This design comes from an exercise in tuning for small area and a short achievable clock period on the open sky130 flow, not from production work.
At most, simulation tests tie the RTL to the original design; equivalence was not proved.
The series may have gaps, and a smaller design here may also do less where the tests do not look.
Only the layout flow was run in runs 1 to 6; the RTL was not checked for function there.

## flow/design.v in outline (module list and top-level ports)
// module pipelined_array_multiplier: 1812 lines
// module mul_fa: 10 lines
// module mul_bpp: 10 lines
// module mul_bpp0: 8 lines
// module mul_ha: 9 lines
// module mul_xnor: 7 lines
// module mul_or: 7 lines
module pipelined_array_multiplier (
    input  logic        clk_i,
    input  logic        clk_en_i,
    input  logic        rst_n_i,
    input  logic [31:0] multiplicand_i,
    input  logic [31:0] multiplier_i,
    input  logic        data_valid_i,
    output logic [63:0] product_o,
    output logic        data_valid_o
);
  // ...
==> flow/run.sh <==
#!/bin/bash
# synth_recipe.tcl (not shown) runs the flow's synth.tcl, then flattens the netlist and writes it again
# the make line also repeats each setting of config.mk as NAME=value (left out here)
make -C /OpenROAD-flow-scripts/flow DESIGN_CONFIG=/design/flow/config.mk WORK_HOME=/design/flow/orfs CLKGATE_MAP_FILE= SYNTH_SCRIPT=/design/flow/synth_recipe.tcl finish
==> flow/config.mk <==
export PLATFORM = sky130hd
export DESIGN_NAME = pipelined_array_multiplier
export DESIGN_NICKNAME = pipelined_array_multiplier
export VERILOG_FILES = /design/flow/design.v
export SDC_FILE = /design/flow/constraint.sdc
export NUM_CORES = 4
export LEC_CHECK = 0
export CAP_MARGIN = 20
export CORE_MARGIN = 2
export CORE_UTILIZATION = 40
export SLEW_MARGIN = 20
export SYNTH_HIERARCHICAL = 1
export SYNTH_MINIMUM_KEEP_SIZE = 0
==> flow/constraint.sdc <==
create_clock -name core_clock -period 11.0 [get_ports {clk_i}]
set_input_delay 2.2000 -clock core_clock [delete_from_list [all_inputs] [get_ports {clk_i}]]
set_output_delay 2.2000 -clock core_clock [all_outputs]
set_load 0.01 [all_outputs]
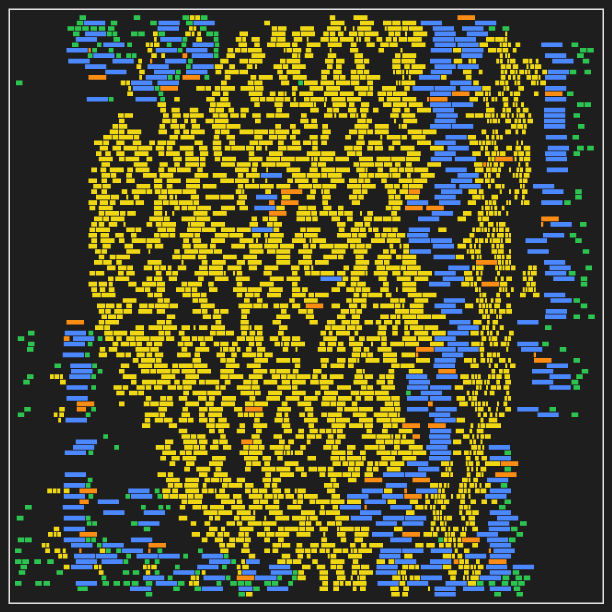
**Above:** run 1 (placed cells, one colour a class).
Scale: 2 px per µm.
colour	class	cells	share of their area
green	remaining buffers and delay cells	216	5.3%
blue	sequential cells	274	22%
orange	clock drivers and dummy loads	59	3.0%
yellow	combinational and other logic	2336	70%

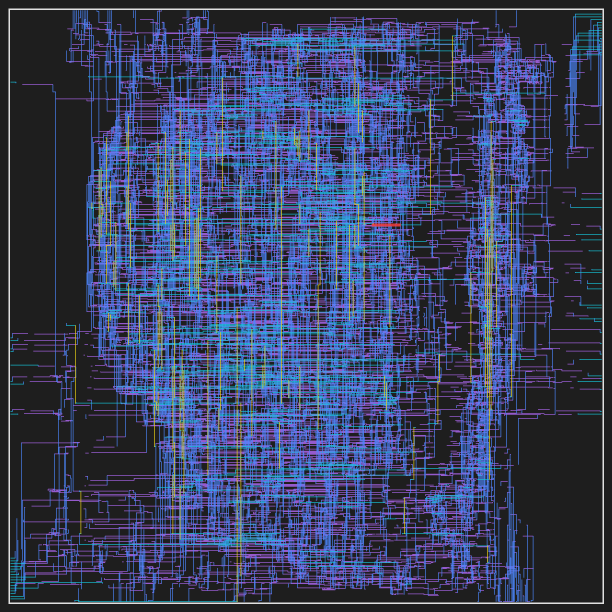
**Above:** run 1 (routed metal, one colour a layer).
Scale: 2 px per µm.
colour	layer	wire length
cyan	metal 3	10600 µm
red	metal 5	12.9 µm
yellow	metal 4	3780 µm
purple	metal 1	48.2 mm
blue	metal 2	50.7 mm

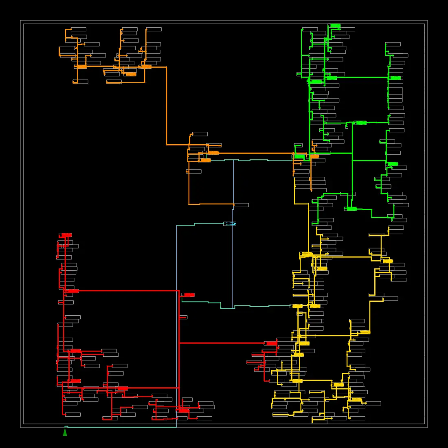
**Above:** run 1 (CTS result over the die).
FF+latch count: 274
Root Driver: clkbuf_16
CTS Buf Count: 34

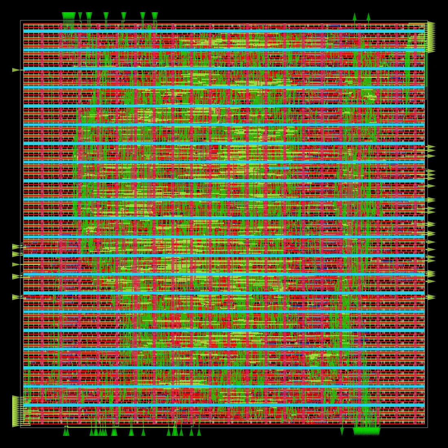
**Above:** run 1 (the whole layout, all layers).
Die X: 296 µm
design area: 38500 µm²

==> metrics.cfg, run 1 <==
[yosys]
synthCells=2644
synthSimpleGateAreaFrac_pct=5.32
synth-xor-area-share_pct=16.3
ys_async_sr_fraction_pct=0
synth-seq-cells=274
synth_top_area_share_pct=27.5
syn_nets=3255
yosysSeqAreaShare_pct=24.0
ys.flop_type=edfxtp_1
netlist_area_um2=34200

[grt]
antenna_found_initial=1
use_met1_pct=35.7
gr-usage-all-layers_pct=26.0
grt_overflow_total=0
grt_pass1_vias=26217
grt_max_degree=80

[sta]
setup_violations=0
timing.hold.ws_ns=0.539
tns_ns=0
hold_viol=0
fmax_ghz=0.216
fin_crit_sh_pct=42.1

[clocking]
htree_num_levels=2
post_cts_buffers=0
cts_tree=built
clk_pin_slew_worst_paths_ns=0.06

[layout]
drive_gt1_share_pct=22.5
final_core_util_pct=45.3
n_antenna_cell=0

[worst_setup_path]
reg2reg_depth=9
worstPathRequired_ns=11.26
end_kind=flip-flop
path_class=reg2reg
rrSetupSlack_ns=6.37
worstPathArrival_ns=4.89

[worst_hold_path]
min_path_cells=2

[drt]
via_count=24336
dr_wl_met3_mm=10.6
drtAntennaViolNets=0
first_iter_violations=2250

[floorplan]
rows=107
die_area_um2=87700
start_util_pct=40.2

[outcome]
status=complete, no violations

[placement]
dpl.hpwl_mm=71.6

==> run 1: final cells by class <==
class | count | area, µm²
inverters | 39 | 146
flip-flops and latches | 274 | 8200
repair buffers | 216 | 1960
multi-input cells | 2297 | 25600
fillers | 7747 | 46400
clock inverters | 15 | 191
clock buffers | 44 | 908
well taps | 1144 | 1430
==> run 1: worst max-delay path, stage by stage (launching register included) <==
cell and delay, ns:
edfxtp_1 0.33, buf_4 0.61, a22oi_2 0.18, xor2_1 0.20
fa_1 0.51, fa_1 0.59, fa_1 0.44, fa_1 0.40
fa_1 0.52, fa_1 0.50
==> run 1: placed cells by master, fill, tap and decap left out, drive strengths merged, types with 6 or more instances in the layout <==
| cell | synthesis | layout |
|---|---|---|
| nor3 | 15 | 15 |
| a21o | 25 | 25 |
| clkbuf | 25 | 44 |
| a22oi | 497 | 497 |
| inv | 39 | 42 |
| nor2b | 8 | 8 |
| o21bai | 18 | 18 |
| or2 | 44 | 44 |
| fa | 469 | 469 |
| buf | 7 | 85 |
| nand2b | 22 | 22 |
| o21a | 6 | 6 |
| o21ai | 64 | 64 |
| edfxtp | 271 | 271 |
| a21oi | 87 | 87 |
| clkinv | 0 | 7 |
| and3 | 9 | 9 |
| a211oi | 7 | 7 |
| nand2 | 129 | 129 |
| nand3 | 19 | 19 |
| and2 | 7 | 7 |
| o211ai | 7 | 7 |
| ha | 74 | 74 |
| xnor2 | 74 | 74 |
| clkdlybuf4s50 | 0 | 131 |
| mux2i | 7 | 7 |
| xor2 | 563 | 563 |
| a31oi | 8 | 8 |
| nand3b | 15 | 15 |
| nand4 | 16 | 16 |
| nor2 | 50 | 50 |
==> run 1: stage by stage <==
stage	instances	setup slack, ns	instance area, µm²
5_1_grt	4029	6.30	38500
2_1_floorplan	2644	6.03	34200
3_5_place_dp	3970	6.24	37400
3_3_place_gp	3970	6.33	37400
4_1_cts	4029	6.45	38500
6_report	4029	6.37	38500
==> run 1: logic make-up after synthesis <==
logic type                 Yosys count
adders and majority gates          543
muxes                                7
DFF                                274
and+or+nand+nor                    354
buffers and inverters               73
AOI/OAI and AO/OA                  756
xor gates and xnor gates           637
==> run 2, diff against run 1 <==
==> flow/flow/run.sh (new file) <==
#!/bin/bash
# Layout flow: the standard ORFS flow (standard.sh) with the standard
# synthesis unchanged, plus
#  - after floorplan, combinational cells downsized to their smallest drive
#    strength (flow/downsize.tcl), so that area is only spent where timing
#    repair asks for it;
#  - optionally a chosen buffer cell for the port buffers.
# Settings are in flow/settings.sh. Each tool's output goes to a log here.
set -euo pipefail
cd "$(dirname "$0")/.."
W=$PWD
source flow/settings.sh
args=()
if [[ "$DOWNSIZE" != "none" ]]; then
  args+=("POST_FLOORPLAN_TCL=$W/flow/downsize.tcl" "DOWNSIZE_FAMILIES=$DOWNSIZE")
fi
args+=("SETUP_SLACK_MARGIN=$SETUP_MARGIN")
if [[ -n "$PORT_BUFFER" ]]; then
  args+=("BUFFER_PORTS_ARGS=-buffer_cell $PORT_BUFFER")
fi
args+=($EXTRA)
bash standard.sh synth > flow_synth.log 2>&1
bash standard.sh "${args[@]}" finish > flow_layout.log 2>&1
==> flow/flow/downsize.tcl (new file) <==
# Downsize combinational cells to the smallest drive strength of their
# family (same function and footprint). Timing repair later sizes the
# critical ones back up. Registers and clock cells are left alone.
# DOWNSIZE_FAMILIES: space-separated family names (e.g. a22oi), or "all".
set families [expr {[info exists ::env(DOWNSIZE_FAMILIES)] ? $::env(DOWNSIZE_FAMILIES) : "all"}]
set skip {^(dfxtp|dfxbp|dfrtp|dfrbp|dfstp|dfbbp|dfsbp|dfrtn|dfbbn|edfxtp|edfxbp|sdf.*|sedf.*|dl.*|clk.*|conb|tap.*|fill.*|decap.*|diode.*|probe.*|lpflow.*)$}
set smallest [dict create]
set count 0
foreach inst [get_cells *] {
  set ref [get_property $inst ref_name]
  if {![regexp {^sky130_fd_sc_hd__(.+)_(\d+)$} $ref -> fam drive]} { continue }
  if {[regexp $skip $fam]} { continue }
  if {$families ne "all" && [lsearch -exact $families $fam] < 0} { continue }
  if {![dict exists $smallest $fam]} {
    set best ""
    set best_area 1e9
    foreach lc [get_lib_cells sky130_fd_sc_hd__${fam}_*] {
      set name [get_property $lc name]
      if {![regexp "^sky130_fd_sc_hd__${fam}_\\d+\$" $name]} { continue }
      if {[get_property $lc dont_use]} { continue }
      set a [get_property $lc area]
      if {$a < $best_area} { set best $name; set best_area $a }
    }
    dict set smallest $fam $best
  }
  set to [dict get $smallest $fam]
  if {$to ne "" && $to ne $ref} {
    replace_cell $inst $to
    incr count
  }
}
puts "downsize: replaced $count cells"
==> flow/flow/settings.sh (new file) <==
SETUP_MARGIN=7.0
DOWNSIZE="all"
PORT_BUFFER=
EXTRA=""
==> flow/standard.sh (new file) <==
#!/bin/bash
# synth_recipe.tcl (not shown) runs the flow's synth.tcl, then flattens the netlist and writes it again
# the make line also repeats each setting of config.mk as NAME=value (left out here)
make -C /OpenROAD-flow-scripts/flow DESIGN_CONFIG=/design/flow/config.mk WORK_HOME=/design/flow/orfs CLKGATE_MAP_FILE= SYNTH_SCRIPT=/design/flow/synth_recipe.tcl "${@:-finish}"
removed: flow/run.sh
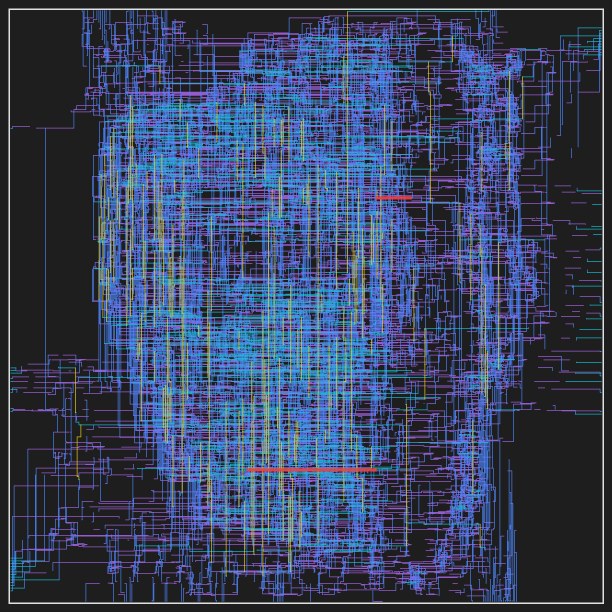
**Above:** run 2 (routed metal, one colour a layer).
Scale: 2 px per µm.
colour	layer	wire length
blue	metal 2	53.7 mm
purple	metal 1	46.2 mm
red	metal 5	80.0 µm
cyan	metal 3	14700 µm
yellow	metal 4	5790 µm

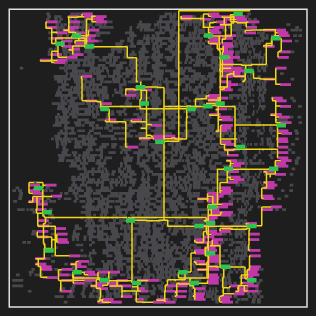
**Above:** run 2 (clock distribution).
Scale: 1 px per µm.
[green] clock drivers | count: 35
[magenta] flip-flops | count: 274
[yellow] clock wires | length: 4500 µm
flops lie	all over the die
routed clock nets	36

==> run 2 against run 1 <==
Compared with the run above:
- still clean on timing, DRC and antenna
- count of clock-buffer cells in the layout is 6 lower
- via count grew 4.8%
- first-iteration DRC count increased by 47%
- critical endpoint unchanged
- highest routed layer unchanged
==> metrics.cfg, run 2 <==
[outcome]
status=complete, no violations  ; unchanged

[worst_setup_path]
cp-start-kind=flip-flop  ; unchanged
path_class=reg2reg  ; unchanged
slowest_stage=fa_1  ; was buf_4
end_kind=flip-flop  ; unchanged
cp_cell_sequence=buf_12, a22oi_1, xor2_1, fa_1, fa_1, fa_1, fa_1, fa_1, fa_1  ; was buf_4, a22oi_2, xor2_1, fa_1, fa_1, fa_1, fa_1, fa_1, fa_1
critical-path-max-stage-delay_ns=0.53  ; was 0.61 ns
worstPathRequired_ns=11.30  ; was 11.26 ns
cp_max_fo=17  ; was 33
rrSetupSlack_ns=6.85  ; was 6.37 ns
worstPathArrival_ns=4.45  ; was 4.89 ns
cp_common_cell=fa_1  ; unchanged
reg2reg_depth=9  ; unchanged

[drt]
wl_per_cell_um=29.1  ; was 28.1 µm
routed_wl_mm=120  ; was 113 mm
first_iter_violations=3312  ; was 2250
met2_length_mm=53.7  ; was 50.7 mm
top_layer=met5  ; unchanged
avgViaCountPerCell=6.17  ; was 6.04
first_pass_iters=6  ; was 5
wl_met1_mm=46.2  ; was 48.2 mm
via_count=25503  ; was 24336
dr_wl_met3_mm=14.7  ; was 10.6 mm
drc=0  ; unchanged
drtAntennaViolNets=0  ; unchanged

[yosys]
ys.flop_type=edfxtp_1  ; unchanged
yosys-top-cells-area=fa_1 (27%), edfxtp_1 (24%), a22oi_2 (18%)  ; unchanged
ys_async_sr_fraction_pct=0  ; unchanged
yosys.cell_count.top_type=xor2_1  ; unchanged
ys_warn_count=7  ; unchanged
synth_edf_count=271  ; unchanged
yosysSeqAreaShare_pct=24.0  ; unchanged
synth-seq-cells=274  ; unchanged
synth_cell_types=76  ; unchanged
synth_common_cells=xor2_1 (563), a22oi_2 (497), fa_1 (469)  ; unchanged
syn_nets=3255  ; unchanged
netlist_area_um2=34200  ; unchanged
synthCells=2644  ; unchanged
yosys.area.top_type=fa_1  ; unchanged
synth_top_area_share_pct=27.5  ; unchanged
syn-mean-instance-area_um2=12.9  ; unchanged

[layout]
largest_register_ff_count=127  ; unchanged
final_cell_mix=xor2_1 (539), a22oi_1 (407), fa_1 (406)  ; was xor2_1 (563), a22oi_2 (497), fa_1 (469)
area_delta_synth_final_pct=14.0  ; was 12.6%
mostFrequentLayoutCell=xor2_1  ; unchanged
nNetsFinal=3570  ; was 3473
final_core_util_pct=45.9  ; was 45.3%
drive_gt1_share_pct=14.0  ; was 22.5%
final_cell_area_um2=38900  ; was 38500 µm²

[floorplan]
die_area_um2=87700  ; unchanged
core_area_um2=84900  ; unchanged
io_pins=133  ; unchanged
die_y_um=296  ; unchanged
rows=107  ; unchanged
die_w_um=296  ; unchanged
start_util_pct=40.2  ; unchanged

[clocking]
htree_num_levels=2  ; unchanged
clock_path_buffers=3  ; unchanged
cts_root_buf=clkbuf_16  ; unchanged
cts.sinks=274  ; unchanged
cts_buffers=35  ; was 34
clk_pin_slew_worst_paths_ns=0.06  ; about the same
hold_buffers=0  ; unchanged
clock_latency_ns=0.57  ; was 0.58 ns
cts_tree=built  ; unchanged

[placement]
portBuffers=132  ; unchanged
detailed_place.area_um2=34800  ; was 37400 µm²
dpl.hpwl_mm=70.7  ; was 71.6 mm
gp_congestion=0.912  ; was 0.916

[sta]
drv_slew=0  ; unchanged
setup_violations=0  ; unchanged
skew_ns=0.0211  ; was 0.0364 ns
fin_crit_ns=4.15  ; was 4.63 ns
tns_ns=0  ; unchanged
fmax_ghz=0.241  ; was 0.216 GHz
slew_headroom_pct=30.3  ; was 33.0%
rsz0062_at_grt=true  ; was false
hold_viol=0  ; unchanged
fin_crit_sh_pct=37.8  ; was 42.1%
tightest_slew_ns=1.05  ; was 1.00 ns

[grt]
grt_pass1_vias=27081  ; was 26217
antenna_found_initial=4  ; was 1
grt_pass1_wl_mm=178  ; was 170 mm
gr-usage-all-layers_pct=27.4  ; was 26.0%
grt_overflow_total=0  ; unchanged
grt_max_degree=83  ; was 80

[worst_hold_path]
hold_path.class=reg2reg  ; unchanged
min_path_cells=2  ; unchanged

[job]
cap_violations=0  ; unchanged

==> run 2: cell counts after synthesis <==
Identical to the previous run, type by type.
==> run 2: what timing repair did <==
item / in CTS / in global routing
setup endpoints to repair: 45 / 54
setup buffers: 57 / 12
pin swaps: 55 / 58
cloned: 24 / 3
gates resized for setup: 267 / 117
==> run 2: logic make-up after synthesis <==
| family | count (synthesis) | synth area share, % |
|---|---|---|
| compound gates | 756 | 23.0 |
| xor+xnor | 637 | 16.3 |
| fa+ha+maj | 543 | 30.2 |
| buf+inv | 73 | 0.978 |
| flops | 274 | 24.0 |
| mux | 7 | 0.205 |
| simple gates | 354 | 5.32 |
==> run 2: through the flow <==
| step | hold slack [ns] | setup slack [ns] | std cells |
|---|---|---|---|
| after floorplan | 0.482 | 6.21 | 2644 |
| after global placement | 0.499 | 6.49 | 3970 |
| after detailed placement | 0.525 | 6.47 | 3970 |
| after CTS | 0.539 | 6.87 | 4115 |
| after global routing | 0.567 | 6.78 | 4130 |
| final | 0.539 | 6.85 | 4132 |
==> run 2: final cells by class <==
class | instances | area [µm²]
diodes | 2 | 5.00
clock buffers | 38 | 908
clock inverters | 26 | 284
fillers | 7642 | 45900
inverters | 39 | 146
multi-input cells | 2297 | 23900
flip-flops and latches | 274 | 8200
well taps | 1144 | 1430
repair buffers | 312 | 4110
==> run 2: critical path: cells and delay by family (launching register included) <==
| kind | cells | cell delay [ns] |
|---|---|---|
| buffers and inverters | 1 | 0.21 |
| XOR/XNOR | 1 | 0.21 |
| adder cells (fa/ha/maj) | 6 | 2.78 |
| flip-flops | 1 | 0.44 |
| AO/OA/AOI/OAI | 1 | 0.22 |
==> run 2: metal layers <==
metal  vias up  track usage [%]
li1      10380                -
met1     12844             35.1
met2      1864             42.3
met3       411             8.27
met4         4             13.0
met5         -                0
==> run 3: too many edits to list; what changed since run 2 <==
flow/design.v: 1863 -> 1979 lines; modules unchanged: 6
  pipelined_array_multiplier: edited, 1812 -> 1928 lines
==> flow/flow/settings.sh (replaced) <==
SETUP_MARGIN=7.3
DOWNSIZE="all"
PORT_BUFFER=
EXTRA=""
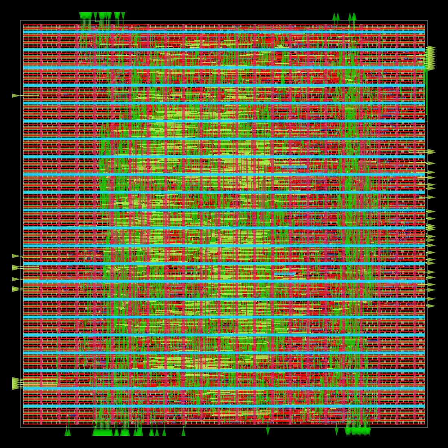
**Above:** run 3 (the whole layout, all layers).
Layout Cells excl Fill: 4333
Die Area: 96500 µm²

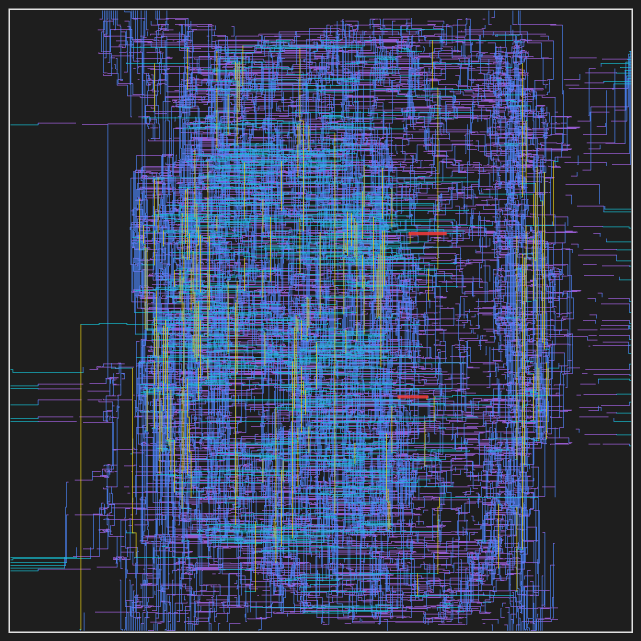
**Above:** run 3 (routed metal, one colour a layer).
Scale: 2 px per µm.
colour	layer	wire length
blue	metal 2	53.8 mm
cyan	metal 3	14200 µm
purple	metal 1	47.8 mm
yellow	metal 4	5030 µm
red	metal 5	31.3 µm

==> run 3 against run 2 <==
Compared with the run above:
- flip-flop and latch count grew 116
- hold slack worse by 0.018 ns
- clock skew fell by 0.0022 ns
==> metrics.cfg, run 3 <==
[outcome]
status=complete, no violations  ; unchanged

[clocking]
cts.sinks=390  ; was 274
clock_latency_ns=0.60  ; was 0.57 ns
cts_root_buf=clkbuf_16  ; unchanged
cts_buffers=45  ; was 35
clock_path_buffers=3  ; unchanged
clk_pin_slew_worst_paths_ns=0.06  ; about the same
cts_tree=built  ; unchanged
hold_buffers=0  ; unchanged
htree_num_levels=2  ; unchanged

[yosys]
ys_warn_count=7  ; unchanged
synth_top_area_share_pct=30.9  ; was 27.5%
yosys.cell_count.top_type=xor2_1  ; unchanged
yosysSeqAreaShare_pct=31.0  ; was 24.0%
yosys.area.top_type=edfxtp_1  ; was fa_1
synth-seq-cells=390  ; was 274
syn_nets=3373  ; was 3255
ys.flop_type=edfxtp_1  ; unchanged
synth_edf_count=387  ; was 271
synth_cell_types=71  ; was 76
synthCells=2762  ; was 2644
syn-mean-instance-area_um2=13.6  ; was 12.9 µm²
ys_async_sr_fraction_pct=0  ; unchanged
yosys-top-cells-area=edfxtp_1 (31%), fa_1 (25%), a22oi_2 (17%)  ; was fa_1 (27%), edfxtp_1 (24%), a22oi_2 (18%)
netlist_area_um2=37600  ; was 34200 µm²
synth_common_cells=xor2_1 (562), a22oi_2 (497), fa_1 (469)  ; was xor2_1 (563), a22oi_2 (497), fa_1 (469)

[drt]
first_pass_iters=6  ; unchanged
routed_wl_mm=121  ; was 120 mm
via_count=25937  ; was 25503
drtAntennaViolNets=0  ; unchanged
first_iter_violations=2902  ; was 3312
avgViaCountPerCell=5.99  ; was 6.17
drc=0  ; unchanged
wl_per_cell_um=27.9  ; was 29.1 µm

[worst_setup_path]
worstPathArrival_ns=4.25  ; was 4.45 ns
end_kind=flip-flop  ; unchanged
worstPathRequired_ns=11.34  ; was 11.30 ns
reg2reg_depth=11  ; was 9
cp_cell_sequence=fa_1, fa_1, ha_4, nand2_4, or4_4, or4_4, nor4_4, a22oi_2, a211oi_2, nor2_1, xnor2_1  ; was buf_12, a22oi_1, xor2_1, fa_1, fa_1, fa_1, fa_1, fa_1, fa_1
cp-start-kind=flip-flop  ; unchanged
crit_buf_inv=0  ; was 1
critical-path-max-stage-delay_ns=0.54  ; was 0.53 ns
slowest_stage=fa_1  ; unchanged
crit_cells=11  ; was 9
rrSetupSlack_ns=7.09  ; was 6.85 ns
cp_max_fo=3  ; was 17
crit_family=adder cells  ; unchanged
path_class=reg2reg  ; unchanged

[floorplan]
die_w_um=311  ; was 296 µm
die_y_um=311  ; was 296 µm
start_util_pct=40.3  ; was 40.2%
core_area_um2=93300  ; was 84900 µm²
io_pins=133  ; unchanged
rows=112  ; was 107

[layout]
largest_register_ff_count=243  ; was 127
n_fill_cell=8592  ; was 7642
final_cell_mix=xor2_1 (562), a22oi_1 (496), fa_1 (458)  ; was xor2_1 (539), a22oi_1 (407), fa_1 (406)
multi_input_comb_area_um2=24000  ; was 23900 µm²
n_antenna_cell=0  ; was 2
seqCellArea_um2=11700  ; was 8200 µm²
drive_gt1_share_pct=11.0  ; was 14.0%
nNetsFinal=3655  ; was 3570
mostFrequentLayoutCell=xor2_1  ; unchanged
area_delta_synth_final_pct=9.69  ; was 14.0%

[worst_hold_path]
hold_path.class=reg2reg  ; unchanged
min_path_cells=2  ; unchanged

[sta]
rsz0062_at_grt=true  ; unchanged
hold_viol=0  ; unchanged
tns_ns=0  ; unchanged
worst_slack_ns=7.09  ; was 6.85 ns
fin_crit_ns=3.91  ; was 4.15 ns
slew_headroom_pct=41.0  ; was 30.3%
setup_violations=0  ; unchanged
fmax_ghz=0.256  ; was 0.241 GHz
fin_crit_sh_pct=35.6  ; was 37.8%
skew_ns=0.0188  ; was 0.0211 ns
drv_slew=0  ; unchanged
tightest_slew_ns=0.885  ; was 1.05 ns

[placement]
portBuffers=132  ; unchanged
dpl.hpwl_mm=73.9  ; was 70.7 mm
gp_congestion=0.867  ; was 0.912
pre_cts_slack_ns=6.07  ; was 6.47 ns

[grt]
grt_pass1_wl_mm=181  ; was 178 mm
grt_pass1_vias=27405  ; was 27081
grt_max_degree=121  ; was 83
grt_overflow_total=0  ; unchanged
gr-usage-all-layers_pct=24.8  ; was 27.4%
antenna_found_initial=2  ; was 4

[job]
cap_violations=0  ; unchanged

run 3: cell families after synthesis:
kind of cell | Yosys count | synth area share (%)
flops | 390 | 31.0
fa+ha+maj | 543 | 27.4
mux | 6 | 0.160
simple gates | 348 | 4.72
buf+inv | 76 | 0.878
xor+xnor | 637 | 14.8
compound gates | 762 | 21.0
run 3: worst reg2reg max path: cells and delay by family (launching register included):
kind,cells,cell delay (ns)
AND/OR/NAND/NOR,5,1.36
AO/OA/AOI/OAI,2,0.39
XOR/XNOR,1,0.14
flip-flops,1,0.40
adder cells (fa/ha/maj),3,1.37
run 3: metal layers:
metal  GRT usage (%)  up-vias  wire length (µm)
li1                -    10796                 -
met1            32.8    13132             47800
met2            37.8     1636             53800
met3            8.00      369             14200
met4            9.88        4              5030
met5               0        -                31
run 3: what timing repair did:
| item | in CTS | in global routing |
|---|---|---|
| setup buffers | 24 | 26 |
| endpoints found under the setup margin | 243 | 110 |
| gates resized for setup | 164 | 125 |
| pin swaps | 33 | 43 |
run 3: through the flow:
stage               hold slack, ns  util [%]  cells  instance area (µm²)
floorplan                    0.482         -   2762                37700
global placement             0.504      41.2   4200                38500
detailed placement           0.513      41.2   4200                38500
CTS                          0.526      43.5   4306                40600
global route                 0.550      44.2   4333                41300
finish                       0.520      44.2   4333                41300
run 3: cell type report:
class | instances | share of cell area [%]
flip-flops and latches | 390 | 28.3
clock inverters | 25 | 0.531
clock buffers | 57 | 2.94
well taps | 1254 | 3.80
repair buffers | 271 | 5.88
inverters | 40 | 0.364
multi-input cells | 2296 | 58.2
--- run 4: outline of the changes from run 3 ---
flow/design.v: 1979 -> 3678 lines; modules unchanged: 6
  pipelined_array_multiplier: edited, 1928 -> 3584 lines
  mul_inv: new, 6 lines
  mul_nand2: new, 7 lines
  mul_nor2: new, 7 lines
  mul_xor2: new, 7 lines
  mul_aoi21: new, 8 lines
  mul_oai21: new, 8 lines
==> module mul_inv as of run 4 <==
module mul_inv (
    input  logic a_i,
    output logic y_o
);
    assign y_o = ~a_i;
endmodule
==> module mul_nand2 as of run 4 <==
module mul_nand2 (
    input  logic a_i,
    input  logic b_i,
    output logic y_o
);
    assign y_o = ~(a_i & b_i);
endmodule
==> module mul_nor2 as of run 4 <==
module mul_nor2 (
    input  logic a_i,
    input  logic b_i,
    output logic y_o
);
    assign y_o = ~(a_i | b_i);
endmodule
==> module mul_xor2 as of run 4 <==
module mul_xor2 (
    input  logic a_i,
    input  logic b_i,
    output logic y_o
);
    assign y_o = a_i ^ b_i;
endmodule
==> module mul_aoi21 as of run 4 <==
module mul_aoi21 (
    input  logic a1_i,
    input  logic a2_i,
    input  logic b1_i,
    output logic y_o
);
    assign y_o = ~((a1_i & a2_i) | b1_i);
endmodule
==> module mul_oai21 as of run 4 <==
module mul_oai21 (
    input  logic a1_i,
    input  logic a2_i,
    input  logic b1_i,
    output logic y_o
);
    assign y_o = ~((a1_i | a2_i) & b1_i);
endmodule
==> flow/flow/settings.sh (replaced) <==
SETUP_MARGIN=7.6
DOWNSIZE="all"
PORT_BUFFER=sky130_fd_sc_hd__buf_2
EXTRA=""
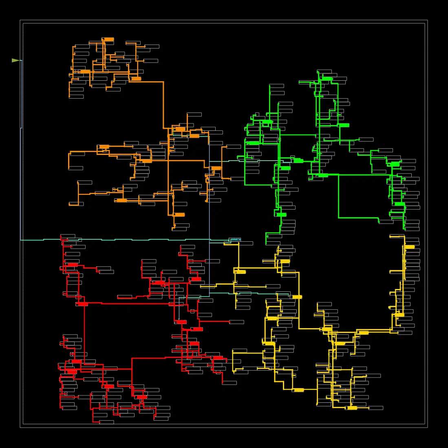
**Above:** run 4 (CTS result over the die).
Sinks on Clock Net: 368
CTS H-tree lvls: 2

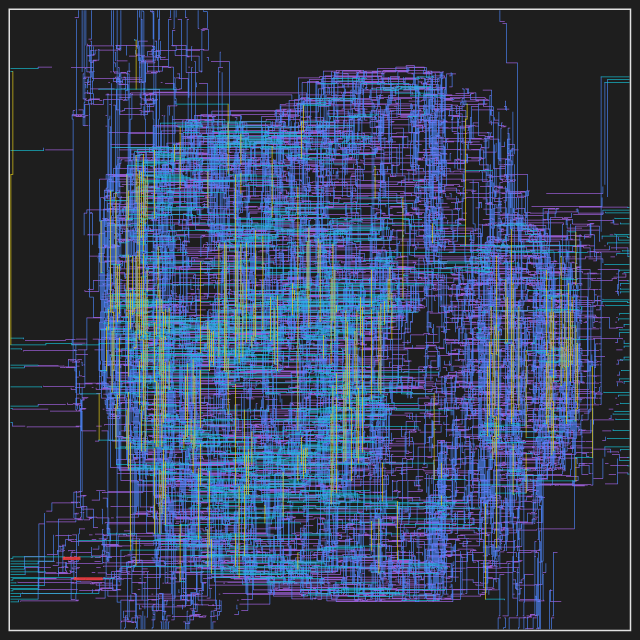
**Above:** run 4 (routed metal, one colour a layer).
Scale: 2 px per µm.
colour	layer	wire length
purple	metal 1	48.2 mm
blue	metal 2	56.9 mm
cyan	metal 3	16700 µm
yellow	metal 4	6720 µm
red	metal 5	20.2 µm

==> run 4 against run 3 <==
Compared with the run above:
- register-to-register slack better by 0.23 ns
- cell area down 0.40%
- flip-flop and latch count is 22 lower
- hold slack better by 0.0040 ns
- synthesized area decreased by 0.55%
- critical path depth unchanged
- critical path type unchanged
- non-clock buffer count down 4
- clock skew increased by 0.018 ns
- global-route usage grew 1.9 points
==> metrics.cfg, run 4 <==
[sta]
worst_slack_ns=7.32  ; was 7.09 ns
fin_crit_ns=3.68  ; was 3.91 ns
tns_ns=0  ; unchanged
rsz0062_at_grt=true  ; unchanged
slew_headroom_pct=29.7  ; was 41.0%

[worst_setup_path]
end_kind=flip-flop  ; unchanged
reg2reg_depth=11  ; unchanged
worstPathRequired_ns=11.30  ; was 11.34 ns
cp_max_fo=4  ; was 3

[layout]
largest_register_ff_count=221  ; was 243
nNetsFinal=3766  ; was 3655
n_fill_cell=8589  ; was 8592

[yosys]
syn-mean-instance-area_um2=12.9  ; was 13.6 µm²
yosys-top-cells-area=edfxtp_1 (29%), fa_1 (25%), a22oi_2 (17%)  ; was edfxtp_1 (31%), fa_1 (25%), a22oi_2 (17%)
synth_edf_count=365  ; was 387
synth-adder-area-share_pct=25.5  ; was 27.4%
synth-seq-cells=368  ; was 390
syn_nets=3456  ; was 3373
synthCells=2905  ; was 2762

[drt]
wl_met1_mm=48.2  ; was 47.8 mm
first_iter_violations=3326  ; was 2902
wl_per_cell_um=28.5  ; was 27.9 µm
met2_length_mm=56.9  ; was 53.8 mm

[floorplan]
die_y_um=310  ; was 311 µm
die_w_um=310  ; was 311 µm

[placement]
gp_congestion=0.938  ; was 0.867
detailed_place.area_um2=37200  ; was 38500 µm²
portBuffers=132  ; unchanged

[worst_hold_path]
hold_path.class=reg2reg  ; unchanged

[clocking]
cts_root_buf=clkbuf_16  ; unchanged
cts_buffers=45  ; unchanged

[grt]
grt_pass1_vias=28686  ; was 27405
grt_overflow_total=0  ; unchanged

[outcome]
status=complete, no violations  ; unchanged

==> run 4: cell types whose count changed after synthesis, sizes merged, moves of 27 or more <==
cell | previous run | this run
xor2 | 562 | 666
ha | 74 | 16
nand2 | 129 | 209
a21oi | 88 | 162
nor2 | 52 | 171
o21ai | 65 | 156
xnor2 | 75 | 43
inv | 40 | 67
==> run 4: logic make-up after synthesis <==
logic type,Yosys count
AOI/OAI and AO/OA,814
xor gates and xnor gates,709
adders and majority gates,483
buffers and inverters,71
DFF,368
muxes,3
and+or+nand+nor,457
==> run 4: area by class of cell <==
| type | instances | area, µm² | area share, % |
|---|---|---|---|
| Sequential cell | 368 | 11000 | 26.8 |
| Inverter | 67 | 251 | 0.612 |
| Antenna cell | 1 | 2.50 | 0.00609 |
| Multi-Input combinational cell | 2466 | 25000 | 60.8 |
| Tap cell | 1254 | 1570 | 3.82 |
| Clock buffer | 50 | 1140 | 2.79 |
| Timing Repair Buffer | 267 | 1780 | 4.33 |
| Clock inverter | 31 | 339 | 0.825 |
==> run 4: per-stage QoR <==
stage               std cells  hold slack (ns)  util [%]
floorplan                2905            0.482         -
global placement         4373            0.499      40.0
detailed placement       4373            0.513      40.0
finish                   4504            0.524      44.2
global route             4503            0.536      44.2
CTS                      4483            0.526      43.1
==> run 4: worst max-delay path: stages (launching register included) <==
cell and delay [ns]:
edfxtp_1 0.40, fa_2 0.60, fa_1 0.45, fa_2 0.65, xor2_4 0.32, nand2_4 0.12, nor2_4 0.16, nand2_2 0.12
nor2_2 0.16, nand2_1 0.11, o21ai_4 0.19, xor2_2 0.12
==> run 4: timing repair <==
item | in CTS | in global routing
setup buffers | 29 | 20
hold buffers | 0 | 0
pin swaps | 45 | 61
resized for setup | 345 | 204
setup endpoints to repair | 311 | 265
==> run 4: per-layer routing <==
layer / track usage (%) / vias up
met5: 0.202 / -
met4: 12.0 / 4
met3: 8.89 / 509
met2: 41.1 / 2034
met1: 34.2 / 13524
li1: - / 11045
## Run 5: large edit since run 4, in outline
flow/design.v: 3678 -> 3628 lines; modules unchanged: 12
  pipelined_array_multiplier: edited, 3584 -> 3534 lines
--- a/flow/flow/run.sh
+++ b/flow/flow/run.sh
@@ -5,4 +5,6 @@
 #    strength (flow/downsize.tcl), so that area is only spent where timing
 #    repair asks for it;
+#  - optionally, timing repair also right after detailed placement
+#    (flow/place_repair.tcl);
 #  - optionally a chosen buffer cell for the port buffers.
 # Settings are in flow/settings.sh. Each tool's output goes to a log here.
@@ -16,4 +18,7 @@
 fi
 args+=("SETUP_SLACK_MARGIN=$SETUP_MARGIN")
+if [[ "${PLACE_REPAIR:-0}" == 1 ]]; then
+  args+=("POST_DETAIL_PLACE_TCL=$W/flow/place_repair.tcl")
+fi
 if [[ -n "$PORT_BUFFER" ]]; then
   args+=("BUFFER_PORTS_ARGS=-buffer_cell $PORT_BUFFER")
==> flow/flow/place_repair.tcl (new file) <==
log_cmd estimate_parasitics -placement
repair_timing_helper -setup
detailed_placement
optimize_mirroring
log_cmd estimate_parasitics -placement
==> flow/flow/settings.sh (replaced) <==
SETUP_MARGIN=7.55
DOWNSIZE="all"
PORT_BUFFER=sky130_fd_sc_hd__buf_2
PLACE_REPAIR=0
EXTRA="CTS_CLUSTER_SIZE=30 CTS_CLUSTER_DIAMETER=100 CORE_UTILIZATION=55"
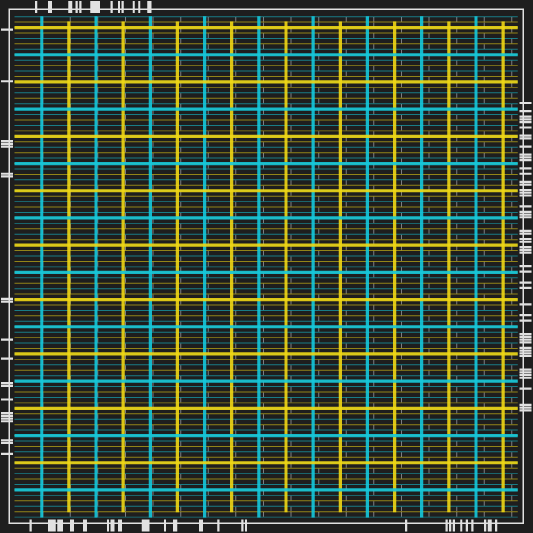
**Above:** run 5 (floorplan with the power grid).
Scale: 2 px per µm. Pins as bars on the die edge. Tap cells in grey.
colour	net
cyan	VSS
yellow	VDD
signal pins	133
met1 rails	93
met5 straps	18
tap cells	846
rows	92

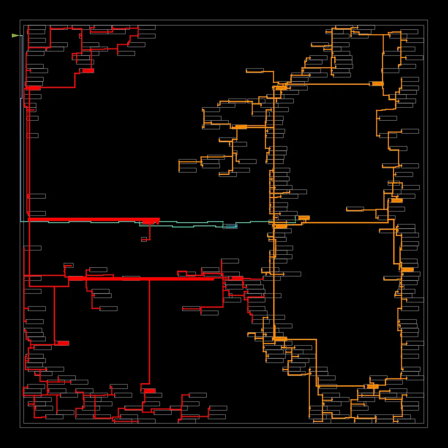
**Above:** run 5 (CTS result over the die).
CTS H-tree lvls: 1
FF+latch count: 287
Sinks on Clock Net: 287
CTS Buf Count: 17

==> run 5 against run 4 <==
Compared with the run above:
- non-clock buffer count is 176 higher
- critical path depth is 3 lower
- synthesized cell count is 2.5% lower
- cell area is 0.42% higher
- flip-flop and latch count is 81 lower
- largest cell class unchanged
==> metrics.cfg, run 5 <==
[yosys]
synth_top_family_by_area=adder cells  ; unchanged
syn-mean-instance-area_um2=12.4  ; was 12.9 µm²
synth_cell_types=20  ; unchanged
ys_warn_count=7  ; unchanged
yosys-top-cells-area=fa_1 (27%), edfxtp_1 (24%), a22oi_2 (18%)  ; was edfxtp_1 (29%), fa_1 (25%), a22oi_2 (17%)
ys.flop_type=edfxtp_1  ; unchanged
netlist_area_um2=35000  ; was 37400 µm²
synth-seq-cells=287  ; was 368
yosysSeqAreaShare_pct=24.5  ; was 29.5%
synth_mux_area_share_pct=0.0858  ; was 0.0802%
yosys.cell_count.top_type=xor2_1  ; unchanged
yosys.area.top_type=fa_1  ; was edfxtp_1
syn_nets=3389  ; was 3456
synthSimpleGateAreaFrac_pct=5.41  ; was 5.15%
synth-adder-area-share_pct=27.6  ; was 25.5%

[clocking]
clock_path_buffers=3  ; unchanged
clk_pin_slew_worst_paths_ns=0.09  ; was 0.06 ns
clock_latency_ns=0.58  ; was 0.61 ns
hold_buffers=0  ; unchanged

[layout]
multi_input_comb_area_um2=25200  ; was 25000 µm²
nNetsFinal=3847  ; was 3766
drive_gt1_share_pct=31.3  ; was 20.5%
seqCellArea_um2=8590  ; was 11000 µm²
n_fill_cell=4772  ; was 8589
final_cell_area_um2=41300  ; was 41100 µm²

[sta]
fmax_ghz=0.263  ; was 0.271 GHz
skew_ns=0.0346  ; was 0.0365 ns
slew_headroom_pct=33.2  ; was 29.7%
tightest_slew_ns=0.991  ; was 1.04 ns
hold_viol=0  ; unchanged
rsz0062_at_grt=true  ; unchanged
setup_violations=0  ; unchanged
drv_slew=0  ; unchanged

[worst_setup_path]
rrSetupSlack_ns=7.20  ; was 7.32 ns
cp-start-kind=flip-flop  ; unchanged
cp_common_cell=fa_1  ; was fa_2
cp_max_fo=17  ; was 4
reg2reg_depth=8  ; was 11
path_class=reg2reg  ; unchanged
crit_buf_inv=1  ; was 0
crit_cells=8  ; was 11
slowest_stage=fa_1  ; was fa_2
worstPathArrival_ns=4.12  ; was 3.98 ns

[drt]
first_pass_iters=9  ; was 6
routed_wl_mm=142  ; was 129 mm
drtAntennaViolNets=0  ; unchanged
via_count=28330  ; was 27116
avgViaCountPerCell=6.83  ; was 6.02

[job]
cap_violations=0  ; unchanged

[placement]
portBuffers=132  ; unchanged
dpl.hpwl_mm=78.0  ; was 77.5 mm
gp_congestion=0.967  ; was 0.938

[floorplan]
start_util_pct=55.6  ; was 40.2%
die_w_um=256  ; was 310 µm

[grt]
use_met2_pct=63.3  ; was 41.1%
gr-usage-all-layers_pct=42.2  ; was 26.7%
antenna_found_initial=4  ; was 3
grt_max_degree=100  ; was 105
use_met1_pct=49.8  ; was 34.2%

[outcome]
status=complete, no violations  ; unchanged

[worst_hold_path]
min_path_cells=2  ; unchanged

==> run 5: cell types whose count changed after synthesis <==
| cell | change |
|---|---|
| a21oi_2 | -5 |
| edfxtp_1 | -81 |
| fa_1 | +5 |
| inv_1 | +32 |
| nand2_1 | -7 |
| nor2_1 | +7 |
| o21ai_1 | -8 |
| or2_1 | -5 |
| xnor2_1 | -5 |
| xor2_1 | -5 |
==> run 5: cell families after synthesis <==
logic type | after synthesis
AND/OR/NAND/NOR | 452
multiplexers | 3
buffers and inverters | 103
adder cells (fa/ha/maj) | 488
AO/OA/AOI/OAI | 801
flip-flops | 287
XOR/XNOR | 699
==> run 5: layout make-up <==
type | instances | share of cell area (%)
Antenna cell | 2 | 0.0121
Clock buffer | 17 | 1.03
Clock inverter | 12 | 0.303
Inverter | 99 | 0.900
Multi-Input combinational cell | 2443 | 61.1
Sequential cell | 287 | 20.8
Tap cell | 846 | 2.56
Timing Repair Buffer | 443 | 13.3
==> run 5: worst min-delay path, delay by kind of cell, from the launching register on <==
kind	cells	cell delay, ns
flip-flops	1	0.33
multiplexers	1	0.07
AND/OR/NAND/NOR	1	0.09
==> run 5: repair_timing <==
item	CTS	global route
pin swaps	160	141
endpoints found under the setup margin	288	174
buffers inserted	135	34
cloned	49	7
gates resized for setup	659	266
==> run 5: per-stage QoR <==
step                worst slack, ns  instances  hold WS, ns  util [%]
floorplan                      6.78       2833        0.482         -
detailed placement             6.18       3893        0.506      54.4
global placement               6.30       3893        0.493      54.4
finish                         7.20       4149        0.523      65.6
CTS                            7.30       4106        0.527      63.1
global route                   7.16       4147        0.576      65.5
==> run 5: routing by layer <==
metal  wire length, µm  up-vias
met5               333        -
met4             12600       13
met3             21000      888
met2             60800     2596
met1             47400    13859
li1                  -    10974
==> run 6, diff against run 5 <==
==> flow/flow/settings.sh (replaced) <==
SETUP_MARGIN=7.45
DOWNSIZE="all"
PORT_BUFFER=sky130_fd_sc_hd__buf_2
PLACE_REPAIR=0
EXTRA="CTS_CLUSTER_SIZE=30 CTS_CLUSTER_DIAMETER=100 CORE_UTILIZATION=55"
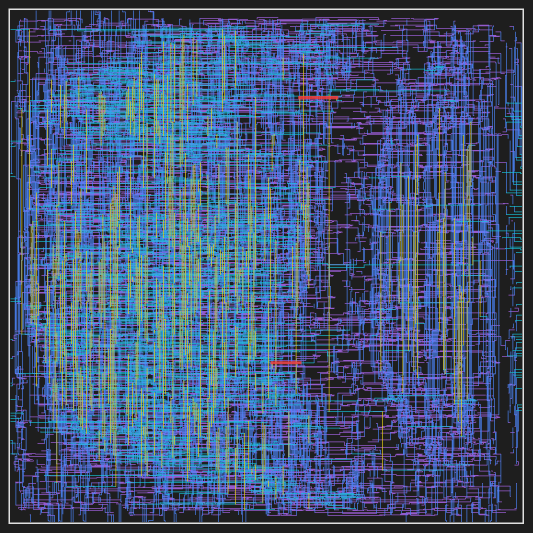
**Above:** run 6 (routed metal, one colour a layer).
Scale: 2 px per µm.
colour	layer	wire length
purple	metal 1	47.1 mm
red	metal 5	32.2 µm
yellow	metal 4	10000 µm
cyan	metal 3	19400 µm
blue	metal 2	60.3 mm

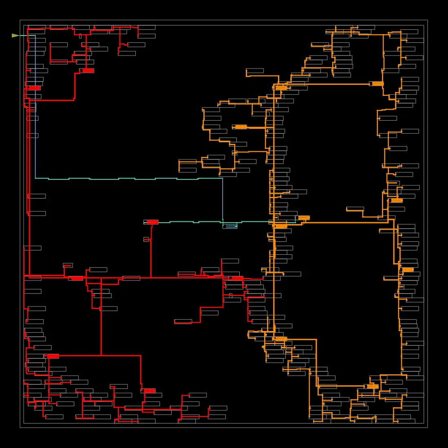
**Above:** run 6 (CTS result over the die).

==> run 6 against run 5 <==
Compared with the run above:
- global-route usage decreased by 1.9 points
- synthesized cell count unchanged
- non-clock buffer count decreased by 38
- sequential share of layout area increased by 0.51 points
- die area unchanged
- register-to-register slack about the same
- hold slack got worse by 0.0048 ns
- maximum frequency decreased by 0.38%
- routed wire length decreased by 3.7%
- still clean
- first-iteration DRC count decreased by 5.0%
==> metrics.cfg, run 6 <==
[layout]
final_cell_area_um2=40300  ; was 41300 µm²
n_antenna_cell=0  ; was 2
drive_gt1_share_pct=27.4  ; was 31.3%
stdcell_count=4109  ; was 4149
area_delta_synth_final_pct=15.1  ; was 17.9%
seqCellArea_um2=8590  ; unchanged
mostFrequentLayoutCell=xor2_1  ; unchanged
final_cell_mix=xor2_1 (615), a22oi_1 (322), edfxtp_1 (284)  ; was xor2_1 (602), a22oi_1 (307), edfxtp_1 (284)
nNetsFinal=3809  ; was 3847
largest_register_ff_count=140  ; unchanged

[sta]
hold_viol=0  ; unchanged
fin_crit_ns=3.82  ; was 3.80 ns
setup_violations=0  ; unchanged
fmax_ghz=0.262  ; was 0.263 GHz
tns_ns=0  ; unchanged
fin_crit_sh_pct=34.7  ; was 34.6%
timing.hold.ws_ns=0.518  ; was 0.523 ns
slew_headroom_pct=36.7  ; was 33.2%
drv_slew=0  ; unchanged

[outcome]
status=complete, no violations  ; unchanged

[yosys]
ys_warn_count=7  ; unchanged
ys.flop_type=edfxtp_1  ; unchanged
syn_nets=3389  ; unchanged
synth_mux_area_share_pct=0.0858  ; unchanged
yosys.area.top_type=fa_1  ; unchanged
synthSimpleGateAreaFrac_pct=5.41  ; unchanged
synth_top_family_by_area=adder cells  ; unchanged
netlist_area_um2=35000  ; unchanged
synth-adder-area-share_pct=27.6  ; unchanged
synth_top_area_share_pct=27.0  ; unchanged
synthCells=2833  ; unchanged
synth_compound_area_share_pct=23.8  ; unchanged
synth-seq-cells=287  ; unchanged
syn-mean-instance-area_um2=12.4  ; unchanged
yosys-top-cells-area=fa_1 (27%), edfxtp_1 (24%), a22oi_2 (18%)  ; unchanged

[worst_setup_path]
reg2reg_depth=8  ; unchanged
worstPathArrival_ns=4.12  ; about the same
cp-start-kind=flip-flop  ; unchanged
path_class=reg2reg  ; unchanged
slowest_stage=fa_2  ; was fa_1
worstPathRequired_ns=11.30  ; was 11.32 ns
critical-path-max-stage-delay_ns=0.57  ; was 0.56 ns
end_kind=flip-flop  ; unchanged
cp_common_cell=fa_2  ; was fa_1

[clocking]
cts_tree=built  ; unchanged
clk_pin_slew_worst_paths_ns=0.10  ; was 0.09 ns
cts.sinks=287  ; unchanged
cts_root_buf=clkbuf_16  ; unchanged
htree_num_levels=1  ; unchanged
clock_latency_ns=0.58  ; about the same

[drt]
wl_per_cell_um=33.3  ; was 34.2 µm
routed_wl_mm=137  ; was 142 mm
drc=0  ; unchanged
via_count=27686  ; was 28330
drtAntennaViolNets=0  ; unchanged

[worst_hold_path]
min_path_cells=2  ; unchanged
hold_path.class=reg2reg  ; unchanged

[grt]
grt_max_degree=100  ; unchanged

[placement]
detailed_place.area_um2=34300  ; unchanged
dp_cells=3893  ; unchanged
gp_congestion=0.967  ; unchanged

[floorplan]
rows=92  ; unchanged
die_y_um=256  ; unchanged
die_area_um2=65700  ; unchanged
core_area_um2=63000  ; unchanged
start_util_pct=55.6  ; unchanged

==> run 6: cell counts after synthesis <==
Identical to the previous run, type by type.
==> run 6: layout make-up <==
type	instances	share of cell area, %
clock buffers	17	1.06
flip-flops and latches	287	21.3
clock inverters	12	0.311
multi-input cells	2443	61.6
repair buffers	405	12.2
inverters	99	0.922
well taps	846	2.63
==> run 6: metal layers <==
layer	track usage, %	wire length, µm	vias up
li1	-	-	10889
met1	48.4	47100	13759
met2	61.9	60300	2373
met3	15.6	19400	661
met4	23.7	10000	4
met5	0	32	-
==> run 6: repair_timing <==
action,CTS,global route
pin swaps,104,122
hold buffers,0,0
gates cloned,36,11
endpoints found under the hold margin,0,0
setup endpoints to repair,196,229
buffers inserted,65,75
resized for setup,479,288
==> run 6: critical path: cells and delay by family, from the launching register on <==
| family | cells | cell delay [ns] |
|---|---|---|
| xor+xnor | 1 | 0.26 |
| fa+ha+maj | 5 | 2.38 |
| compound gates | 1 | 0.22 |
| flops | 1 | 0.46 |
| buf+inv | 1 | 0.21 |
==> run 6: through the flow <==
step | setup slack [ns] | util [%]
after floorplan | 6.78 | -
after global placement | 6.30 | 54.4
after detailed placement | 6.18 | 54.4
after CTS | 7.29 | 60.6
after global routing | 7.17 | 64.0
final | 7.18 | 64.0
==> run 6: cells by family after synthesis <==
| logic type | after synthesis |
|---|---|
| simple gates | 452 |
| flops | 287 |
| mux | 3 |
| fa+ha+maj | 488 |
| buf+inv | 103 |
| xor+xnor | 699 |
| compound gates | 801 |
==> run 7: too many edits to list; what changed since run 6 <==
flow/design.v: 3628 -> 3636 lines; modules unchanged: 12
  pipelined_array_multiplier: edited, 3534 -> 3542 lines
--- a/flow/flow/run.sh
+++ b/flow/flow/run.sh
@@ -5,6 +5,4 @@
 #    strength (flow/downsize.tcl), so that area is only spent where timing
 #    repair asks for it;
-#  - optionally, timing repair also right after detailed placement
-#    (flow/place_repair.tcl);
 #  - optionally a chosen buffer cell for the port buffers.
 # Settings are in flow/settings.sh. Each tool's output goes to a log here.
@@ -18,7 +16,4 @@
 fi
 args+=("SETUP_SLACK_MARGIN=$SETUP_MARGIN")
-if [[ "${PLACE_REPAIR:-0}" == 1 ]]; then
-  args+=("POST_DETAIL_PLACE_TCL=$W/flow/place_repair.tcl")
-fi
 if [[ -n "$PORT_BUFFER" ]]; then
   args+=("BUFFER_PORTS_ARGS=-buffer_cell $PORT_BUFFER")
==> flow/flow/settings.sh (replaced) <==
SETUP_MARGIN=7.45
DOWNSIZE="all"
PORT_BUFFER=sky130_fd_sc_hd__buf_2
EXTRA=""
removed: flow/flow/place_repair.tcl
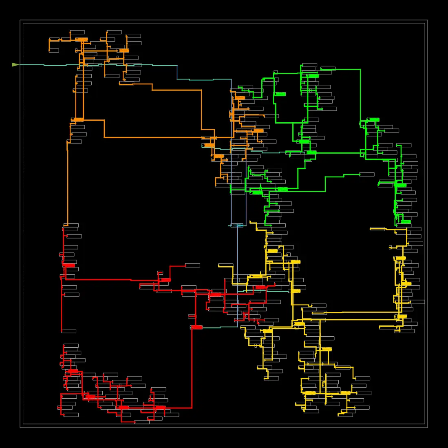
**Above:** run 7 (CTS result over the die).
CTS Buf Count: 38
CTS H-tree lvls: 2
FF+latch count: 324
Sinks on Clock Net: 324

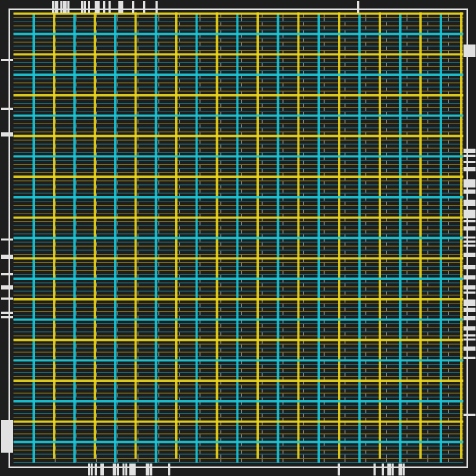
**Above:** run 7 (floorplan with the power grid).
Scale: 1.5 px per µm. Pins as bars on the die edge. Tap cells in grey.
colour	net
yellow	VDD
cyan	VSS
met1 rails	111
signal pins	133

==> run 7 against run 6 <==
Compared with the run above:
- critical path depth is 1 lower
- still clean
- final cell count up 5.2%
- critical path type unchanged
==> metrics.cfg, run 7 <==
[worst_setup_path]
worstPathRequired_ns=11.31  ; was 11.30 ns
reg2reg_depth=7  ; was 8
crit_family=adder cells  ; unchanged
end_kind=flip-flop  ; unchanged
slowest_stage=fa_1  ; was fa_2
rrSetupSlack_ns=7.48  ; was 7.18 ns
crit_cells=7  ; was 8
critical-path-max-stage-delay_ns=0.66  ; was 0.57 ns

[sta]
fin_crit_sh_pct=32.0  ; was 34.7%
tightest_slew_ns=1.07  ; was 0.939 ns
timing.hold.ws_ns=0.516  ; was 0.518 ns
rsz0062_at_grt=true  ; unchanged
skew_ns=0.0233  ; was 0.0297 ns
hold_viol=0  ; unchanged
setup_violations=0  ; unchanged

[yosys]
synthSimpleGateAreaFrac_pct=5.31  ; was 5.41%
ys_warn_count=7  ; unchanged
synth_common_cells=xor2_1 (664), a22oi_2 (496), fa_1 (469)  ; was xor2_1 (661), a22oi_2 (496), fa_1 (472)
synth-seq-cells=324  ; was 287
yosysSeqAreaShare_pct=26.9  ; was 24.5%
yosys.area.top_type=edfxtp_1  ; was fa_1
ys_async_sr_fraction_pct=0  ; unchanged

[grt]
gr-usage-all-layers_pct=26.2  ; was 40.3%
grt_pass1_wl_mm=181  ; was 193 mm

[floorplan]
io_pins=133  ; unchanged
die_w_um=304  ; was 256 µm
rows=110  ; was 92
die_y_um=304  ; was 256 µm

[layout]
final_core_util_pct=42.1  ; was 64.0%
final_cell_area_um2=37800  ; was 40300 µm²
mostFrequentLayoutCell=xor2_1  ; unchanged

[placement]
portBuffers=132  ; unchanged
gp_congestion=0.985  ; was 0.967

[clocking]
hold_buffers=0  ; unchanged
cts_tree=built  ; unchanged
clock_path_buffers=3  ; unchanged

[outcome]
status=complete, no violations  ; unchanged

[job]
cap_violations=0  ; unchanged

[worst_hold_path]
hold_path.class=reg2reg  ; unchanged

==> run 7: cell types whose count changed in the layout (fill, tap and decap cells not counted), moves of 27 or more <==
cell,previous run,this run
a22oi_2,174,1
edfxtp_1,284,321
buf_12,75,1
xor2_2,46,14
a22oi_1,322,495
o21ai_1,18,45
buf_4,98,21
fa_1,265,466
fa_2,207,3
==> run 7: worst register-to-register path: stages (launching register included) <==
cell      delay [ns]
edfxtp_1        0.32
buf_4           0.50
a22oi_1         0.23
xor2_1          0.19
fa_1            0.45
fa_1            0.44
fa_1            0.66
fa_1            0.47
==> run 7: cell families after synthesis <==
family | count (synthesis)
AOI/OAI and AO/OA | 809
xor gates and xnor gates | 705
adders and majority gates | 485
and+or+nand+nor | 455
DFF | 324
buffers and inverters | 77
muxes | 3
==> run 7: area by class of cell <==
cell class,count,share of cell area [%]
Sequential cell,324,25.7
Clock buffer,46,2.60
Clock inverter,23,0.761
Inverter,73,0.725
Antenna cell,2,0.0132
Multi-Input combinational cell,2457,62.0
Timing Repair Buffer,221,4.30
Tap cell,1176,3.89
==> run 7: metal layers <==
metal | vias to the layer above | share of wire, % | GRT usage (%)
li1 | 10731 | - | -
met1 | 12897 | 39 | 34.2
met2 | 1911 | 44 | 39.6
met3 | 449 | 13 | 9.54
met4 | 8 | 4.5 | 10.9
met5 | - | 0.044 | 0
==> run 7: timing repair <==
item                                    4_1_cts  5_1_grt
pin swaps                                     1       10
hold endpoints to repair                      0        0
gates resized for setup                      46      173
endpoints found under the setup margin      233      147
buffers inserted                              2        0
==> run 7: per-stage QoR <==
step                      instances  setup slack, ns
after detailed placement       4249             6.66
after floorplan                2858             7.25
after CTS                      4320             7.40
after global placement         4249             6.67
after global routing           4320             7.36
final                          4322             7.48
==> run 8, diff against run 7 <==
==> flow/flow/settings.sh (replaced) <==
SETUP_MARGIN=7.35
DOWNSIZE="all"
PORT_BUFFER=sky130_fd_sc_hd__buf_2
EXTRA=""
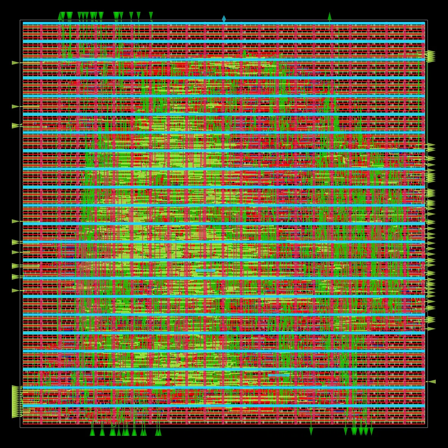
**Above:** run 8 (the whole layout, all layers).
Die X: 304 µm
Post-Route WL: 125 mm
Die Area: 92600 µm²
# IOs: 133
final core occ: 41.9%

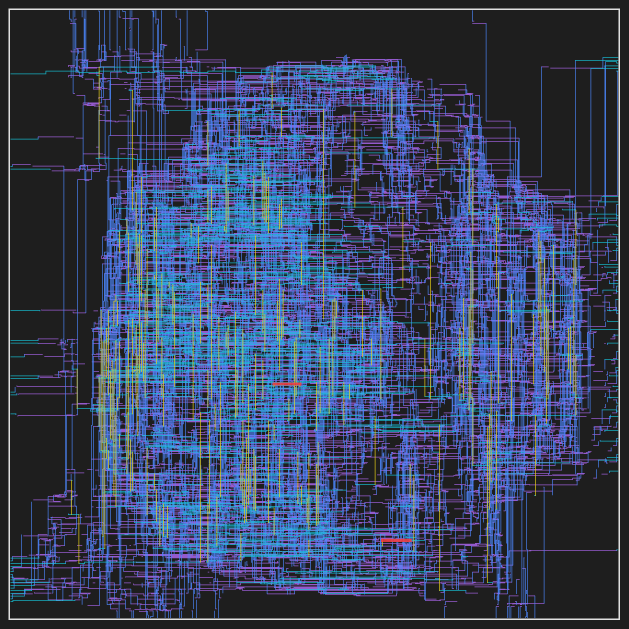
**Above:** run 8 (routed metal, one colour a layer).
Scale: 2 px per µm.
colour	layer	wire length
yellow	metal 4	5790 µm
blue	metal 2	55.4 mm
purple	metal 1	48.3 mm
cyan	metal 3	15200 µm
red	metal 5	26.7 µm

==> run 8 against run 7 <==
Compared with the run above:
- maximum frequency down 3.5%
- routed wire length up 1.8%
- global-route usage up 0.53 points
- die area unchanged
- highest routed layer unchanged
- sequential share of layout area up 0.16 points
- count of clock-buffer cells in the layout up 3
- register-to-register slack worse by 0.13 ns
==> metrics.cfg, run 8 <==
[clocking]
clk_pin_slew_worst_paths_ns=0.06  ; about the same
cts_buffers=41  ; was 38
cts.sinks=324  ; unchanged
clock_path_buffers=3  ; unchanged
htree_num_levels=2  ; unchanged
clock_latency_ns=0.60  ; was 0.59 ns
cts_root_buf=clkbuf_16  ; unchanged
hold_buffers=0  ; unchanged

[floorplan]
core_area_um2=89700  ; unchanged
rows=110  ; unchanged

[sta]
setup_violations=0  ; unchanged
tightest_slew_ns=0.937  ; was 1.07 ns
rsz0062_at_grt=true  ; unchanged
slew_headroom_pct=37.5  ; was 27.9%
fmax_ghz=0.274  ; was 0.284 GHz
worst_slack_ns=7.35  ; was 7.48 ns
hold_viol=0  ; unchanged
fin_crit_ns=3.65  ; was 3.52 ns
drv_slew=0  ; unchanged

[yosys]
syn_nets=3411  ; unchanged
synth-seq-cells=324  ; unchanged
yosysSeqAreaShare_pct=26.9  ; unchanged
yosys.cell_count.top_type=xor2_1  ; unchanged
synth_top_area_share_pct=26.7  ; unchanged
yosys.area.top_type=edfxtp_1  ; unchanged
ys_async_sr_fraction_pct=0  ; unchanged
yosys-top-cells-area=edfxtp_1 (27%), fa_1 (26%), a22oi_2 (17%)  ; unchanged
synth_cell_types=20  ; unchanged
synth_common_cells=xor2_1 (664), a22oi_2 (496), fa_1 (469)  ; unchanged
synth_edf_count=321  ; unchanged

[placement]
pre_cts_slack_ns=6.69  ; was 6.66 ns
dpl.hpwl_mm=77.4  ; was 76.9 mm
gp_congestion=0.950  ; was 0.985

[outcome]
status=complete, no violations  ; unchanged

[drt]
drtAntennaViolNets=0  ; unchanged
avgViaCountPerCell=6.03  ; was 6.01
drc=0  ; unchanged

[worst_setup_path]
worstPathRequired_ns=11.27  ; was 11.31 ns
cp_max_fo=33  ; unchanged
end_kind=flip-flop  ; unchanged
reg2reg_depth=7  ; unchanged

[layout]
largest_register_ff_count=177  ; unchanged
drive_gt1_share_pct=10.5  ; was 11.2%
final_cell_mix=xor2_1 (636), a22oi_1 (496), fa_1 (469)  ; was xor2_1 (641), a22oi_1 (495), fa_1 (466)
mostFrequentLayoutCell=xor2_1  ; unchanged

[grt]
grt_pass1_wl_mm=184  ; was 181 mm
grt_max_degree=119  ; was 118
grt_overflow_total=0  ; unchanged
grt_pass1_vias=27729  ; was 27563
antenna_found_initial=3  ; was 5

[worst_hold_path]
min_path_cells=2  ; unchanged

run 8: final cells by class:
cell class	count	area, µm²
Multi-Input combinational cell	2457	23300
Timing Repair Buffer	220	1400
Clock buffer	49	1100
Clock inverter	24	292
Tap cell	1176	1470
Inverter	73	274
Fill cell	8553	52200
Antenna cell	2	5.00
Sequential cell	324	9700
run 8: metal layers:
metal,track usage [%],vias up,part of all wire (%)
li1,-,10721,-
met1,34.5,13076,39
met2,40.6,1864,44
met3,9.35,430,12
met4,12.0,4,4.6
met5,0,-,0.021
run 8: per-stage QoR:
| step | hold WS (ns) | cell area, µm² | instances | util, % |
|---|---|---|---|---|
| floorplan | 0.482 | 36400 | 2858 | - |
| global placement | 0.521 | 35800 | 4249 | 39.9 |
| detailed placement | 0.519 | 35800 | 4249 | 39.9 |
| CTS | 0.531 | 37200 | 4322 | 41.5 |
| global route | 0.562 | 37600 | 4323 | 41.9 |
| finish | 0.523 | 37600 | 4325 | 41.9 |
run 8: cell families (layout without fill, tap and decap cells):
kind of cell / after synthesis / count (layout) / share of synthesized area (%)
xor gates and xnor gates: 705 / 705 / 17.1
AOI/OAI and AO/OA: 809 / 809 / 23.2
muxes: 3 / 3 / 0.0832
DFF: 324 / 324 / 26.9
buffers and inverters: 77 / 366 / 0.836
other: 0 / 2 / 0
and+or+nand+nor: 455 / 455 / 5.31
adders and majority gates: 485 / 485 / 26.6
run 8: timing repair:
| item | 4_1_cts | 5_1_grt |
|---|---|---|
| pin swaps | 0 | 2 |
| buffers inserted | 0 | 1 |
| endpoints found under the setup margin | 31 | 48 |
| endpoints found under the hold margin | 0 | 0 |
| resized for setup | 14 | 81 |
| cloned | 0 | 0 |
run 8: critical path, cell delays in order, from the launching register on:
cell	delay, ns
edfxtp_1	0.32
buf_4	0.55
a22oi_1	0.21
xor2_1	0.20
fa_1	0.44
fa_1	0.47
fa_1	0.48
fa_1	0.60
==> run 9, diff against run 8 <==
--- a/flow/flow/run.sh
+++ b/flow/flow/run.sh
@@ -4,6 +4,8 @@
 #  - after floorplan, combinational cells downsized to their smallest drive
 #    strength (flow/downsize.tcl), so that area is only spent where timing
 #    repair asks for it;
+#  - optionally, timing repair also right after detailed placement
+#    (flow/place_repair.tcl);
 #  - optionally a chosen buffer cell for the port buffers.
 # Settings are in flow/settings.sh. Each tool's output goes to a log here.
 set -euo pipefail
@@ -15,6 +17,9 @@
   args+=("POST_FLOORPLAN_TCL=$W/flow/downsize.tcl" "DOWNSIZE_FAMILIES=$DOWNSIZE")
 fi
 args+=("SETUP_SLACK_MARGIN=$SETUP_MARGIN")
+if [[ "${PLACE_REPAIR:-0}" == 1 ]]; then
+  args+=("POST_DETAIL_PLACE_TCL=$W/flow/place_repair.tcl")
+fi
 if [[ -n "$PORT_BUFFER" ]]; then
   args+=("BUFFER_PORTS_ARGS=-buffer_cell $PORT_BUFFER")
 fi
==> flow/flow/place_repair.tcl (new file) <==
log_cmd estimate_parasitics -placement
repair_timing_helper -setup
detailed_placement
optimize_mirroring
log_cmd estimate_parasitics -placement
==> flow/flow/settings.sh (replaced) <==
SETUP_MARGIN=7.55
DOWNSIZE="all"
PORT_BUFFER=sky130_fd_sc_hd__buf_2
PLACE_REPAIR=1
EXTRA=""
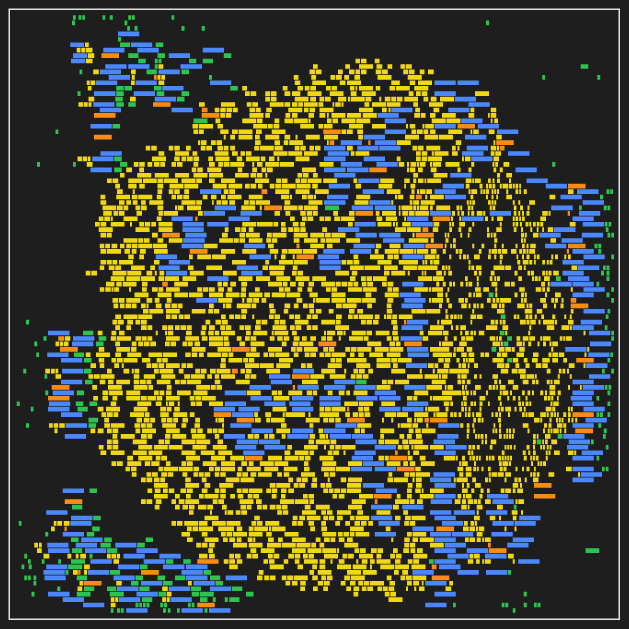
**Above:** run 9 (placed cells, one colour a class).
Scale: 2 px per µm.
colour	class	cells	share of their area
yellow	combinational and other logic	2530	65%
blue	sequential cells	324	26%
green	remaining buffers and delay cells	225	5.0%
orange	clock drivers and dummy loads	74	3.7%

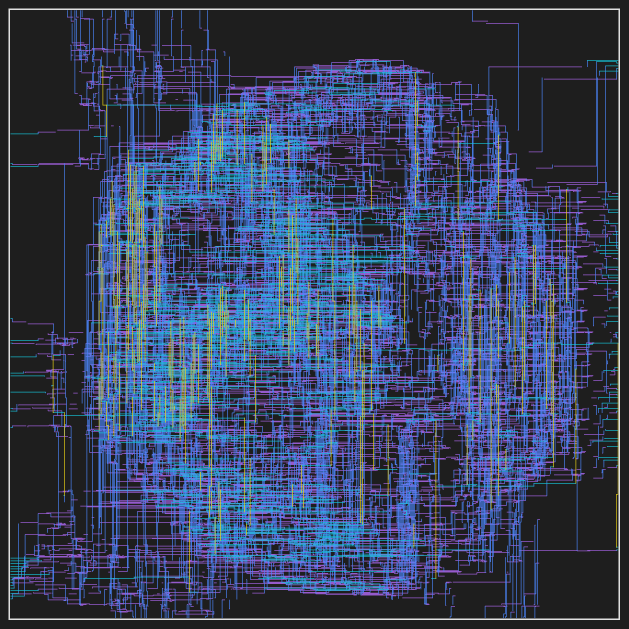
**Above:** run 9 (routed metal, one colour a layer).
Scale: 2 px per µm.
colour	layer	wire length
cyan	metal 3	15200 µm
purple	metal 1	47.3 mm
yellow	metal 4	5810 µm
blue	metal 2	54.7 mm

==> run 9 against run 8 <==
Compared with the run above:
- largest cell class unchanged
- synthesized cell count did not move
- register-to-register slack improved by 0.18 ns
- non-clock buffer count rose by 5
- die area did not move
- via count rose by 0.46%
- hold slack got worse by 0.0043 ns
- clock skew fell by 0.0081 ns
- synthesized area did not move
- flip-flop and latch count did not move
==> metrics.cfg, run 9 <==
[grt]
grt_pass1_wl_mm=183  ; was 184 mm
grt_overflow_total=0  ; unchanged
gr-usage-all-layers_pct=26.3  ; was 26.8%
grt_pass1_vias=28250  ; was 27729
grt_max_degree=87  ; was 119

[drt]
first_iter_violations=3141  ; was 2970
drc=0  ; unchanged
drtAntennaViolNets=0  ; unchanged
via_count=26214  ; was 26095
avgViaCountPerCell=6.06  ; was 6.03
wl_per_cell_um=28.4  ; was 28.8 µm

[yosys]
ys.flop_type=edfxtp_1  ; unchanged
synth_cell_types=20  ; unchanged
syn-mean-instance-area_um2=12.6  ; unchanged
synth_common_cells=xor2_1 (664), a22oi_2 (496), fa_1 (469)  ; unchanged
syn_nets=3411  ; unchanged
synth_top_area_share_pct=26.7  ; unchanged
netlist_area_um2=36100  ; unchanged
synth_top_family_by_area=adder cells  ; unchanged
yosys-top-cells-area=edfxtp_1 (27%), fa_1 (26%), a22oi_2 (17%)  ; unchanged
synthCells=2858  ; unchanged
ys_async_sr_fraction_pct=0  ; unchanged
synth-xor-area-share_pct=17.1  ; unchanged
synth_compound_area_share_pct=23.2  ; unchanged
synth-adder-area-share_pct=26.6  ; unchanged
yosys.cell_count.top_type=xor2_1  ; unchanged
yosys.area.top_type=edfxtp_1  ; unchanged
synth_mux_area_share_pct=0.0832  ; unchanged

[placement]
dpl.hpwl_mm=76.1  ; was 77.4 mm
portBuffers=132  ; unchanged
pre_cts_slack_ns=6.33  ; was 6.69 ns
gp_congestion=0.979  ; was 0.950

[layout]
n_fill_cell=8460  ; was 8553
final_cell_area_um2=38600  ; was 37600 µm²
drive_gt1_share_pct=14.5  ; was 10.5%
final_cell_mix=xor2_1 (632), a22oi_1 (485), fa_1 (459)  ; was xor2_1 (636), a22oi_1 (496), fa_1 (469)
n_antenna_cell=0  ; was 2
largest_register_ff_count=177  ; unchanged
area_delta_synth_final_pct=6.99  ; was 4.12%
final_core_util_pct=43.0  ; was 41.9%
nNetsFinal=3676  ; was 3670

[worst_setup_path]
path_class=reg2reg  ; unchanged
worstPathRequired_ns=11.32  ; was 11.27 ns
cp_max_fo=2  ; was 33
reg2reg_depth=12  ; was 7
worstPathArrival_ns=3.80  ; was 3.92 ns
crit_family=adder cells  ; unchanged
cp-start-kind=flip-flop  ; unchanged
slowest_stage=fa_1  ; unchanged
critical-path-max-stage-delay_ns=0.51  ; was 0.60 ns
rrSetupSlack_ns=7.53  ; was 7.35 ns
crit_cells=12  ; was 7
cp_cell_sequence=or2_0, fa_1, fa_2, nor2_1, a21oi_2, o21ai_2, a21oi_1, o21ai_1, a21oi_1, o21ai_1, xor2_1, inv_1  ; was buf_4, a22oi_1, xor2_1, fa_1, fa_1, fa_1, fa_1
end_kind=flip-flop  ; unchanged

[sta]
fmax_ghz=0.288  ; was 0.274 GHz
tns_ns=0  ; unchanged
hold_viol=0  ; unchanged
slew_headroom_pct=33.3  ; was 37.5%
fin_crit_sh_pct=31.6  ; was 33.2%
drv_slew=0  ; unchanged
fin_crit_ns=3.47  ; was 3.65 ns
tightest_slew_ns=0.990  ; was 0.937 ns
rsz0062_at_grt=true  ; unchanged
skew_ns=0.0287  ; was 0.0368 ns

[floorplan]
start_util_pct=40.2  ; unchanged
die_area_um2=92600  ; unchanged
die_w_um=304  ; unchanged
core_area_um2=89700  ; unchanged
die_y_um=304  ; unchanged
rows=110  ; unchanged

[worst_hold_path]
hold_path.class=reg2reg  ; unchanged

[clocking]
cts_tree=built  ; unchanged
clock_latency_ns=0.58  ; was 0.60 ns
cts.sinks=324  ; unchanged
clock_path_buffers=3  ; unchanged
hold_buffers=0  ; unchanged
cts_root_buf=clkbuf_16  ; unchanged
clk_pin_slew_worst_paths_ns=0.06  ; about the same
htree_num_levels=2  ; unchanged

[outcome]
status=complete, no violations  ; unchanged

run 9: cell counts after synthesis:
No cell type changed its count.
run 9: cells by family after synthesis:
group / count (synthesis)
buffers and inverters: 77
AND/OR/NAND/NOR: 455
multiplexers: 3
AO/OA/AOI/OAI: 809
XOR/XNOR: 705
flip-flops: 324
adder cells (fa/ha/maj): 485
run 9: layer usage:
layer / vias up / track usage (%) / routed length (µm)
li1: 10730 / - / -
met1: 13071 / 33.9 / 47300
met2: 1961 / 40.7 / 54700
met3: 452 / 8.41 / 15200
met4: 0 / 11.5 / 5810
met5: - / 0.103 / 0
run 9: what timing repair did:
action	CTS	global route
gates resized for setup	149	268
pin swaps	7	16
endpoints found under the setup margin	138	83
setup buffers	4	4
run 9: cell type report:
type                            count  area, µm²  share of cell area [%]
Clock inverter                     25        287                   0.742
Inverter                           73        274                   0.710
Clock buffer                       49       1100                    2.85
Sequential cell                   324       9700                    25.1
Timing Repair Buffer              225       1840                    4.77
Tap cell                         1176       1470                    3.81
Multi-Input combinational cell   2457      23900                    62.0
run 9: stage by stage:
step           cells  hold slack (ns)
2_1_floorplan   2858            0.482
3_3_place_gp    4247            0.522
3_5_place_dp    4247            0.509
4_1_cts         4325            0.529
5_1_grt         4329            0.545
6_report        4329            0.519
run 9: worst reg2reg max path: cells and delay by family (launching register included):
family          cells  cell delay (ns)
xor+xnor            1             0.15
buf+inv             1             0.06
simple gates        2             0.63
flops               1             0.40
compound gates      6             0.97
fa+ha+maj           2             1.00
==> run 10, diff against run 9 <==
==> flow/flow/settings.sh (replaced) <==
SETUP_MARGIN=7.65
DOWNSIZE="all"
PORT_BUFFER=sky130_fd_sc_hd__buf_2
PLACE_REPAIR=0
EXTRA="CTS_CLUSTER_SIZE=30 CTS_CLUSTER_DIAMETER=100 CORE_UTILIZATION=55"
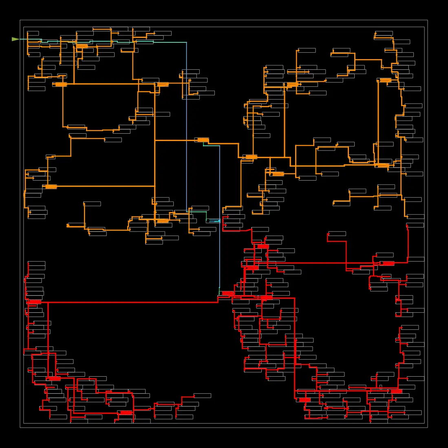
**Above:** run 10 (CTS result over the die).
CTS H-tree lvls: 1
CTS Buf Count: 22

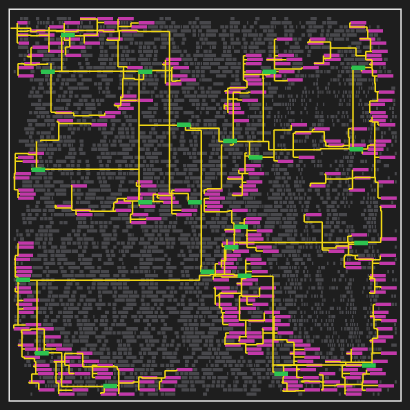
**Above:** run 10 (clock distribution).
Scale: 1.5 px per µm.
[green] clock drivers | count: 22
[yellow] clock wires | length: 4420 µm
[magenta] flip-flops | count: 324
routed clock nets	23
flops lie	all over the die

==> run 10 against run 9 <==
Compared with the run above:
- still clean
- utilization increased by 18 points
- sequential share of layout area is 0.73 points lower
- non-clock buffer count grew 48
- critical path type unchanged
- largest cell class unchanged
==> metrics.cfg, run 10 <==
[placement]
pre_cts_slack_ns=6.86  ; was 6.33 ns
dpl.hpwl_mm=79.3  ; was 76.1 mm
gp_congestion=0.985  ; was 0.979
portBuffers=132  ; unchanged

[layout]
multi_input_comb_area_um2=25000  ; was 23900 µm²
mostFrequentLayoutCell=xor2_1  ; unchanged
largest_register_ff_count=177  ; unchanged
n_antenna_cell=0  ; unchanged
n_fill_cell=5338  ; was 8460
area_delta_synth_final_pct=10.2  ; was 6.99%

[worst_setup_path]
reg2reg_depth=8  ; was 12
cp-start-kind=flip-flop  ; unchanged
path_class=reg2reg  ; unchanged
worstPathArrival_ns=3.80  ; about the same
rrSetupSlack_ns=7.54  ; was 7.53 ns
end_kind=flip-flop  ; unchanged
worstPathRequired_ns=11.34  ; was 11.32 ns

[yosys]
yosys.cell_count.top_type=xor2_1  ; unchanged
synth_common_cells=xor2_1 (664), a22oi_2 (496), fa_1 (469)  ; unchanged
syn_nets=3411  ; unchanged
yosys.area.top_type=edfxtp_1  ; unchanged
synthCells=2858  ; unchanged
synth_edf_count=321  ; unchanged
synth_top_area_share_pct=26.7  ; unchanged
syn-mean-instance-area_um2=12.6  ; unchanged
synth_cell_types=20  ; unchanged
ys_async_sr_fraction_pct=0  ; unchanged
synth-seq-cells=324  ; unchanged
netlist_area_um2=36100  ; unchanged
ys.flop_type=edfxtp_1  ; unchanged
ys_warn_count=7  ; unchanged

[sta]
fin_crit_ns=3.46  ; was 3.47 ns
slew_headroom_pct=23.0  ; was 33.3%
rsz0062_at_grt=true  ; unchanged
fin_crit_sh_pct=31.5  ; was 31.6%
setup_violations=0  ; unchanged
tightest_slew_ns=1.14  ; was 0.990 ns
drv_slew=0  ; unchanged
worst_slack_ns=7.54  ; was 7.53 ns
fmax_ghz=0.289  ; was 0.288 GHz
skew_ns=0.0342  ; was 0.0287 ns
tns_ns=0  ; unchanged

[clocking]
clk_pin_slew_worst_paths_ns=0.11  ; was 0.06 ns
cts_tree=built  ; unchanged
cts.sinks=324  ; unchanged
clock_latency_ns=0.60  ; was 0.58 ns
cts_root_buf=clkbuf_16  ; unchanged

[drt]
wl_per_cell_um=32.2  ; was 28.4 µm
first_pass_iters=8  ; was 7
routed_wl_mm=129  ; was 123 mm
first_iter_violations=3713  ; was 3141
drtAntennaViolNets=0  ; unchanged

[floorplan]
start_util_pct=55.8  ; was 40.2%
rows=93  ; was 110
core_area_um2=64700  ; was 89700 µm²
die_w_um=260  ; was 304 µm
io_pins=133  ; unchanged
die_area_um2=67700  ; was 92600 µm²

[grt]
grt_pass1_vias=28703  ; was 28250
grt_max_degree=148  ; was 87
grt_pass1_wl_mm=184  ; was 183 mm
gr-usage-all-layers_pct=37.2  ; was 26.3%

[worst_hold_path]
hold_path.class=reg2reg  ; unchanged
min_path_cells=2  ; unchanged

[job]
cap_violations=0  ; unchanged

[outcome]
status=complete, no violations  ; unchanged

==> run 10: cells by family after synthesis <==
family,share of synthesized area (%)
flip-flops,26.9
AO/OA/AOI/OAI,23.2
multiplexers,0.0832
buffers and inverters,0.836
XOR/XNOR,17.1
AND/OR/NAND/NOR,5.31
adder cells (fa/ha/maj),26.6
==> run 10: per-stage QoR <==
stage          instances  utilization (%)  instance area (µm²)
6_report            4021             61.4                39800
5_1_grt             4021             61.4                39800
4_1_cts             3975             57.7                37300
3_5_place_dp        3924             54.6                35300
3_3_place_gp        3924             54.6                35300
2_1_floorplan       2858                -                36600
==> run 10: cell type report <==
cell class	count	area share (%)
Sequential cell	324	24.4
Tap cell	855	2.69
Clock buffer	23	1.45
Timing Repair Buffer	273	7.36
Inverter	73	0.689
Multi-Input combinational cell	2457	62.8
Clock inverter	16	0.633
==> run 10: layer usage <==
metal  share of wire (%)  track usage, %  vias to the layer above  wire, µm
met5               0.014               0                        -        18
met4                 5.8            18.0                        2      7500
met3                  13            11.3                      515     17200
met2                  44            57.7                     2153     57400
met1                  37            47.7                    13539     47300
li1                    -               -                    10803         -
==> run 10: critical path: stages (launching register included) <==
cell and delay, ns:
edfxtp_1 0.41, buf_4 0.16, buf_12 0.17, a22oi_1 0.24, xor2_1 0.22, fa_1 0.49
fa_2 0.39, fa_2 0.65, fa_1 0.47
==> run 10: timing repair <==
| action | in CTS | in global routing |
|---|---|---|
| resized for setup | 283 | 504 |
| gates cloned | 1 | 15 |
| setup endpoints to repair | 223 | 283 |
| pin swaps | 16 | 65 |
| buffers inserted | 11 | 31 |
| endpoints found under the hold margin | 0 | 0 |
==> run 11, diff against run 10 <==
==> flow/flow/settings.sh (replaced) <==
SETUP_MARGIN=7.55
DOWNSIZE="all"
PORT_BUFFER=sky130_fd_sc_hd__buf_2
PLACE_REPAIR=0
EXTRA="CTS_CLUSTER_SIZE=30 CTS_CLUSTER_DIAMETER=100 CORE_UTILIZATION=65"
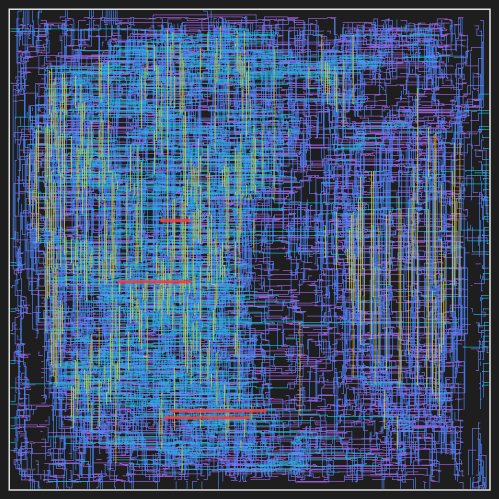
**Above:** run 11 (routed metal, one colour a layer).
Scale: 2 px per µm.
colour	layer	wire length
purple	metal 1	41.2 mm
red	metal 5	137 µm
cyan	metal 3	18600 µm
yellow	metal 4	8200 µm
blue	metal 2	52.4 mm

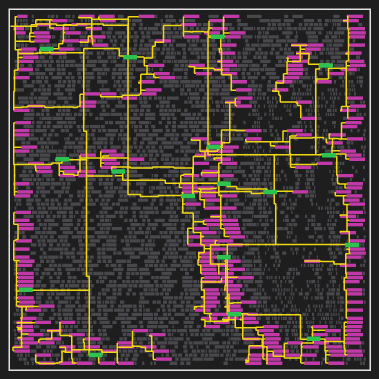
**Above:** run 11 (clock distribution).
Scale: 1.5 px per µm.
[green] clock drivers | count: 17
[magenta] flip-flops | count: 324
[yellow] clock wires | length: 4090 µm
flops lie	all over the die
routed clock nets	18

==> run 11 against run 10 <==
Compared with the run above:
- still clean
- non-clock buffer count decreased by 43
- count of clock-buffer cells in the layout is 6 lower
- first-iteration DRC count increased by 11%
- clock skew is 0.017 ns lower
- cell area shrank 6.4%
==> metrics.cfg, run 11 <==
[clocking]
clock_path_buffers=3  ; unchanged
cts.sinks=324  ; unchanged
clock_latency_ns=0.58  ; was 0.60 ns
cts_tree=built  ; unchanged
htree_num_levels=1  ; unchanged
cts_root_buf=clkbuf_16  ; unchanged

[drt]
first_iter_violations=4129  ; was 3713
via_count=27365  ; was 27012
wl_per_cell_um=31.2  ; was 32.2 µm
avgViaCountPerCell=7.08  ; was 6.72
drc=0  ; unchanged
drtAntennaViolNets=0  ; unchanged
first_pass_iters=9  ; was 8

[floorplan]
die_area_um2=57400  ; was 67700 µm²
io_pins=133  ; unchanged
die_y_um=240  ; was 260 µm
core_area_um2=55000  ; was 64700 µm²
start_util_pct=65.6  ; was 55.8%

[sta]
fin_crit_ns=3.45  ; was 3.46 ns
hold_viol=0  ; unchanged
setup_violations=0  ; unchanged
fin_crit_sh_pct=31.3  ; was 31.5%
drv_slew=0  ; unchanged
fmax_ghz=0.290  ; was 0.289 GHz
slew_headroom_pct=49.2  ; was 23.0%
skew_ns=0.0173  ; was 0.0342 ns

[yosys]
ys_warn_count=7  ; unchanged
synth-xor-area-share_pct=17.1  ; unchanged
yosys.cell_count.top_type=xor2_1  ; unchanged
syn_nets=3411  ; unchanged
yosys.area.top_type=edfxtp_1  ; unchanged
synth_edf_count=321  ; unchanged
netlist_area_um2=36100  ; unchanged
ys.flop_type=edfxtp_1  ; unchanged
synthCells=2858  ; unchanged
synth_top_family_by_area=adder cells  ; unchanged
synth-adder-area-share_pct=26.6  ; unchanged
synth_common_cells=xor2_1 (664), a22oi_2 (496), fa_1 (469)  ; unchanged
synth_top_area_share_pct=26.7  ; unchanged
yosys-top-cells-area=edfxtp_1 (27%), fa_1 (26%), a22oi_2 (17%)  ; unchanged
synthSimpleGateAreaFrac_pct=5.31  ; unchanged

[worst_setup_path]
cp-start-kind=flip-flop  ; unchanged
reg2reg_depth=7  ; was 8
cp_max_fo=33  ; was 17
worstPathRequired_ns=11.32  ; was 11.34 ns
end_kind=flip-flop  ; unchanged

[grt]
grt_pass1_wl_mm=177  ; was 184 mm
grt_overflow_total=0  ; unchanged
grt_max_degree=91  ; was 148
grt_pass1_vias=28672  ; was 28703

[job]
cap_violations=0  ; unchanged

[placement]
pre_cts_slack_ns=6.85  ; was 6.86 ns
detailed_place.area_um2=35200  ; was 35300 µm²
dpl.hpwl_mm=76.2  ; was 79.3 mm
gp_congestion=1.05  ; was 0.985
portBuffers=132  ; unchanged

[layout]
largest_register_ff_count=177  ; unchanged
mostFrequentLayoutCell=xor2_1  ; unchanged
area_delta_synth_final_pct=3.11  ; was 10.2%
final_cell_area_um2=37200  ; was 39800 µm²
final_core_util_pct=67.6  ; was 61.4%
final_cell_mix=xor2_1 (627), a22oi_1 (492), fa_1 (455)  ; was xor2_1 (624), a22oi_1 (413), fa_1 (395)

[outcome]
status=complete, no violations  ; unchanged

[worst_hold_path]
hold_path.class=reg2reg  ; unchanged

## run 11: cell count changes in the layout (fill, tap and decap cells not counted), moves of 21 or more
cell       previous run  this run
fa_1                395       455
buf_4                40        17
buf_6                13        69
a21oi_1              96       117
a22oi_2              83         4
a22oi_1             413       492
o21ai_0              67        88
buf_12               52         2
fa_2                 74        14
clkbuf_16            38        17
## run 11: repair_timing
item | in CTS | in global routing
endpoints found under the setup margin | 234 | 156
setup buffers | 3 | 11
resized for setup | 150 | 219
endpoints found under the hold margin | 0 | 0
pin swaps | 7 | 15
hold buffers | 0 | 0
## run 11: through the flow
step,hold slack [ns],std cells
3_5_place_dp,0.508,3818
5_1_grt,0.567,3860
4_1_cts,0.531,3849
2_1_floorplan,0.482,2858
3_3_place_gp,0.495,3818
6_report,0.529,3864
## run 11: worst max-delay path: stages (launching register included)
cell and delay, ns:
edfxtp_1 0.35, buf_6 0.40, a22oi_2 0.18, xor2_2 0.18
fa_1 0.52, fa_1 0.48, fa_2 0.63, fa_1 0.45
## run 11: layer usage
metal | routed length, µm | global-route usage (%) | vias up | share of wire [%]
li1 | - | - | 10691 | -
met1 | 41200 | 52.4 | 13371 | 34
met2 | 52400 | 63.6 | 2598 | 43
met3 | 18600 | 17.1 | 697 | 15
met4 | 8200 | 23.2 | 8 | 6.8
met5 | 137 | 0 | - | 0.11
## run 11: logic make-up after synthesis
family,after synthesis
mux,3
fa+ha+maj,485
buf+inv,77
compound gates,809
simple gates,455
xor+xnor,705
flops,324
## run 11: cell type report
type,instances,area [µm²]
Antenna cell,4,10.0
Fill cell,4204,17800
Inverter,73,274
Tap cell,748,936
Sequential cell,324,9700
Timing Repair Buffer,230,1760
Clock inverter,11,140
Multi-Input combinational cell,2457,23900
Clock buffer,17,425
==> run 12, diff against run 11 <==
==> flow/flow/settings.sh (replaced) <==
SETUP_MARGIN=7.6
DOWNSIZE="all"
PORT_BUFFER=sky130_fd_sc_hd__buf_2
PLACE_REPAIR=0
EXTRA="CTS_CLUSTER_SIZE=30 CTS_CLUSTER_DIAMETER=100 CORE_UTILIZATION=65"
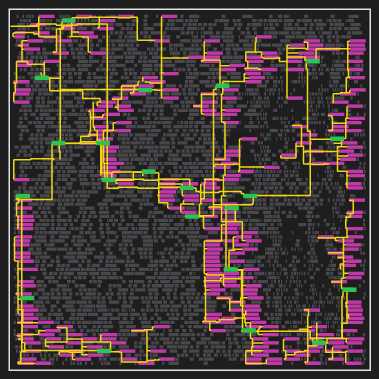
**Above:** run 12 (clock distribution).
Scale: 1.5 px per µm.
[yellow] clock wires | length: 4100 µm
[magenta] flip-flops | count: 324
[green] clock drivers | count: 21
routed clock nets	22

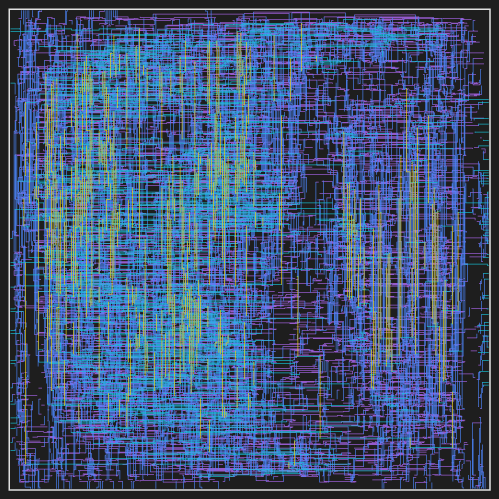
**Above:** run 12 (routed metal, one colour a layer).
Scale: 2 px per µm.
colour	layer	wire length
cyan	metal 3	18100 µm
yellow	metal 4	7820 µm
blue	metal 2	53.4 mm
purple	metal 1	41.2 mm

==> run 12 against run 11 <==
Compared with the run above:
- critical endpoint is now p_q[43]
- global-route usage up 0.11 points
- die area stayed put
- still clean
- sequential share of layout area decreased by 0.52 points
- maximum frequency shrank 0.22%
==> metrics.cfg, run 12 <==
[drt]
via_count=27305  ; was 27365
wl_per_cell_um=31.0  ; was 31.2 µm
drc=0  ; unchanged
avgViaCountPerCell=7.03  ; was 7.08
first_pass_iters=7  ; was 9
drtAntennaViolNets=0  ; unchanged
routed_wl_mm=120  ; was 121 mm
first_iter_violations=4113  ; was 4129

[yosys]
ys.flop_type=edfxtp_1  ; unchanged
synth_edf_count=321  ; unchanged
ys_warn_count=7  ; unchanged
ys_async_sr_fraction_pct=0  ; unchanged
synth_common_cells=xor2_1 (664), a22oi_2 (496), fa_1 (469)  ; unchanged
yosys.area.top_type=edfxtp_1  ; unchanged
synth_top_area_share_pct=26.7  ; unchanged
synth-seq-cells=324  ; unchanged
yosysSeqAreaShare_pct=26.9  ; unchanged
syn-mean-instance-area_um2=12.6  ; unchanged
yosys.cell_count.top_type=xor2_1  ; unchanged
synth_cell_types=20  ; unchanged
netlist_area_um2=36100  ; unchanged
yosys-top-cells-area=edfxtp_1 (27%), fa_1 (26%), a22oi_2 (17%)  ; unchanged
syn_nets=3411  ; unchanged
synthCells=2858  ; unchanged

[worst_setup_path]
path_class=reg2reg  ; unchanged
cp_max_fo=4  ; was 33
cp-start-kind=flip-flop  ; unchanged
reg2reg_depth=11  ; was 7
worstPathRequired_ns=11.33  ; was 11.32 ns
end_kind=flip-flop  ; unchanged
rrSetupSlack_ns=7.55  ; about the same
worstPathArrival_ns=3.78  ; was 3.76 ns

[placement]
portBuffers=132  ; unchanged
detailed_place.area_um2=35200  ; unchanged
dpl.hpwl_mm=76.5  ; was 76.2 mm
gp_congestion=1.08  ; was 1.05

[sta]
timing.hold.ws_ns=0.538  ; was 0.529 ns
hold_viol=0  ; unchanged
tns_ns=0  ; unchanged
fin_crit_ns=3.45  ; about the same
setup_violations=0  ; unchanged
slew_headroom_pct=46.3  ; was 49.2%
skew_ns=0.0264  ; was 0.0173 ns
fmax_ghz=0.290  ; about the same
fin_crit_sh_pct=31.4  ; was 31.3%
rsz0062_at_grt=true  ; unchanged
tightest_slew_ns=0.805  ; was 0.763 ns
drv_slew=0  ; unchanged

[floorplan]
rows=86  ; unchanged
io_pins=133  ; unchanged
die_w_um=240  ; unchanged
die_area_um2=57400  ; unchanged
die_y_um=240  ; unchanged
core_area_um2=55000  ; unchanged
start_util_pct=65.6  ; unchanged

[grt]
grt_overflow_total=0  ; unchanged
grt_max_degree=99  ; was 91
gr-usage-all-layers_pct=42.5  ; was 42.4%
antenna_found_initial=1  ; was 4
grt_pass1_wl_mm=178  ; was 177 mm
grt_pass1_vias=28941  ; was 28672

[clocking]
cts.sinks=324  ; unchanged
hold_buffers=0  ; unchanged
cts_tree=built  ; unchanged
clock_latency_ns=0.58  ; about the same
clk_pin_slew_worst_paths_ns=0.11  ; about the same
clock_path_buffers=3  ; unchanged
cts_buffers=21  ; was 17
cts_root_buf=clkbuf_16  ; unchanged
htree_num_levels=1  ; unchanged

[layout]
mostFrequentLayoutCell=xor2_1  ; unchanged
nNetsFinal=3670  ; was 3656
area_delta_synth_final_pct=5.21  ; was 3.11%
n_fill_cell=4061  ; was 4204
final_cell_area_um2=38000  ; was 37200 µm²
final_core_util_pct=69.0  ; was 67.6%
multi_input_comb_area_um2=24200  ; was 23900 µm²
drive_gt1_share_pct=15.9  ; was 13.8%
final_cell_mix=xor2_1 (627), a22oi_1 (474), fa_1 (452)  ; was xor2_1 (627), a22oi_1 (492), fa_1 (455)
largest_register_ff_count=177  ; unchanged
seqCellArea_um2=9700  ; unchanged

[job]
cap_violations=0  ; unchanged

[worst_hold_path]
min_path_cells=2  ; unchanged
hold_path.class=reg2reg  ; unchanged

[outcome]
status=complete, no violations  ; unchanged

run 12: cell types whose count changed in the layout (fill, tap and decap cells not counted), sizes merged:
cell / change
buf: +11
clkbuf: +3
inv: +3
clkinv: +2
bufinv: -1
run 12: logic make-up (layout without fill, tap and decap cells):
group                    count (synthesis)  count (layout)  synth area share [%]
buffers and inverters                   77             349                 0.836
adder cells (fa/ha/maj)                485             485                  26.6
XOR/XNOR                               705             705                  17.1
other                                    0               4                     0
AND/OR/NAND/NOR                        455             455                  5.31
flip-flops                             324             324                  26.9
multiplexers                             3               3                0.0832
AO/OA/AOI/OAI                          809             809                  23.2
run 12: cell type report:
type	count	share of cell area (%)
inverter	73	0.722
timing repair buffer	240	5.49
clock buffer	21	1.38
antenna	4	0.0264
multi-input combinational	2457	63.8
tap	748	2.47
clock inverter	15	0.574
sequential	324	25.6
run 12: stage by stage:
stage | setup slack [ns] | cells
global route | 7.47 | 3878
finish | 7.55 | 3882
CTS | 7.50 | 3864
detailed placement | 6.74 | 3818
global placement | 6.83 | 3818
floorplan | 7.25 | 2858
run 12: critical path, stage by stage, from the launching register on:
cell and delay [ns]:
edfxtp_1 0.43, xnor2_1 0.17, fa_1 0.40, fa_1 0.58, xor2_4 0.28, a21oi_2 0.27, o21ai_1 0.19, a21oi_2 0.19
o21ai_2 0.13, a21oi_1 0.23, o21ai_4 0.14, xor2_2 0.20
run 12: layer usage:
layer	part of all wire, %	up-vias	GRT usage [%]
li1	-	10734	-
met1	34	13421	52.4
met2	44	2475	64.2
met3	15	675	17.2
met4	6.5	0	22.6
met5	0	-	0
run 12: what timing repair did:
item,4_1_cts,5_1_grt
endpoints found under the setup margin,275,160
resized for setup,179,354
setup buffers,10,14
pin swaps,11,36
==> run 13, diff against run 12 <==
==> flow/flow/settings.sh (replaced) <==
SETUP_MARGIN=7.55
DOWNSIZE="all"
PORT_BUFFER=sky130_fd_sc_hd__buf_2
PLACE_REPAIR=0
EXTRA="CTS_CLUSTER_SIZE=25 CTS_CLUSTER_DIAMETER=80 CORE_UTILIZATION=55"
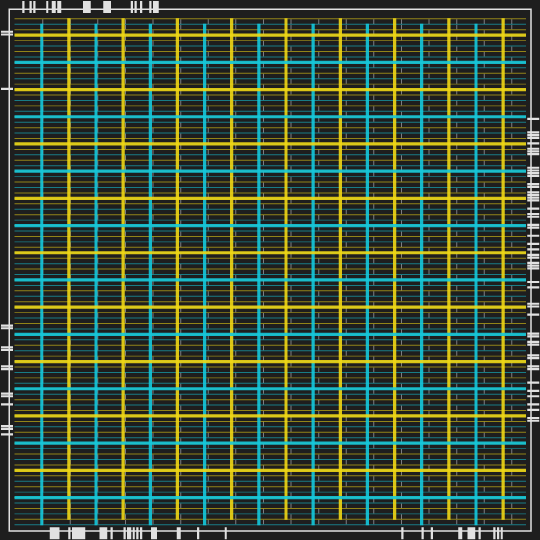
**Above:** run 13 (floorplan with the power grid).
Scale: 2 px per µm. Pins as bars on the die edge. Tap cells in grey.
colour	net
cyan	VSS
yellow	VDD
met1 rails	94
met4 straps	18
met5 straps	18

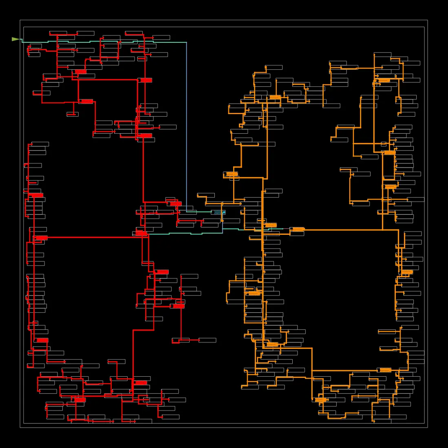
**Above:** run 13 (CTS result over the die).
CTS Buf Count: 26

==> run 13 against run 12 <==
Compared with the run above:
- critical path depth is 1 lower
- synthesized area stayed put
- routed wire length is 1.7% higher
- sequential share of layout area hardly changed
- global-route usage is 5.9 points lower
- worst setup slack worse by 0.063 ns
- hold slack worse by 0.0033 ns
- via count is 2.3% lower
- utilization is 10 points lower
==> metrics.cfg, run 13 <==
[clocking]
clk_pin_slew_worst_paths_ns=0.09  ; was 0.11 ns
cts.sinks=324  ; unchanged
hold_buffers=0  ; unchanged
clock_latency_ns=0.60  ; was 0.58 ns
clock_path_buffers=3  ; unchanged
htree_num_levels=1  ; unchanged
cts_tree=built  ; unchanged
cts_root_buf=clkbuf_16  ; unchanged

[placement]
portBuffers=132  ; unchanged
detailed_place.area_um2=35400  ; was 35200 µm²
dpl.hpwl_mm=77.4  ; was 76.5 mm
pre_cts_slack_ns=6.26  ; was 6.74 ns
gp_congestion=1.01  ; was 1.08

[yosys]
synth_cell_types=20  ; unchanged
yosys-top-cells-area=edfxtp_1 (27%), fa_1 (26%), a22oi_2 (17%)  ; unchanged
netlist_area_um2=36100  ; unchanged
ys_async_sr_fraction_pct=0  ; unchanged
ys_warn_count=7  ; unchanged
yosysSeqAreaShare_pct=26.9  ; unchanged
yosys.area.top_type=edfxtp_1  ; unchanged
ys.flop_type=edfxtp_1  ; unchanged
synthCells=2858  ; unchanged
syn_nets=3411  ; unchanged
syn-mean-instance-area_um2=12.6  ; unchanged
synth_top_area_share_pct=26.7  ; unchanged
synth-seq-cells=324  ; unchanged
yosys.cell_count.top_type=xor2_1  ; unchanged
synth_edf_count=321  ; unchanged
synth_common_cells=xor2_1 (664), a22oi_2 (496), fa_1 (469)  ; unchanged

[layout]
mostFrequentLayoutCell=xor2_1  ; unchanged
drive_gt1_share_pct=14.7  ; was 15.9%
nNetsFinal=3665  ; was 3670
largest_register_ff_count=177  ; unchanged
final_core_util_pct=58.6  ; was 69.0%
area_delta_synth_final_pct=5.11  ; was 5.21%
final_cell_mix=xor2_1 (637), a22oi_1 (485), fa_1 (450)  ; was xor2_1 (627), a22oi_1 (474), fa_1 (452)
n_antenna_cell=0  ; was 4
final_cell_area_um2=37900  ; was 38000 µm²

[worst_setup_path]
path_class=reg2reg  ; unchanged
worstPathArrival_ns=3.85  ; was 3.78 ns
worstPathRequired_ns=11.33  ; about the same
cp_max_fo=4  ; unchanged
reg2reg_depth=10  ; was 11
cp-start-kind=flip-flop  ; unchanged
rrSetupSlack_ns=7.48  ; was 7.55 ns
end_kind=flip-flop  ; unchanged

[sta]
skew_ns=0.0241  ; was 0.0264 ns
drv_slew=0  ; unchanged
setup_violations=0  ; unchanged
worst_slack_ns=7.48  ; was 7.55 ns
slew_headroom_pct=48.1  ; was 46.3%
hold_viol=0  ; unchanged
rsz0062_at_grt=true  ; unchanged
fin_crit_sh_pct=32.0  ; was 31.4%
fin_crit_ns=3.52  ; was 3.45 ns
fmax_ghz=0.284  ; was 0.290 GHz
tightest_slew_ns=0.770  ; was 0.805 ns
tns_ns=0  ; unchanged

[drt]
first_iter_violations=3701  ; was 4113
first_pass_iters=6  ; was 7
drtAntennaViolNets=0  ; unchanged
drc=0  ; unchanged
avgViaCountPerCell=6.69  ; was 7.03
wl_per_cell_um=30.7  ; was 31.0 µm
via_count=26670  ; was 27305
routed_wl_mm=123  ; was 120 mm

[grt]
grt_overflow_total=0  ; unchanged
antenna_found_initial=1  ; unchanged
gr-usage-all-layers_pct=36.6  ; was 42.5%
grt_pass1_vias=28844  ; was 28941
grt_pass1_wl_mm=181  ; was 178 mm
grt_max_degree=76  ; was 99

[floorplan]
rows=93  ; was 86
die_area_um2=67700  ; was 57400 µm²
die_y_um=260  ; was 240 µm
io_pins=133  ; unchanged
die_w_um=260  ; was 240 µm
start_util_pct=55.8  ; was 65.6%
core_area_um2=64700  ; was 55000 µm²

[worst_hold_path]
min_path_cells=2  ; unchanged
hold_path.class=reg2reg  ; unchanged

[outcome]
status=complete, no violations  ; unchanged

[job]
cap_violations=0  ; unchanged

==> run 13: layout make-up <==
type	instances	area, µm²
tap	855	1070
clock inverter	18	269
fill	5525	26800
sequential	324	9700
timing repair buffer	230	1900
inverter	73	274
multi-input combinational	2457	24000
clock buffer	28	679
==> run 13: stage by stage <==
stage,hold WS [ns],instances
3_3_place_gp,0.498,3926
2_1_floorplan,0.482,2858
5_1_grt,0.583,3985
4_1_cts,0.541,3977
6_report,0.534,3985
3_5_place_dp,0.527,3926
==> run 13: logic make-up (layout without fill, tap and decap cells) <==
family	count (synthesis)	after routing	share of synthesized area, %
XOR/XNOR	705	705	17.1
buffers and inverters	77	349	0.836
adder cells (fa/ha/maj)	485	485	26.6
flip-flops	324	324	26.9
AO/OA/AOI/OAI	809	809	23.2
AND/OR/NAND/NOR	455	455	5.31
multiplexers	3	3	0.0832
==> run 13: metal layers <==
metal	GRT usage [%]	vias up	part of all wire (%)	wire length, µm
li1	-	10717	-	-
met4	18.3	0	5.6	6860
met1	46.8	13262	36	44500
met5	0	-	0	0
met3	12.2	540	13	16500
met2	55.7	2151	45	54700
==> run 13: worst max-delay path: stages (launching register included) <==
cell	delay, ns
edfxtp_1	0.43
or2_0	0.28
fa_1	0.50
xor2_1	0.22
a21oi_1	0.28
o21ai_0	0.22
a21oi_1	0.41
o21ai_1	0.28
a21oi_2	0.31
o21ai_2	0.14
xor2_1	0.18
==> run 13: repair_timing <==
item | in CTS | in global routing
pin swaps | 10 | 22
gates resized for setup | 163 | 285
endpoints found under the setup margin | 238 | 178
setup buffers | 5 | 8
==> run 14, diff against run 13 <==
==> flow/flow/settings.sh (replaced) <==
SETUP_MARGIN=7.55
DOWNSIZE="all"
PORT_BUFFER=sky130_fd_sc_hd__buf_2
PLACE_REPAIR=0
EXTRA="CTS_CLUSTER_SIZE=30 CTS_CLUSTER_DIAMETER=100 CORE_UTILIZATION=60 PLACE_DENSITY=0.75"
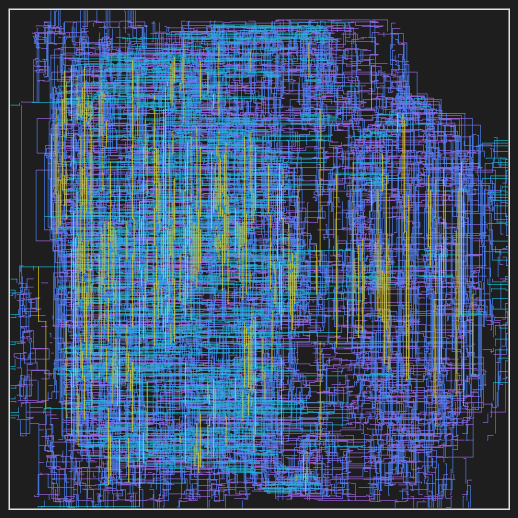
**Above:** run 14 (routed metal, one colour a layer).
Scale: 2 px per µm.
colour	layer	wire length
blue	metal 2	53.4 mm
purple	metal 1	40.1 mm
cyan	metal 3	19300 µm
yellow	metal 4	8310 µm

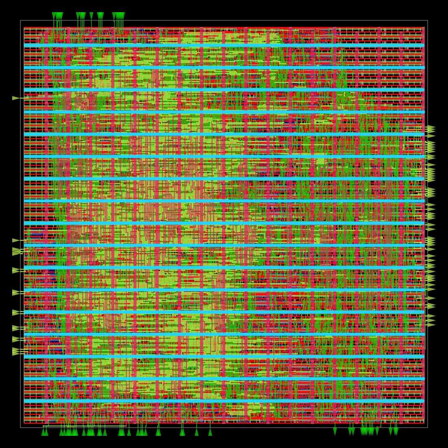
**Above:** run 14 (the whole layout, all layers).
design area: 37200 µm²
Die Span Y: 249 µm

==> run 14 against run 13 <==
Compared with the run above:
- count of clock-buffer cells in the layout decreased by 7
- routed wire length decreased by 1.1%
- via count increased by 2.6%
- synthesized area unchanged
- utilization increased by 4.2 points
- largest cell class unchanged
- global-route usage increased by 2.1 points
- clock skew increased by 0.020 ns
- final cell count decreased by 2.3%
==> metrics.cfg, run 14 <==
[outcome]
status=complete, no violations  ; unchanged

[worst_setup_path]
crit_family=adder cells  ; was compound AO/OA/AOI/OAI gates
cp_cell_sequence=buf_4, xor2_1, fa_1, fa_1, fa_1, fa_1  ; was or2_0, fa_1, xor2_1, a21oi_1, o21ai_0, a21oi_1, o21ai_1, a21oi_2, o21ai_2, xor2_1
cp_max_fo=35  ; was 4
worstPathRequired_ns=11.32  ; was 11.33 ns
critical-path-max-stage-delay_ns=0.64  ; was 0.50 ns
path_class=reg2reg  ; unchanged
reg2reg_depth=6  ; was 10
cp_common_cell=fa_1
slowest_stage=buf_4  ; was fa_1
end_kind=flip-flop  ; unchanged
crit_buf_inv=1  ; was 0
cp-start-kind=flip-flop  ; unchanged
rrSetupSlack_ns=7.52  ; was 7.48 ns
worstPathArrival_ns=3.80  ; was 3.85 ns
crit_cells=6  ; was 10

[yosys]
synth_mux_area_share_pct=0.0832  ; unchanged
yosysSeqAreaShare_pct=26.9  ; unchanged
ys_async_sr_fraction_pct=0  ; unchanged
synth_top_area_share_pct=26.7  ; unchanged
synth_common_cells=xor2_1 (664), a22oi_2 (496), fa_1 (469)  ; unchanged
ys.flop_type=edfxtp_1  ; unchanged
synth-adder-area-share_pct=26.6  ; unchanged
yosys.cell_count.top_type=xor2_1  ; unchanged
synth_edf_count=321  ; unchanged
syn-mean-instance-area_um2=12.6  ; unchanged
synthCells=2858  ; unchanged
netlist_area_um2=36100  ; unchanged
yosys.area.top_type=edfxtp_1  ; unchanged
synthSimpleGateAreaFrac_pct=5.31  ; unchanged
yosys-top-cells-area=edfxtp_1 (27%), fa_1 (26%), a22oi_2 (17%)  ; unchanged
ys_warn_count=7  ; unchanged
synth_cell_types=20  ; unchanged
synth_top_family_by_area=adder cells  ; unchanged
synth-seq-cells=324  ; unchanged
syn_nets=3411  ; unchanged

[layout]
area_delta_synth_final_pct=3.15  ; was 5.11%
nNetsFinal=3658  ; was 3665
largest_register_ff_count=177  ; unchanged
drive_gt1_share_pct=13.2  ; was 14.7%
final_cell_mix=xor2_1 (636), a22oi_1 (492), fa_1 (458)  ; was xor2_1 (637), a22oi_1 (485), fa_1 (450)
mostFrequentLayoutCell=xor2_1  ; unchanged

[clocking]
cts_root_buf=clkbuf_16  ; unchanged
cts_tree=built  ; unchanged
clk_pin_slew_worst_paths_ns=0.10  ; was 0.09 ns
clock_latency_ns=0.59  ; was 0.60 ns
htree_num_levels=1  ; unchanged
hold_buffers=0  ; unchanged
cts_buffers=20  ; was 26
cts.sinks=324  ; unchanged

[grt]
antenna_found_initial=1  ; unchanged
grt_overflow_total=0  ; unchanged
gr-usage-all-layers_pct=38.6  ; was 36.6%
grt_max_degree=101  ; was 76
grt_pass1_wl_mm=179  ; was 181 mm
grt_pass1_vias=29340  ; was 28844

[floorplan]
core_area_um2=59200  ; was 64700 µm²
start_util_pct=60.9  ; was 55.8%
die_w_um=249  ; was 260 µm
die_area_um2=62100  ; was 67700 µm²
io_pins=133  ; unchanged
rows=89  ; was 93

[worst_hold_path]
hold_path.class=reg2reg  ; unchanged
min_path_cells=2  ; unchanged

[placement]
portBuffers=132  ; unchanged
gp_congestion=1.02  ; was 1.01
pre_cts_slack_ns=6.79  ; was 6.26 ns

[drt]
via_count=27354  ; was 26670
first_pass_iters=13  ; was 6
routed_wl_mm=121  ; was 123 mm
avgViaCountPerCell=7.03  ; was 6.69
wl_per_cell_um=31.1  ; was 30.7 µm
drtAntennaViolNets=0  ; unchanged
drc=0  ; unchanged
first_iter_violations=4225  ; was 3701

[sta]
hold_viol=0  ; unchanged
rsz0062_at_grt=true  ; unchanged
fin_crit_ns=3.48  ; was 3.52 ns
setup_violations=0  ; unchanged
slew_headroom_pct=31.1  ; was 48.1%
tightest_slew_ns=1.02  ; was 0.770 ns
skew_ns=0.0444  ; was 0.0241 ns
fin_crit_sh_pct=31.6  ; was 32.0%
tns_ns=0  ; unchanged
fmax_ghz=0.288  ; was 0.284 GHz

[job]
cap_violations=0  ; unchanged

run 14: cell counts after synthesis:
No cell type changed its count.
run 14: layout make-up:
| class | count | area [µm²] |
|---|---|---|
| clock buffer | 21 | 526 |
| clock inverter | 15 | 213 |
| fill | 4708 | 22000 |
| inverter | 73 | 274 |
| multi-input combinational | 2457 | 23800 |
| sequential | 324 | 9700 |
| tap | 773 | 967 |
| timing repair buffer | 229 | 1720 |
run 14: metal layers:
metal  global-route usage (%)  vias to the layer above  part of all wire [%]
met1                     46.2                    13299                    33
met4                     21.7                        0                   6.9
met3                     16.2                      680                    16
li1                         -                    10700                     -
met5                        0                        -                     0
met2                     58.9                     2675                    44
run 14: cells by family (layout without fill, tap and decap cells):
group	count (synthesis)	after routing
xor gates and xnor gates	705	705
AOI/OAI and AO/OA	809	809
buffers and inverters	77	338
adders and majority gates	485	485
muxes	3	3
DFF	324	324
and+or+nand+nor	455	455
run 14: repair_timing:
| action | in CTS | in global routing |
|---|---|---|
| resized for setup | 115 | 215 |
| pin swaps | 6 | 16 |
| setup endpoints to repair | 231 | 180 |
| buffers inserted | 2 | 10 |
run 14: tightest hold or removal path, stage by stage, from the launching register on:
cell and delay [ns]:
dfxtp_1 0.32, mux2i_1 0.12, nor2b_1 0.06
run 14: per-stage QoR:
step | hold WS [ns] | util, % | cells | cell area, µm²
global placement | 0.495 | 59.5 | 3844 | 35200
finish | 0.532 | 62.8 | 3892 | 37200
global route | 0.559 | 62.8 | 3892 | 37200
CTS | 0.540 | 61.5 | 3882 | 36400
floorplan | 0.482 | - | 2858 | 36500
detailed placement | 0.522 | 59.5 | 3844 | 35200
==> run 15, diff against run 14 <==
==> flow/flow/settings.sh (replaced) <==
SETUP_MARGIN=7.55
DOWNSIZE="all"
PORT_BUFFER=sky130_fd_sc_hd__buf_2
PLACE_REPAIR=0
EXTRA="CTS_CLUSTER_SIZE=30 CTS_CLUSTER_DIAMETER=100 CORE_UTILIZATION=55 TNS_END_PERCENT=0"
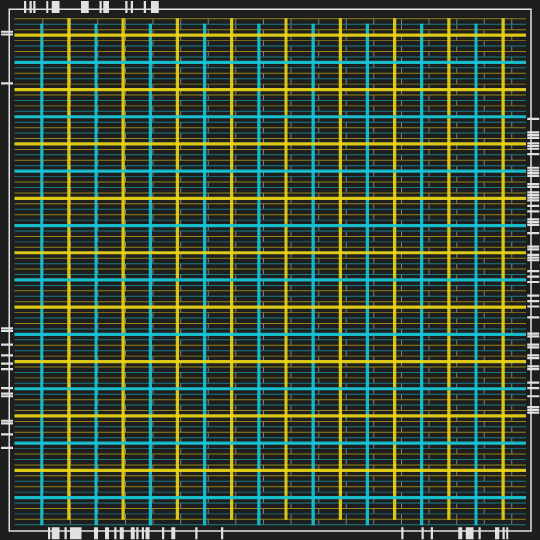
**Above:** run 15 (floorplan with the power grid).
Scale: 2 px per µm. Pins as bars on the die edge. Tap cells in grey.
colour	net
yellow	VDD
cyan	VSS
rows	93
met5 straps	18
signal pins	133

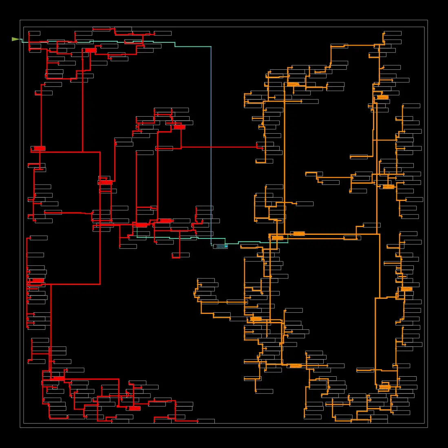
**Above:** run 15 (CTS result over the die).
CTS Buf Count: 19

==> run 15 against run 14 <==
Compared with the run above:
- still clean on timing, DRC and antenna
- worst setup slack worse by 0.11 ns
- count of clock-buffer cells in the layout down 2
- synthesized area unchanged
- hold slack better by 0.00066 ns
- clock skew down 0.022 ns
==> metrics.cfg, run 15 <==
[yosys]
yosys.area.top_type=edfxtp_1  ; unchanged
synth_common_cells=xor2_1 (664), a22oi_2 (496), fa_1 (469)  ; unchanged
syn-mean-instance-area_um2=12.6  ; unchanged
netlist_area_um2=36100  ; unchanged
synth_edf_count=321  ; unchanged
synth_top_area_share_pct=26.7  ; unchanged
yosysSeqAreaShare_pct=26.9  ; unchanged
ys_warn_count=7  ; unchanged
syn_nets=3411  ; unchanged
yosys.cell_count.top_type=xor2_1  ; unchanged
synth_cell_types=20  ; unchanged
synthCells=2858  ; unchanged
synth-seq-cells=324  ; unchanged
ys_async_sr_fraction_pct=0  ; unchanged
yosys-top-cells-area=edfxtp_1 (27%), fa_1 (26%), a22oi_2 (17%)  ; unchanged
ys.flop_type=edfxtp_1  ; unchanged

[grt]
use_met2_pct=56.3  ; was 58.9%
grt_overflow_total=0  ; unchanged
use_met1_pct=47.5  ; was 46.2%
grt_pass1_wl_mm=183  ; was 179 mm
gr-usage-met3_pct=12.1  ; was 16.2%
gr-usage-all-layers_pct=36.8  ; was 38.6%
grt_busiest_layer=met2  ; unchanged
antenna_found_initial=3  ; was 1
grt_max_degree=87  ; was 101
grt_pass1_vias=28394  ; was 29340

[sta]
slew_headroom_pct=20.4  ; was 31.1%
fin_crit_sh_pct=32.7  ; was 31.6%
skew_ns=0.0227  ; was 0.0444 ns
tightest_slew_ns=1.18  ; was 1.02 ns
rsz0062_at_grt=true  ; unchanged
fmax_ghz=0.278  ; was 0.288 GHz
setup_violations=0  ; unchanged
hold_viol=0  ; unchanged
tns_ns=0  ; unchanged
drv_slew=0  ; unchanged
fin_crit_ns=3.59  ; was 3.48 ns

[clocking]
clock_latency_ns=0.58  ; was 0.59 ns
clock_path_buffers=3  ; unchanged
htree_num_levels=1  ; unchanged
clk_pin_slew_worst_paths_ns=0.11  ; was 0.10 ns
cts.sinks=324  ; unchanged
cts_tree=built  ; unchanged
cts_root_buf=clkbuf_16  ; unchanged

[floorplan]
io_pins=133  ; unchanged
core_area_um2=64700  ; was 59200 µm²
die_y_um=260  ; was 249 µm
start_util_pct=55.8  ; was 60.9%
die_area_um2=67700  ; was 62100 µm²
die_w_um=260  ; was 249 µm
rows=93  ; was 89

[worst_setup_path]
cp_cell_sequence=buf_4, a22oi_1, xor2_1, fa_1, fa_1, fa_1, fa_1  ; was buf_4, xor2_1, fa_1, fa_1, fa_1, fa_1
end_kind=flip-flop  ; unchanged
cp_max_fo=33  ; was 35
path_class=reg2reg  ; unchanged
slowest_stage=fa_1  ; was buf_4
rrSetupSlack_ns=7.41  ; was 7.52 ns
cp_common_cell=fa_1  ; unchanged
reg2reg_depth=7  ; was 6
crit_family=adder cells  ; unchanged
crit_buf_inv=1  ; unchanged
crit_cells=7  ; was 6
cp-start-kind=flip-flop  ; unchanged
worstPathArrival_ns=3.90  ; was 3.80 ns
worstPathRequired_ns=11.31  ; was 11.32 ns
critical-path-max-stage-delay_ns=0.59  ; was 0.64 ns

[drt]
wl_per_cell_um=31.2  ; was 31.1 µm
drtAntennaViolNets=0  ; unchanged
first_pass_iters=5  ; was 13
drc=0  ; unchanged
routed_wl_mm=124  ; was 121 mm
first_iter_violations=3793  ; was 4225
avgViaCountPerCell=6.72  ; was 7.03
via_count=26679  ; was 27354

[job]
cap_violations=0  ; unchanged

[layout]
nNetsFinal=3659  ; was 3658
final_cell_mix=xor2_1 (637), a22oi_1 (496), fa_1 (459)  ; was xor2_1 (636), a22oi_1 (492), fa_1 (458)
mostFrequentLayoutCell=xor2_1  ; unchanged
n_antenna_cell=0  ; unchanged
final_cell_area_um2=36900  ; was 37200 µm²
area_delta_synth_final_pct=2.31  ; was 3.15%
largest_register_ff_count=177  ; unchanged
drive_gt1_share_pct=12.0  ; was 13.2%

[worst_hold_path]
hold_path.class=reg2reg  ; unchanged
min_path_cells=2  ; unchanged

[outcome]
status=complete, no violations  ; unchanged

[placement]
portBuffers=132  ; unchanged
gp_congestion=1.01  ; was 1.02
dpl.hpwl_mm=77.9  ; was 75.3 mm
detailed_place.area_um2=35400  ; was 35200 µm²

-- run 15: cell counts after synthesis --
Identical to the previous run, type by type.
-- run 15: cells by family (layout without fill, tap and decap cells) --
family / after synthesis / in the layout / synth area share [%]
compound gates: 809 / 809 / 23.2
xor+xnor: 705 / 705 / 17.1
fa+ha+maj: 485 / 485 / 26.6
buf+inv: 77 / 335 / 0.836
flops: 324 / 324 / 26.9
mux: 3 / 3 / 0.0832
simple gates: 455 / 455 / 5.31
-- run 15: per-stage QoR --
| step | std cells | setup WS [ns] | hold WS [ns] | utilization [%] |
|---|---|---|---|---|
| after CTS | 3958 | 7.42 | 0.535 | 56.0 |
| after detailed placement | 3926 | 6.81 | 0.514 | 54.6 |
| final | 3971 | 7.41 | 0.533 | 57.0 |
| after global placement | 3926 | 6.85 | 0.497 | 54.6 |
| after global routing | 3971 | 7.40 | 0.559 | 57.0 |
| after floorplan | 2858 | 7.25 | 0.482 | - |
-- run 15: tightest hold or removal path, delay by kind of cell (launching register included) --
family           cells  cell delay, ns
flip-flops           1            0.33
multiplexers         1            0.12
AND/OR/NAND/NOR      1            0.06
-- run 15: timing repair --
action | in CTS | in global routing
endpoints found under the setup margin | 275 | 264
setup buffers | 1 | 13
pin swaps | 1 | 16
endpoints found under the hold margin | 0 | 0
resized for setup | 47 | 180
hold buffers | 0 | 0
-- run 15: layout make-up --
cell class,instances,area [µm²]
well taps,855,1070
flip-flops and latches,324,9700
clock inverters,12,161
inverters,73,274
clock buffers,19,475
repair buffers,231,1580
multi-input cells,2457,23700
fillers,5577,27800
-- run 15: metal layers --
layer / share of wire [%] / vias to the layer above
met1: 37 / 13286
met2: 45 / 2205
met5: 0 / -
met4: 5.4 / 0
li1: - / 10688
met3: 13 / 500

what the ideal ports hide:
No port has a modelled driver above. Below, the same layouts with a new extraction and two added sets of constraints.
Step 1 assumes that a clkbuf_16 drives the clock port and a buf_2 every other input.
Step 2 moves the port delays by t, midway between the first and last clock arrival at a register: inputs arrive t later, outputs are due t later. That takes back most of the time a late clock gives input paths.
Three values: ideal, step 1, step 2; two values: the first two.
run | t (ns) | slack for setup (ns) | hold slack, ns | clock arrival spread, ns | cell pins on the clock port's net
run 1 | 0.622 | 6.373 / 6.373 / 6.221 | 0.539 / 0.539 / 0.539 | 0.036 / 0.036 | 1
run 2 | 0.617 | 6.847 / 6.847 / 6.847 | 0.539 / 0.539 / 0.539 | 0.021 / 0.021 | 1
run 3 | 0.657 | 7.088 / 7.088 / 6.781 | 0.520 / 0.520 / 0.520 | 0.018 / 0.019 | 1
run 4 | 0.663 | 7.316 / 7.316 / 6.985 | 0.524 / 0.524 / 0.524 | 0.036 / 0.037 | 1
run 5 | 0.629 | 7.199 / 7.199 / 6.993 | 0.523 / 0.523 / 0.523 | 0.034 / 0.034 | 1
run 6 | 0.635 | 7.185 / 7.185 / 6.946 | 0.518 / 0.518 / 0.518 | 0.030 / 0.030 | 1
run 7 | 0.645 | 7.476 / 7.476 / 7.057 | 0.516 / 0.516 / 0.516 | 0.024 / 0.024 | 1
run 8 | 0.653 | 7.347 / 7.347 / 6.870 | 0.523 / 0.523 / 0.523 | 0.037 / 0.037 | 1
run 9 | 0.635 | 7.527 / 7.527 / 7.049 | 0.519 / 0.519 / 0.519 | 0.029 / 0.029 | 1
run 10 | 0.646 | 7.537 / 7.478 / 7.159 | 0.526 / 0.526 / 0.526 | 0.034 / 0.034 | 1
run 11 | 0.635 | 7.555 / 7.532 / 7.033 | 0.529 / 0.529 / 0.529 | 0.018 / 0.017 | 1
run 12 | 0.627 | 7.547 / 7.503 / 7.136 | 0.538 / 0.538 / 0.538 | 0.027 / 0.028 | 1
run 13 | 0.651 | 7.484 / 7.484 / 7.030 | 0.534 / 0.534 / 0.534 | 0.024 / 0.024 | 1
run 14 | 0.631 | 7.523 / 7.517 / 6.998 | 0.532 / 0.532 / 0.532 | 0.047 / 0.047 | 1
run 15 | 0.633 | 7.408 / 7.408 / 6.954 | 0.533 / 0.533 / 0.533 | 0.023 / 0.023 | 1
After both steps every run listed still meets setup and hold. For run 14, which loses most, drivers alone change the setup slack by -0.006 ns; drivers and shift together by -0.525 ns.
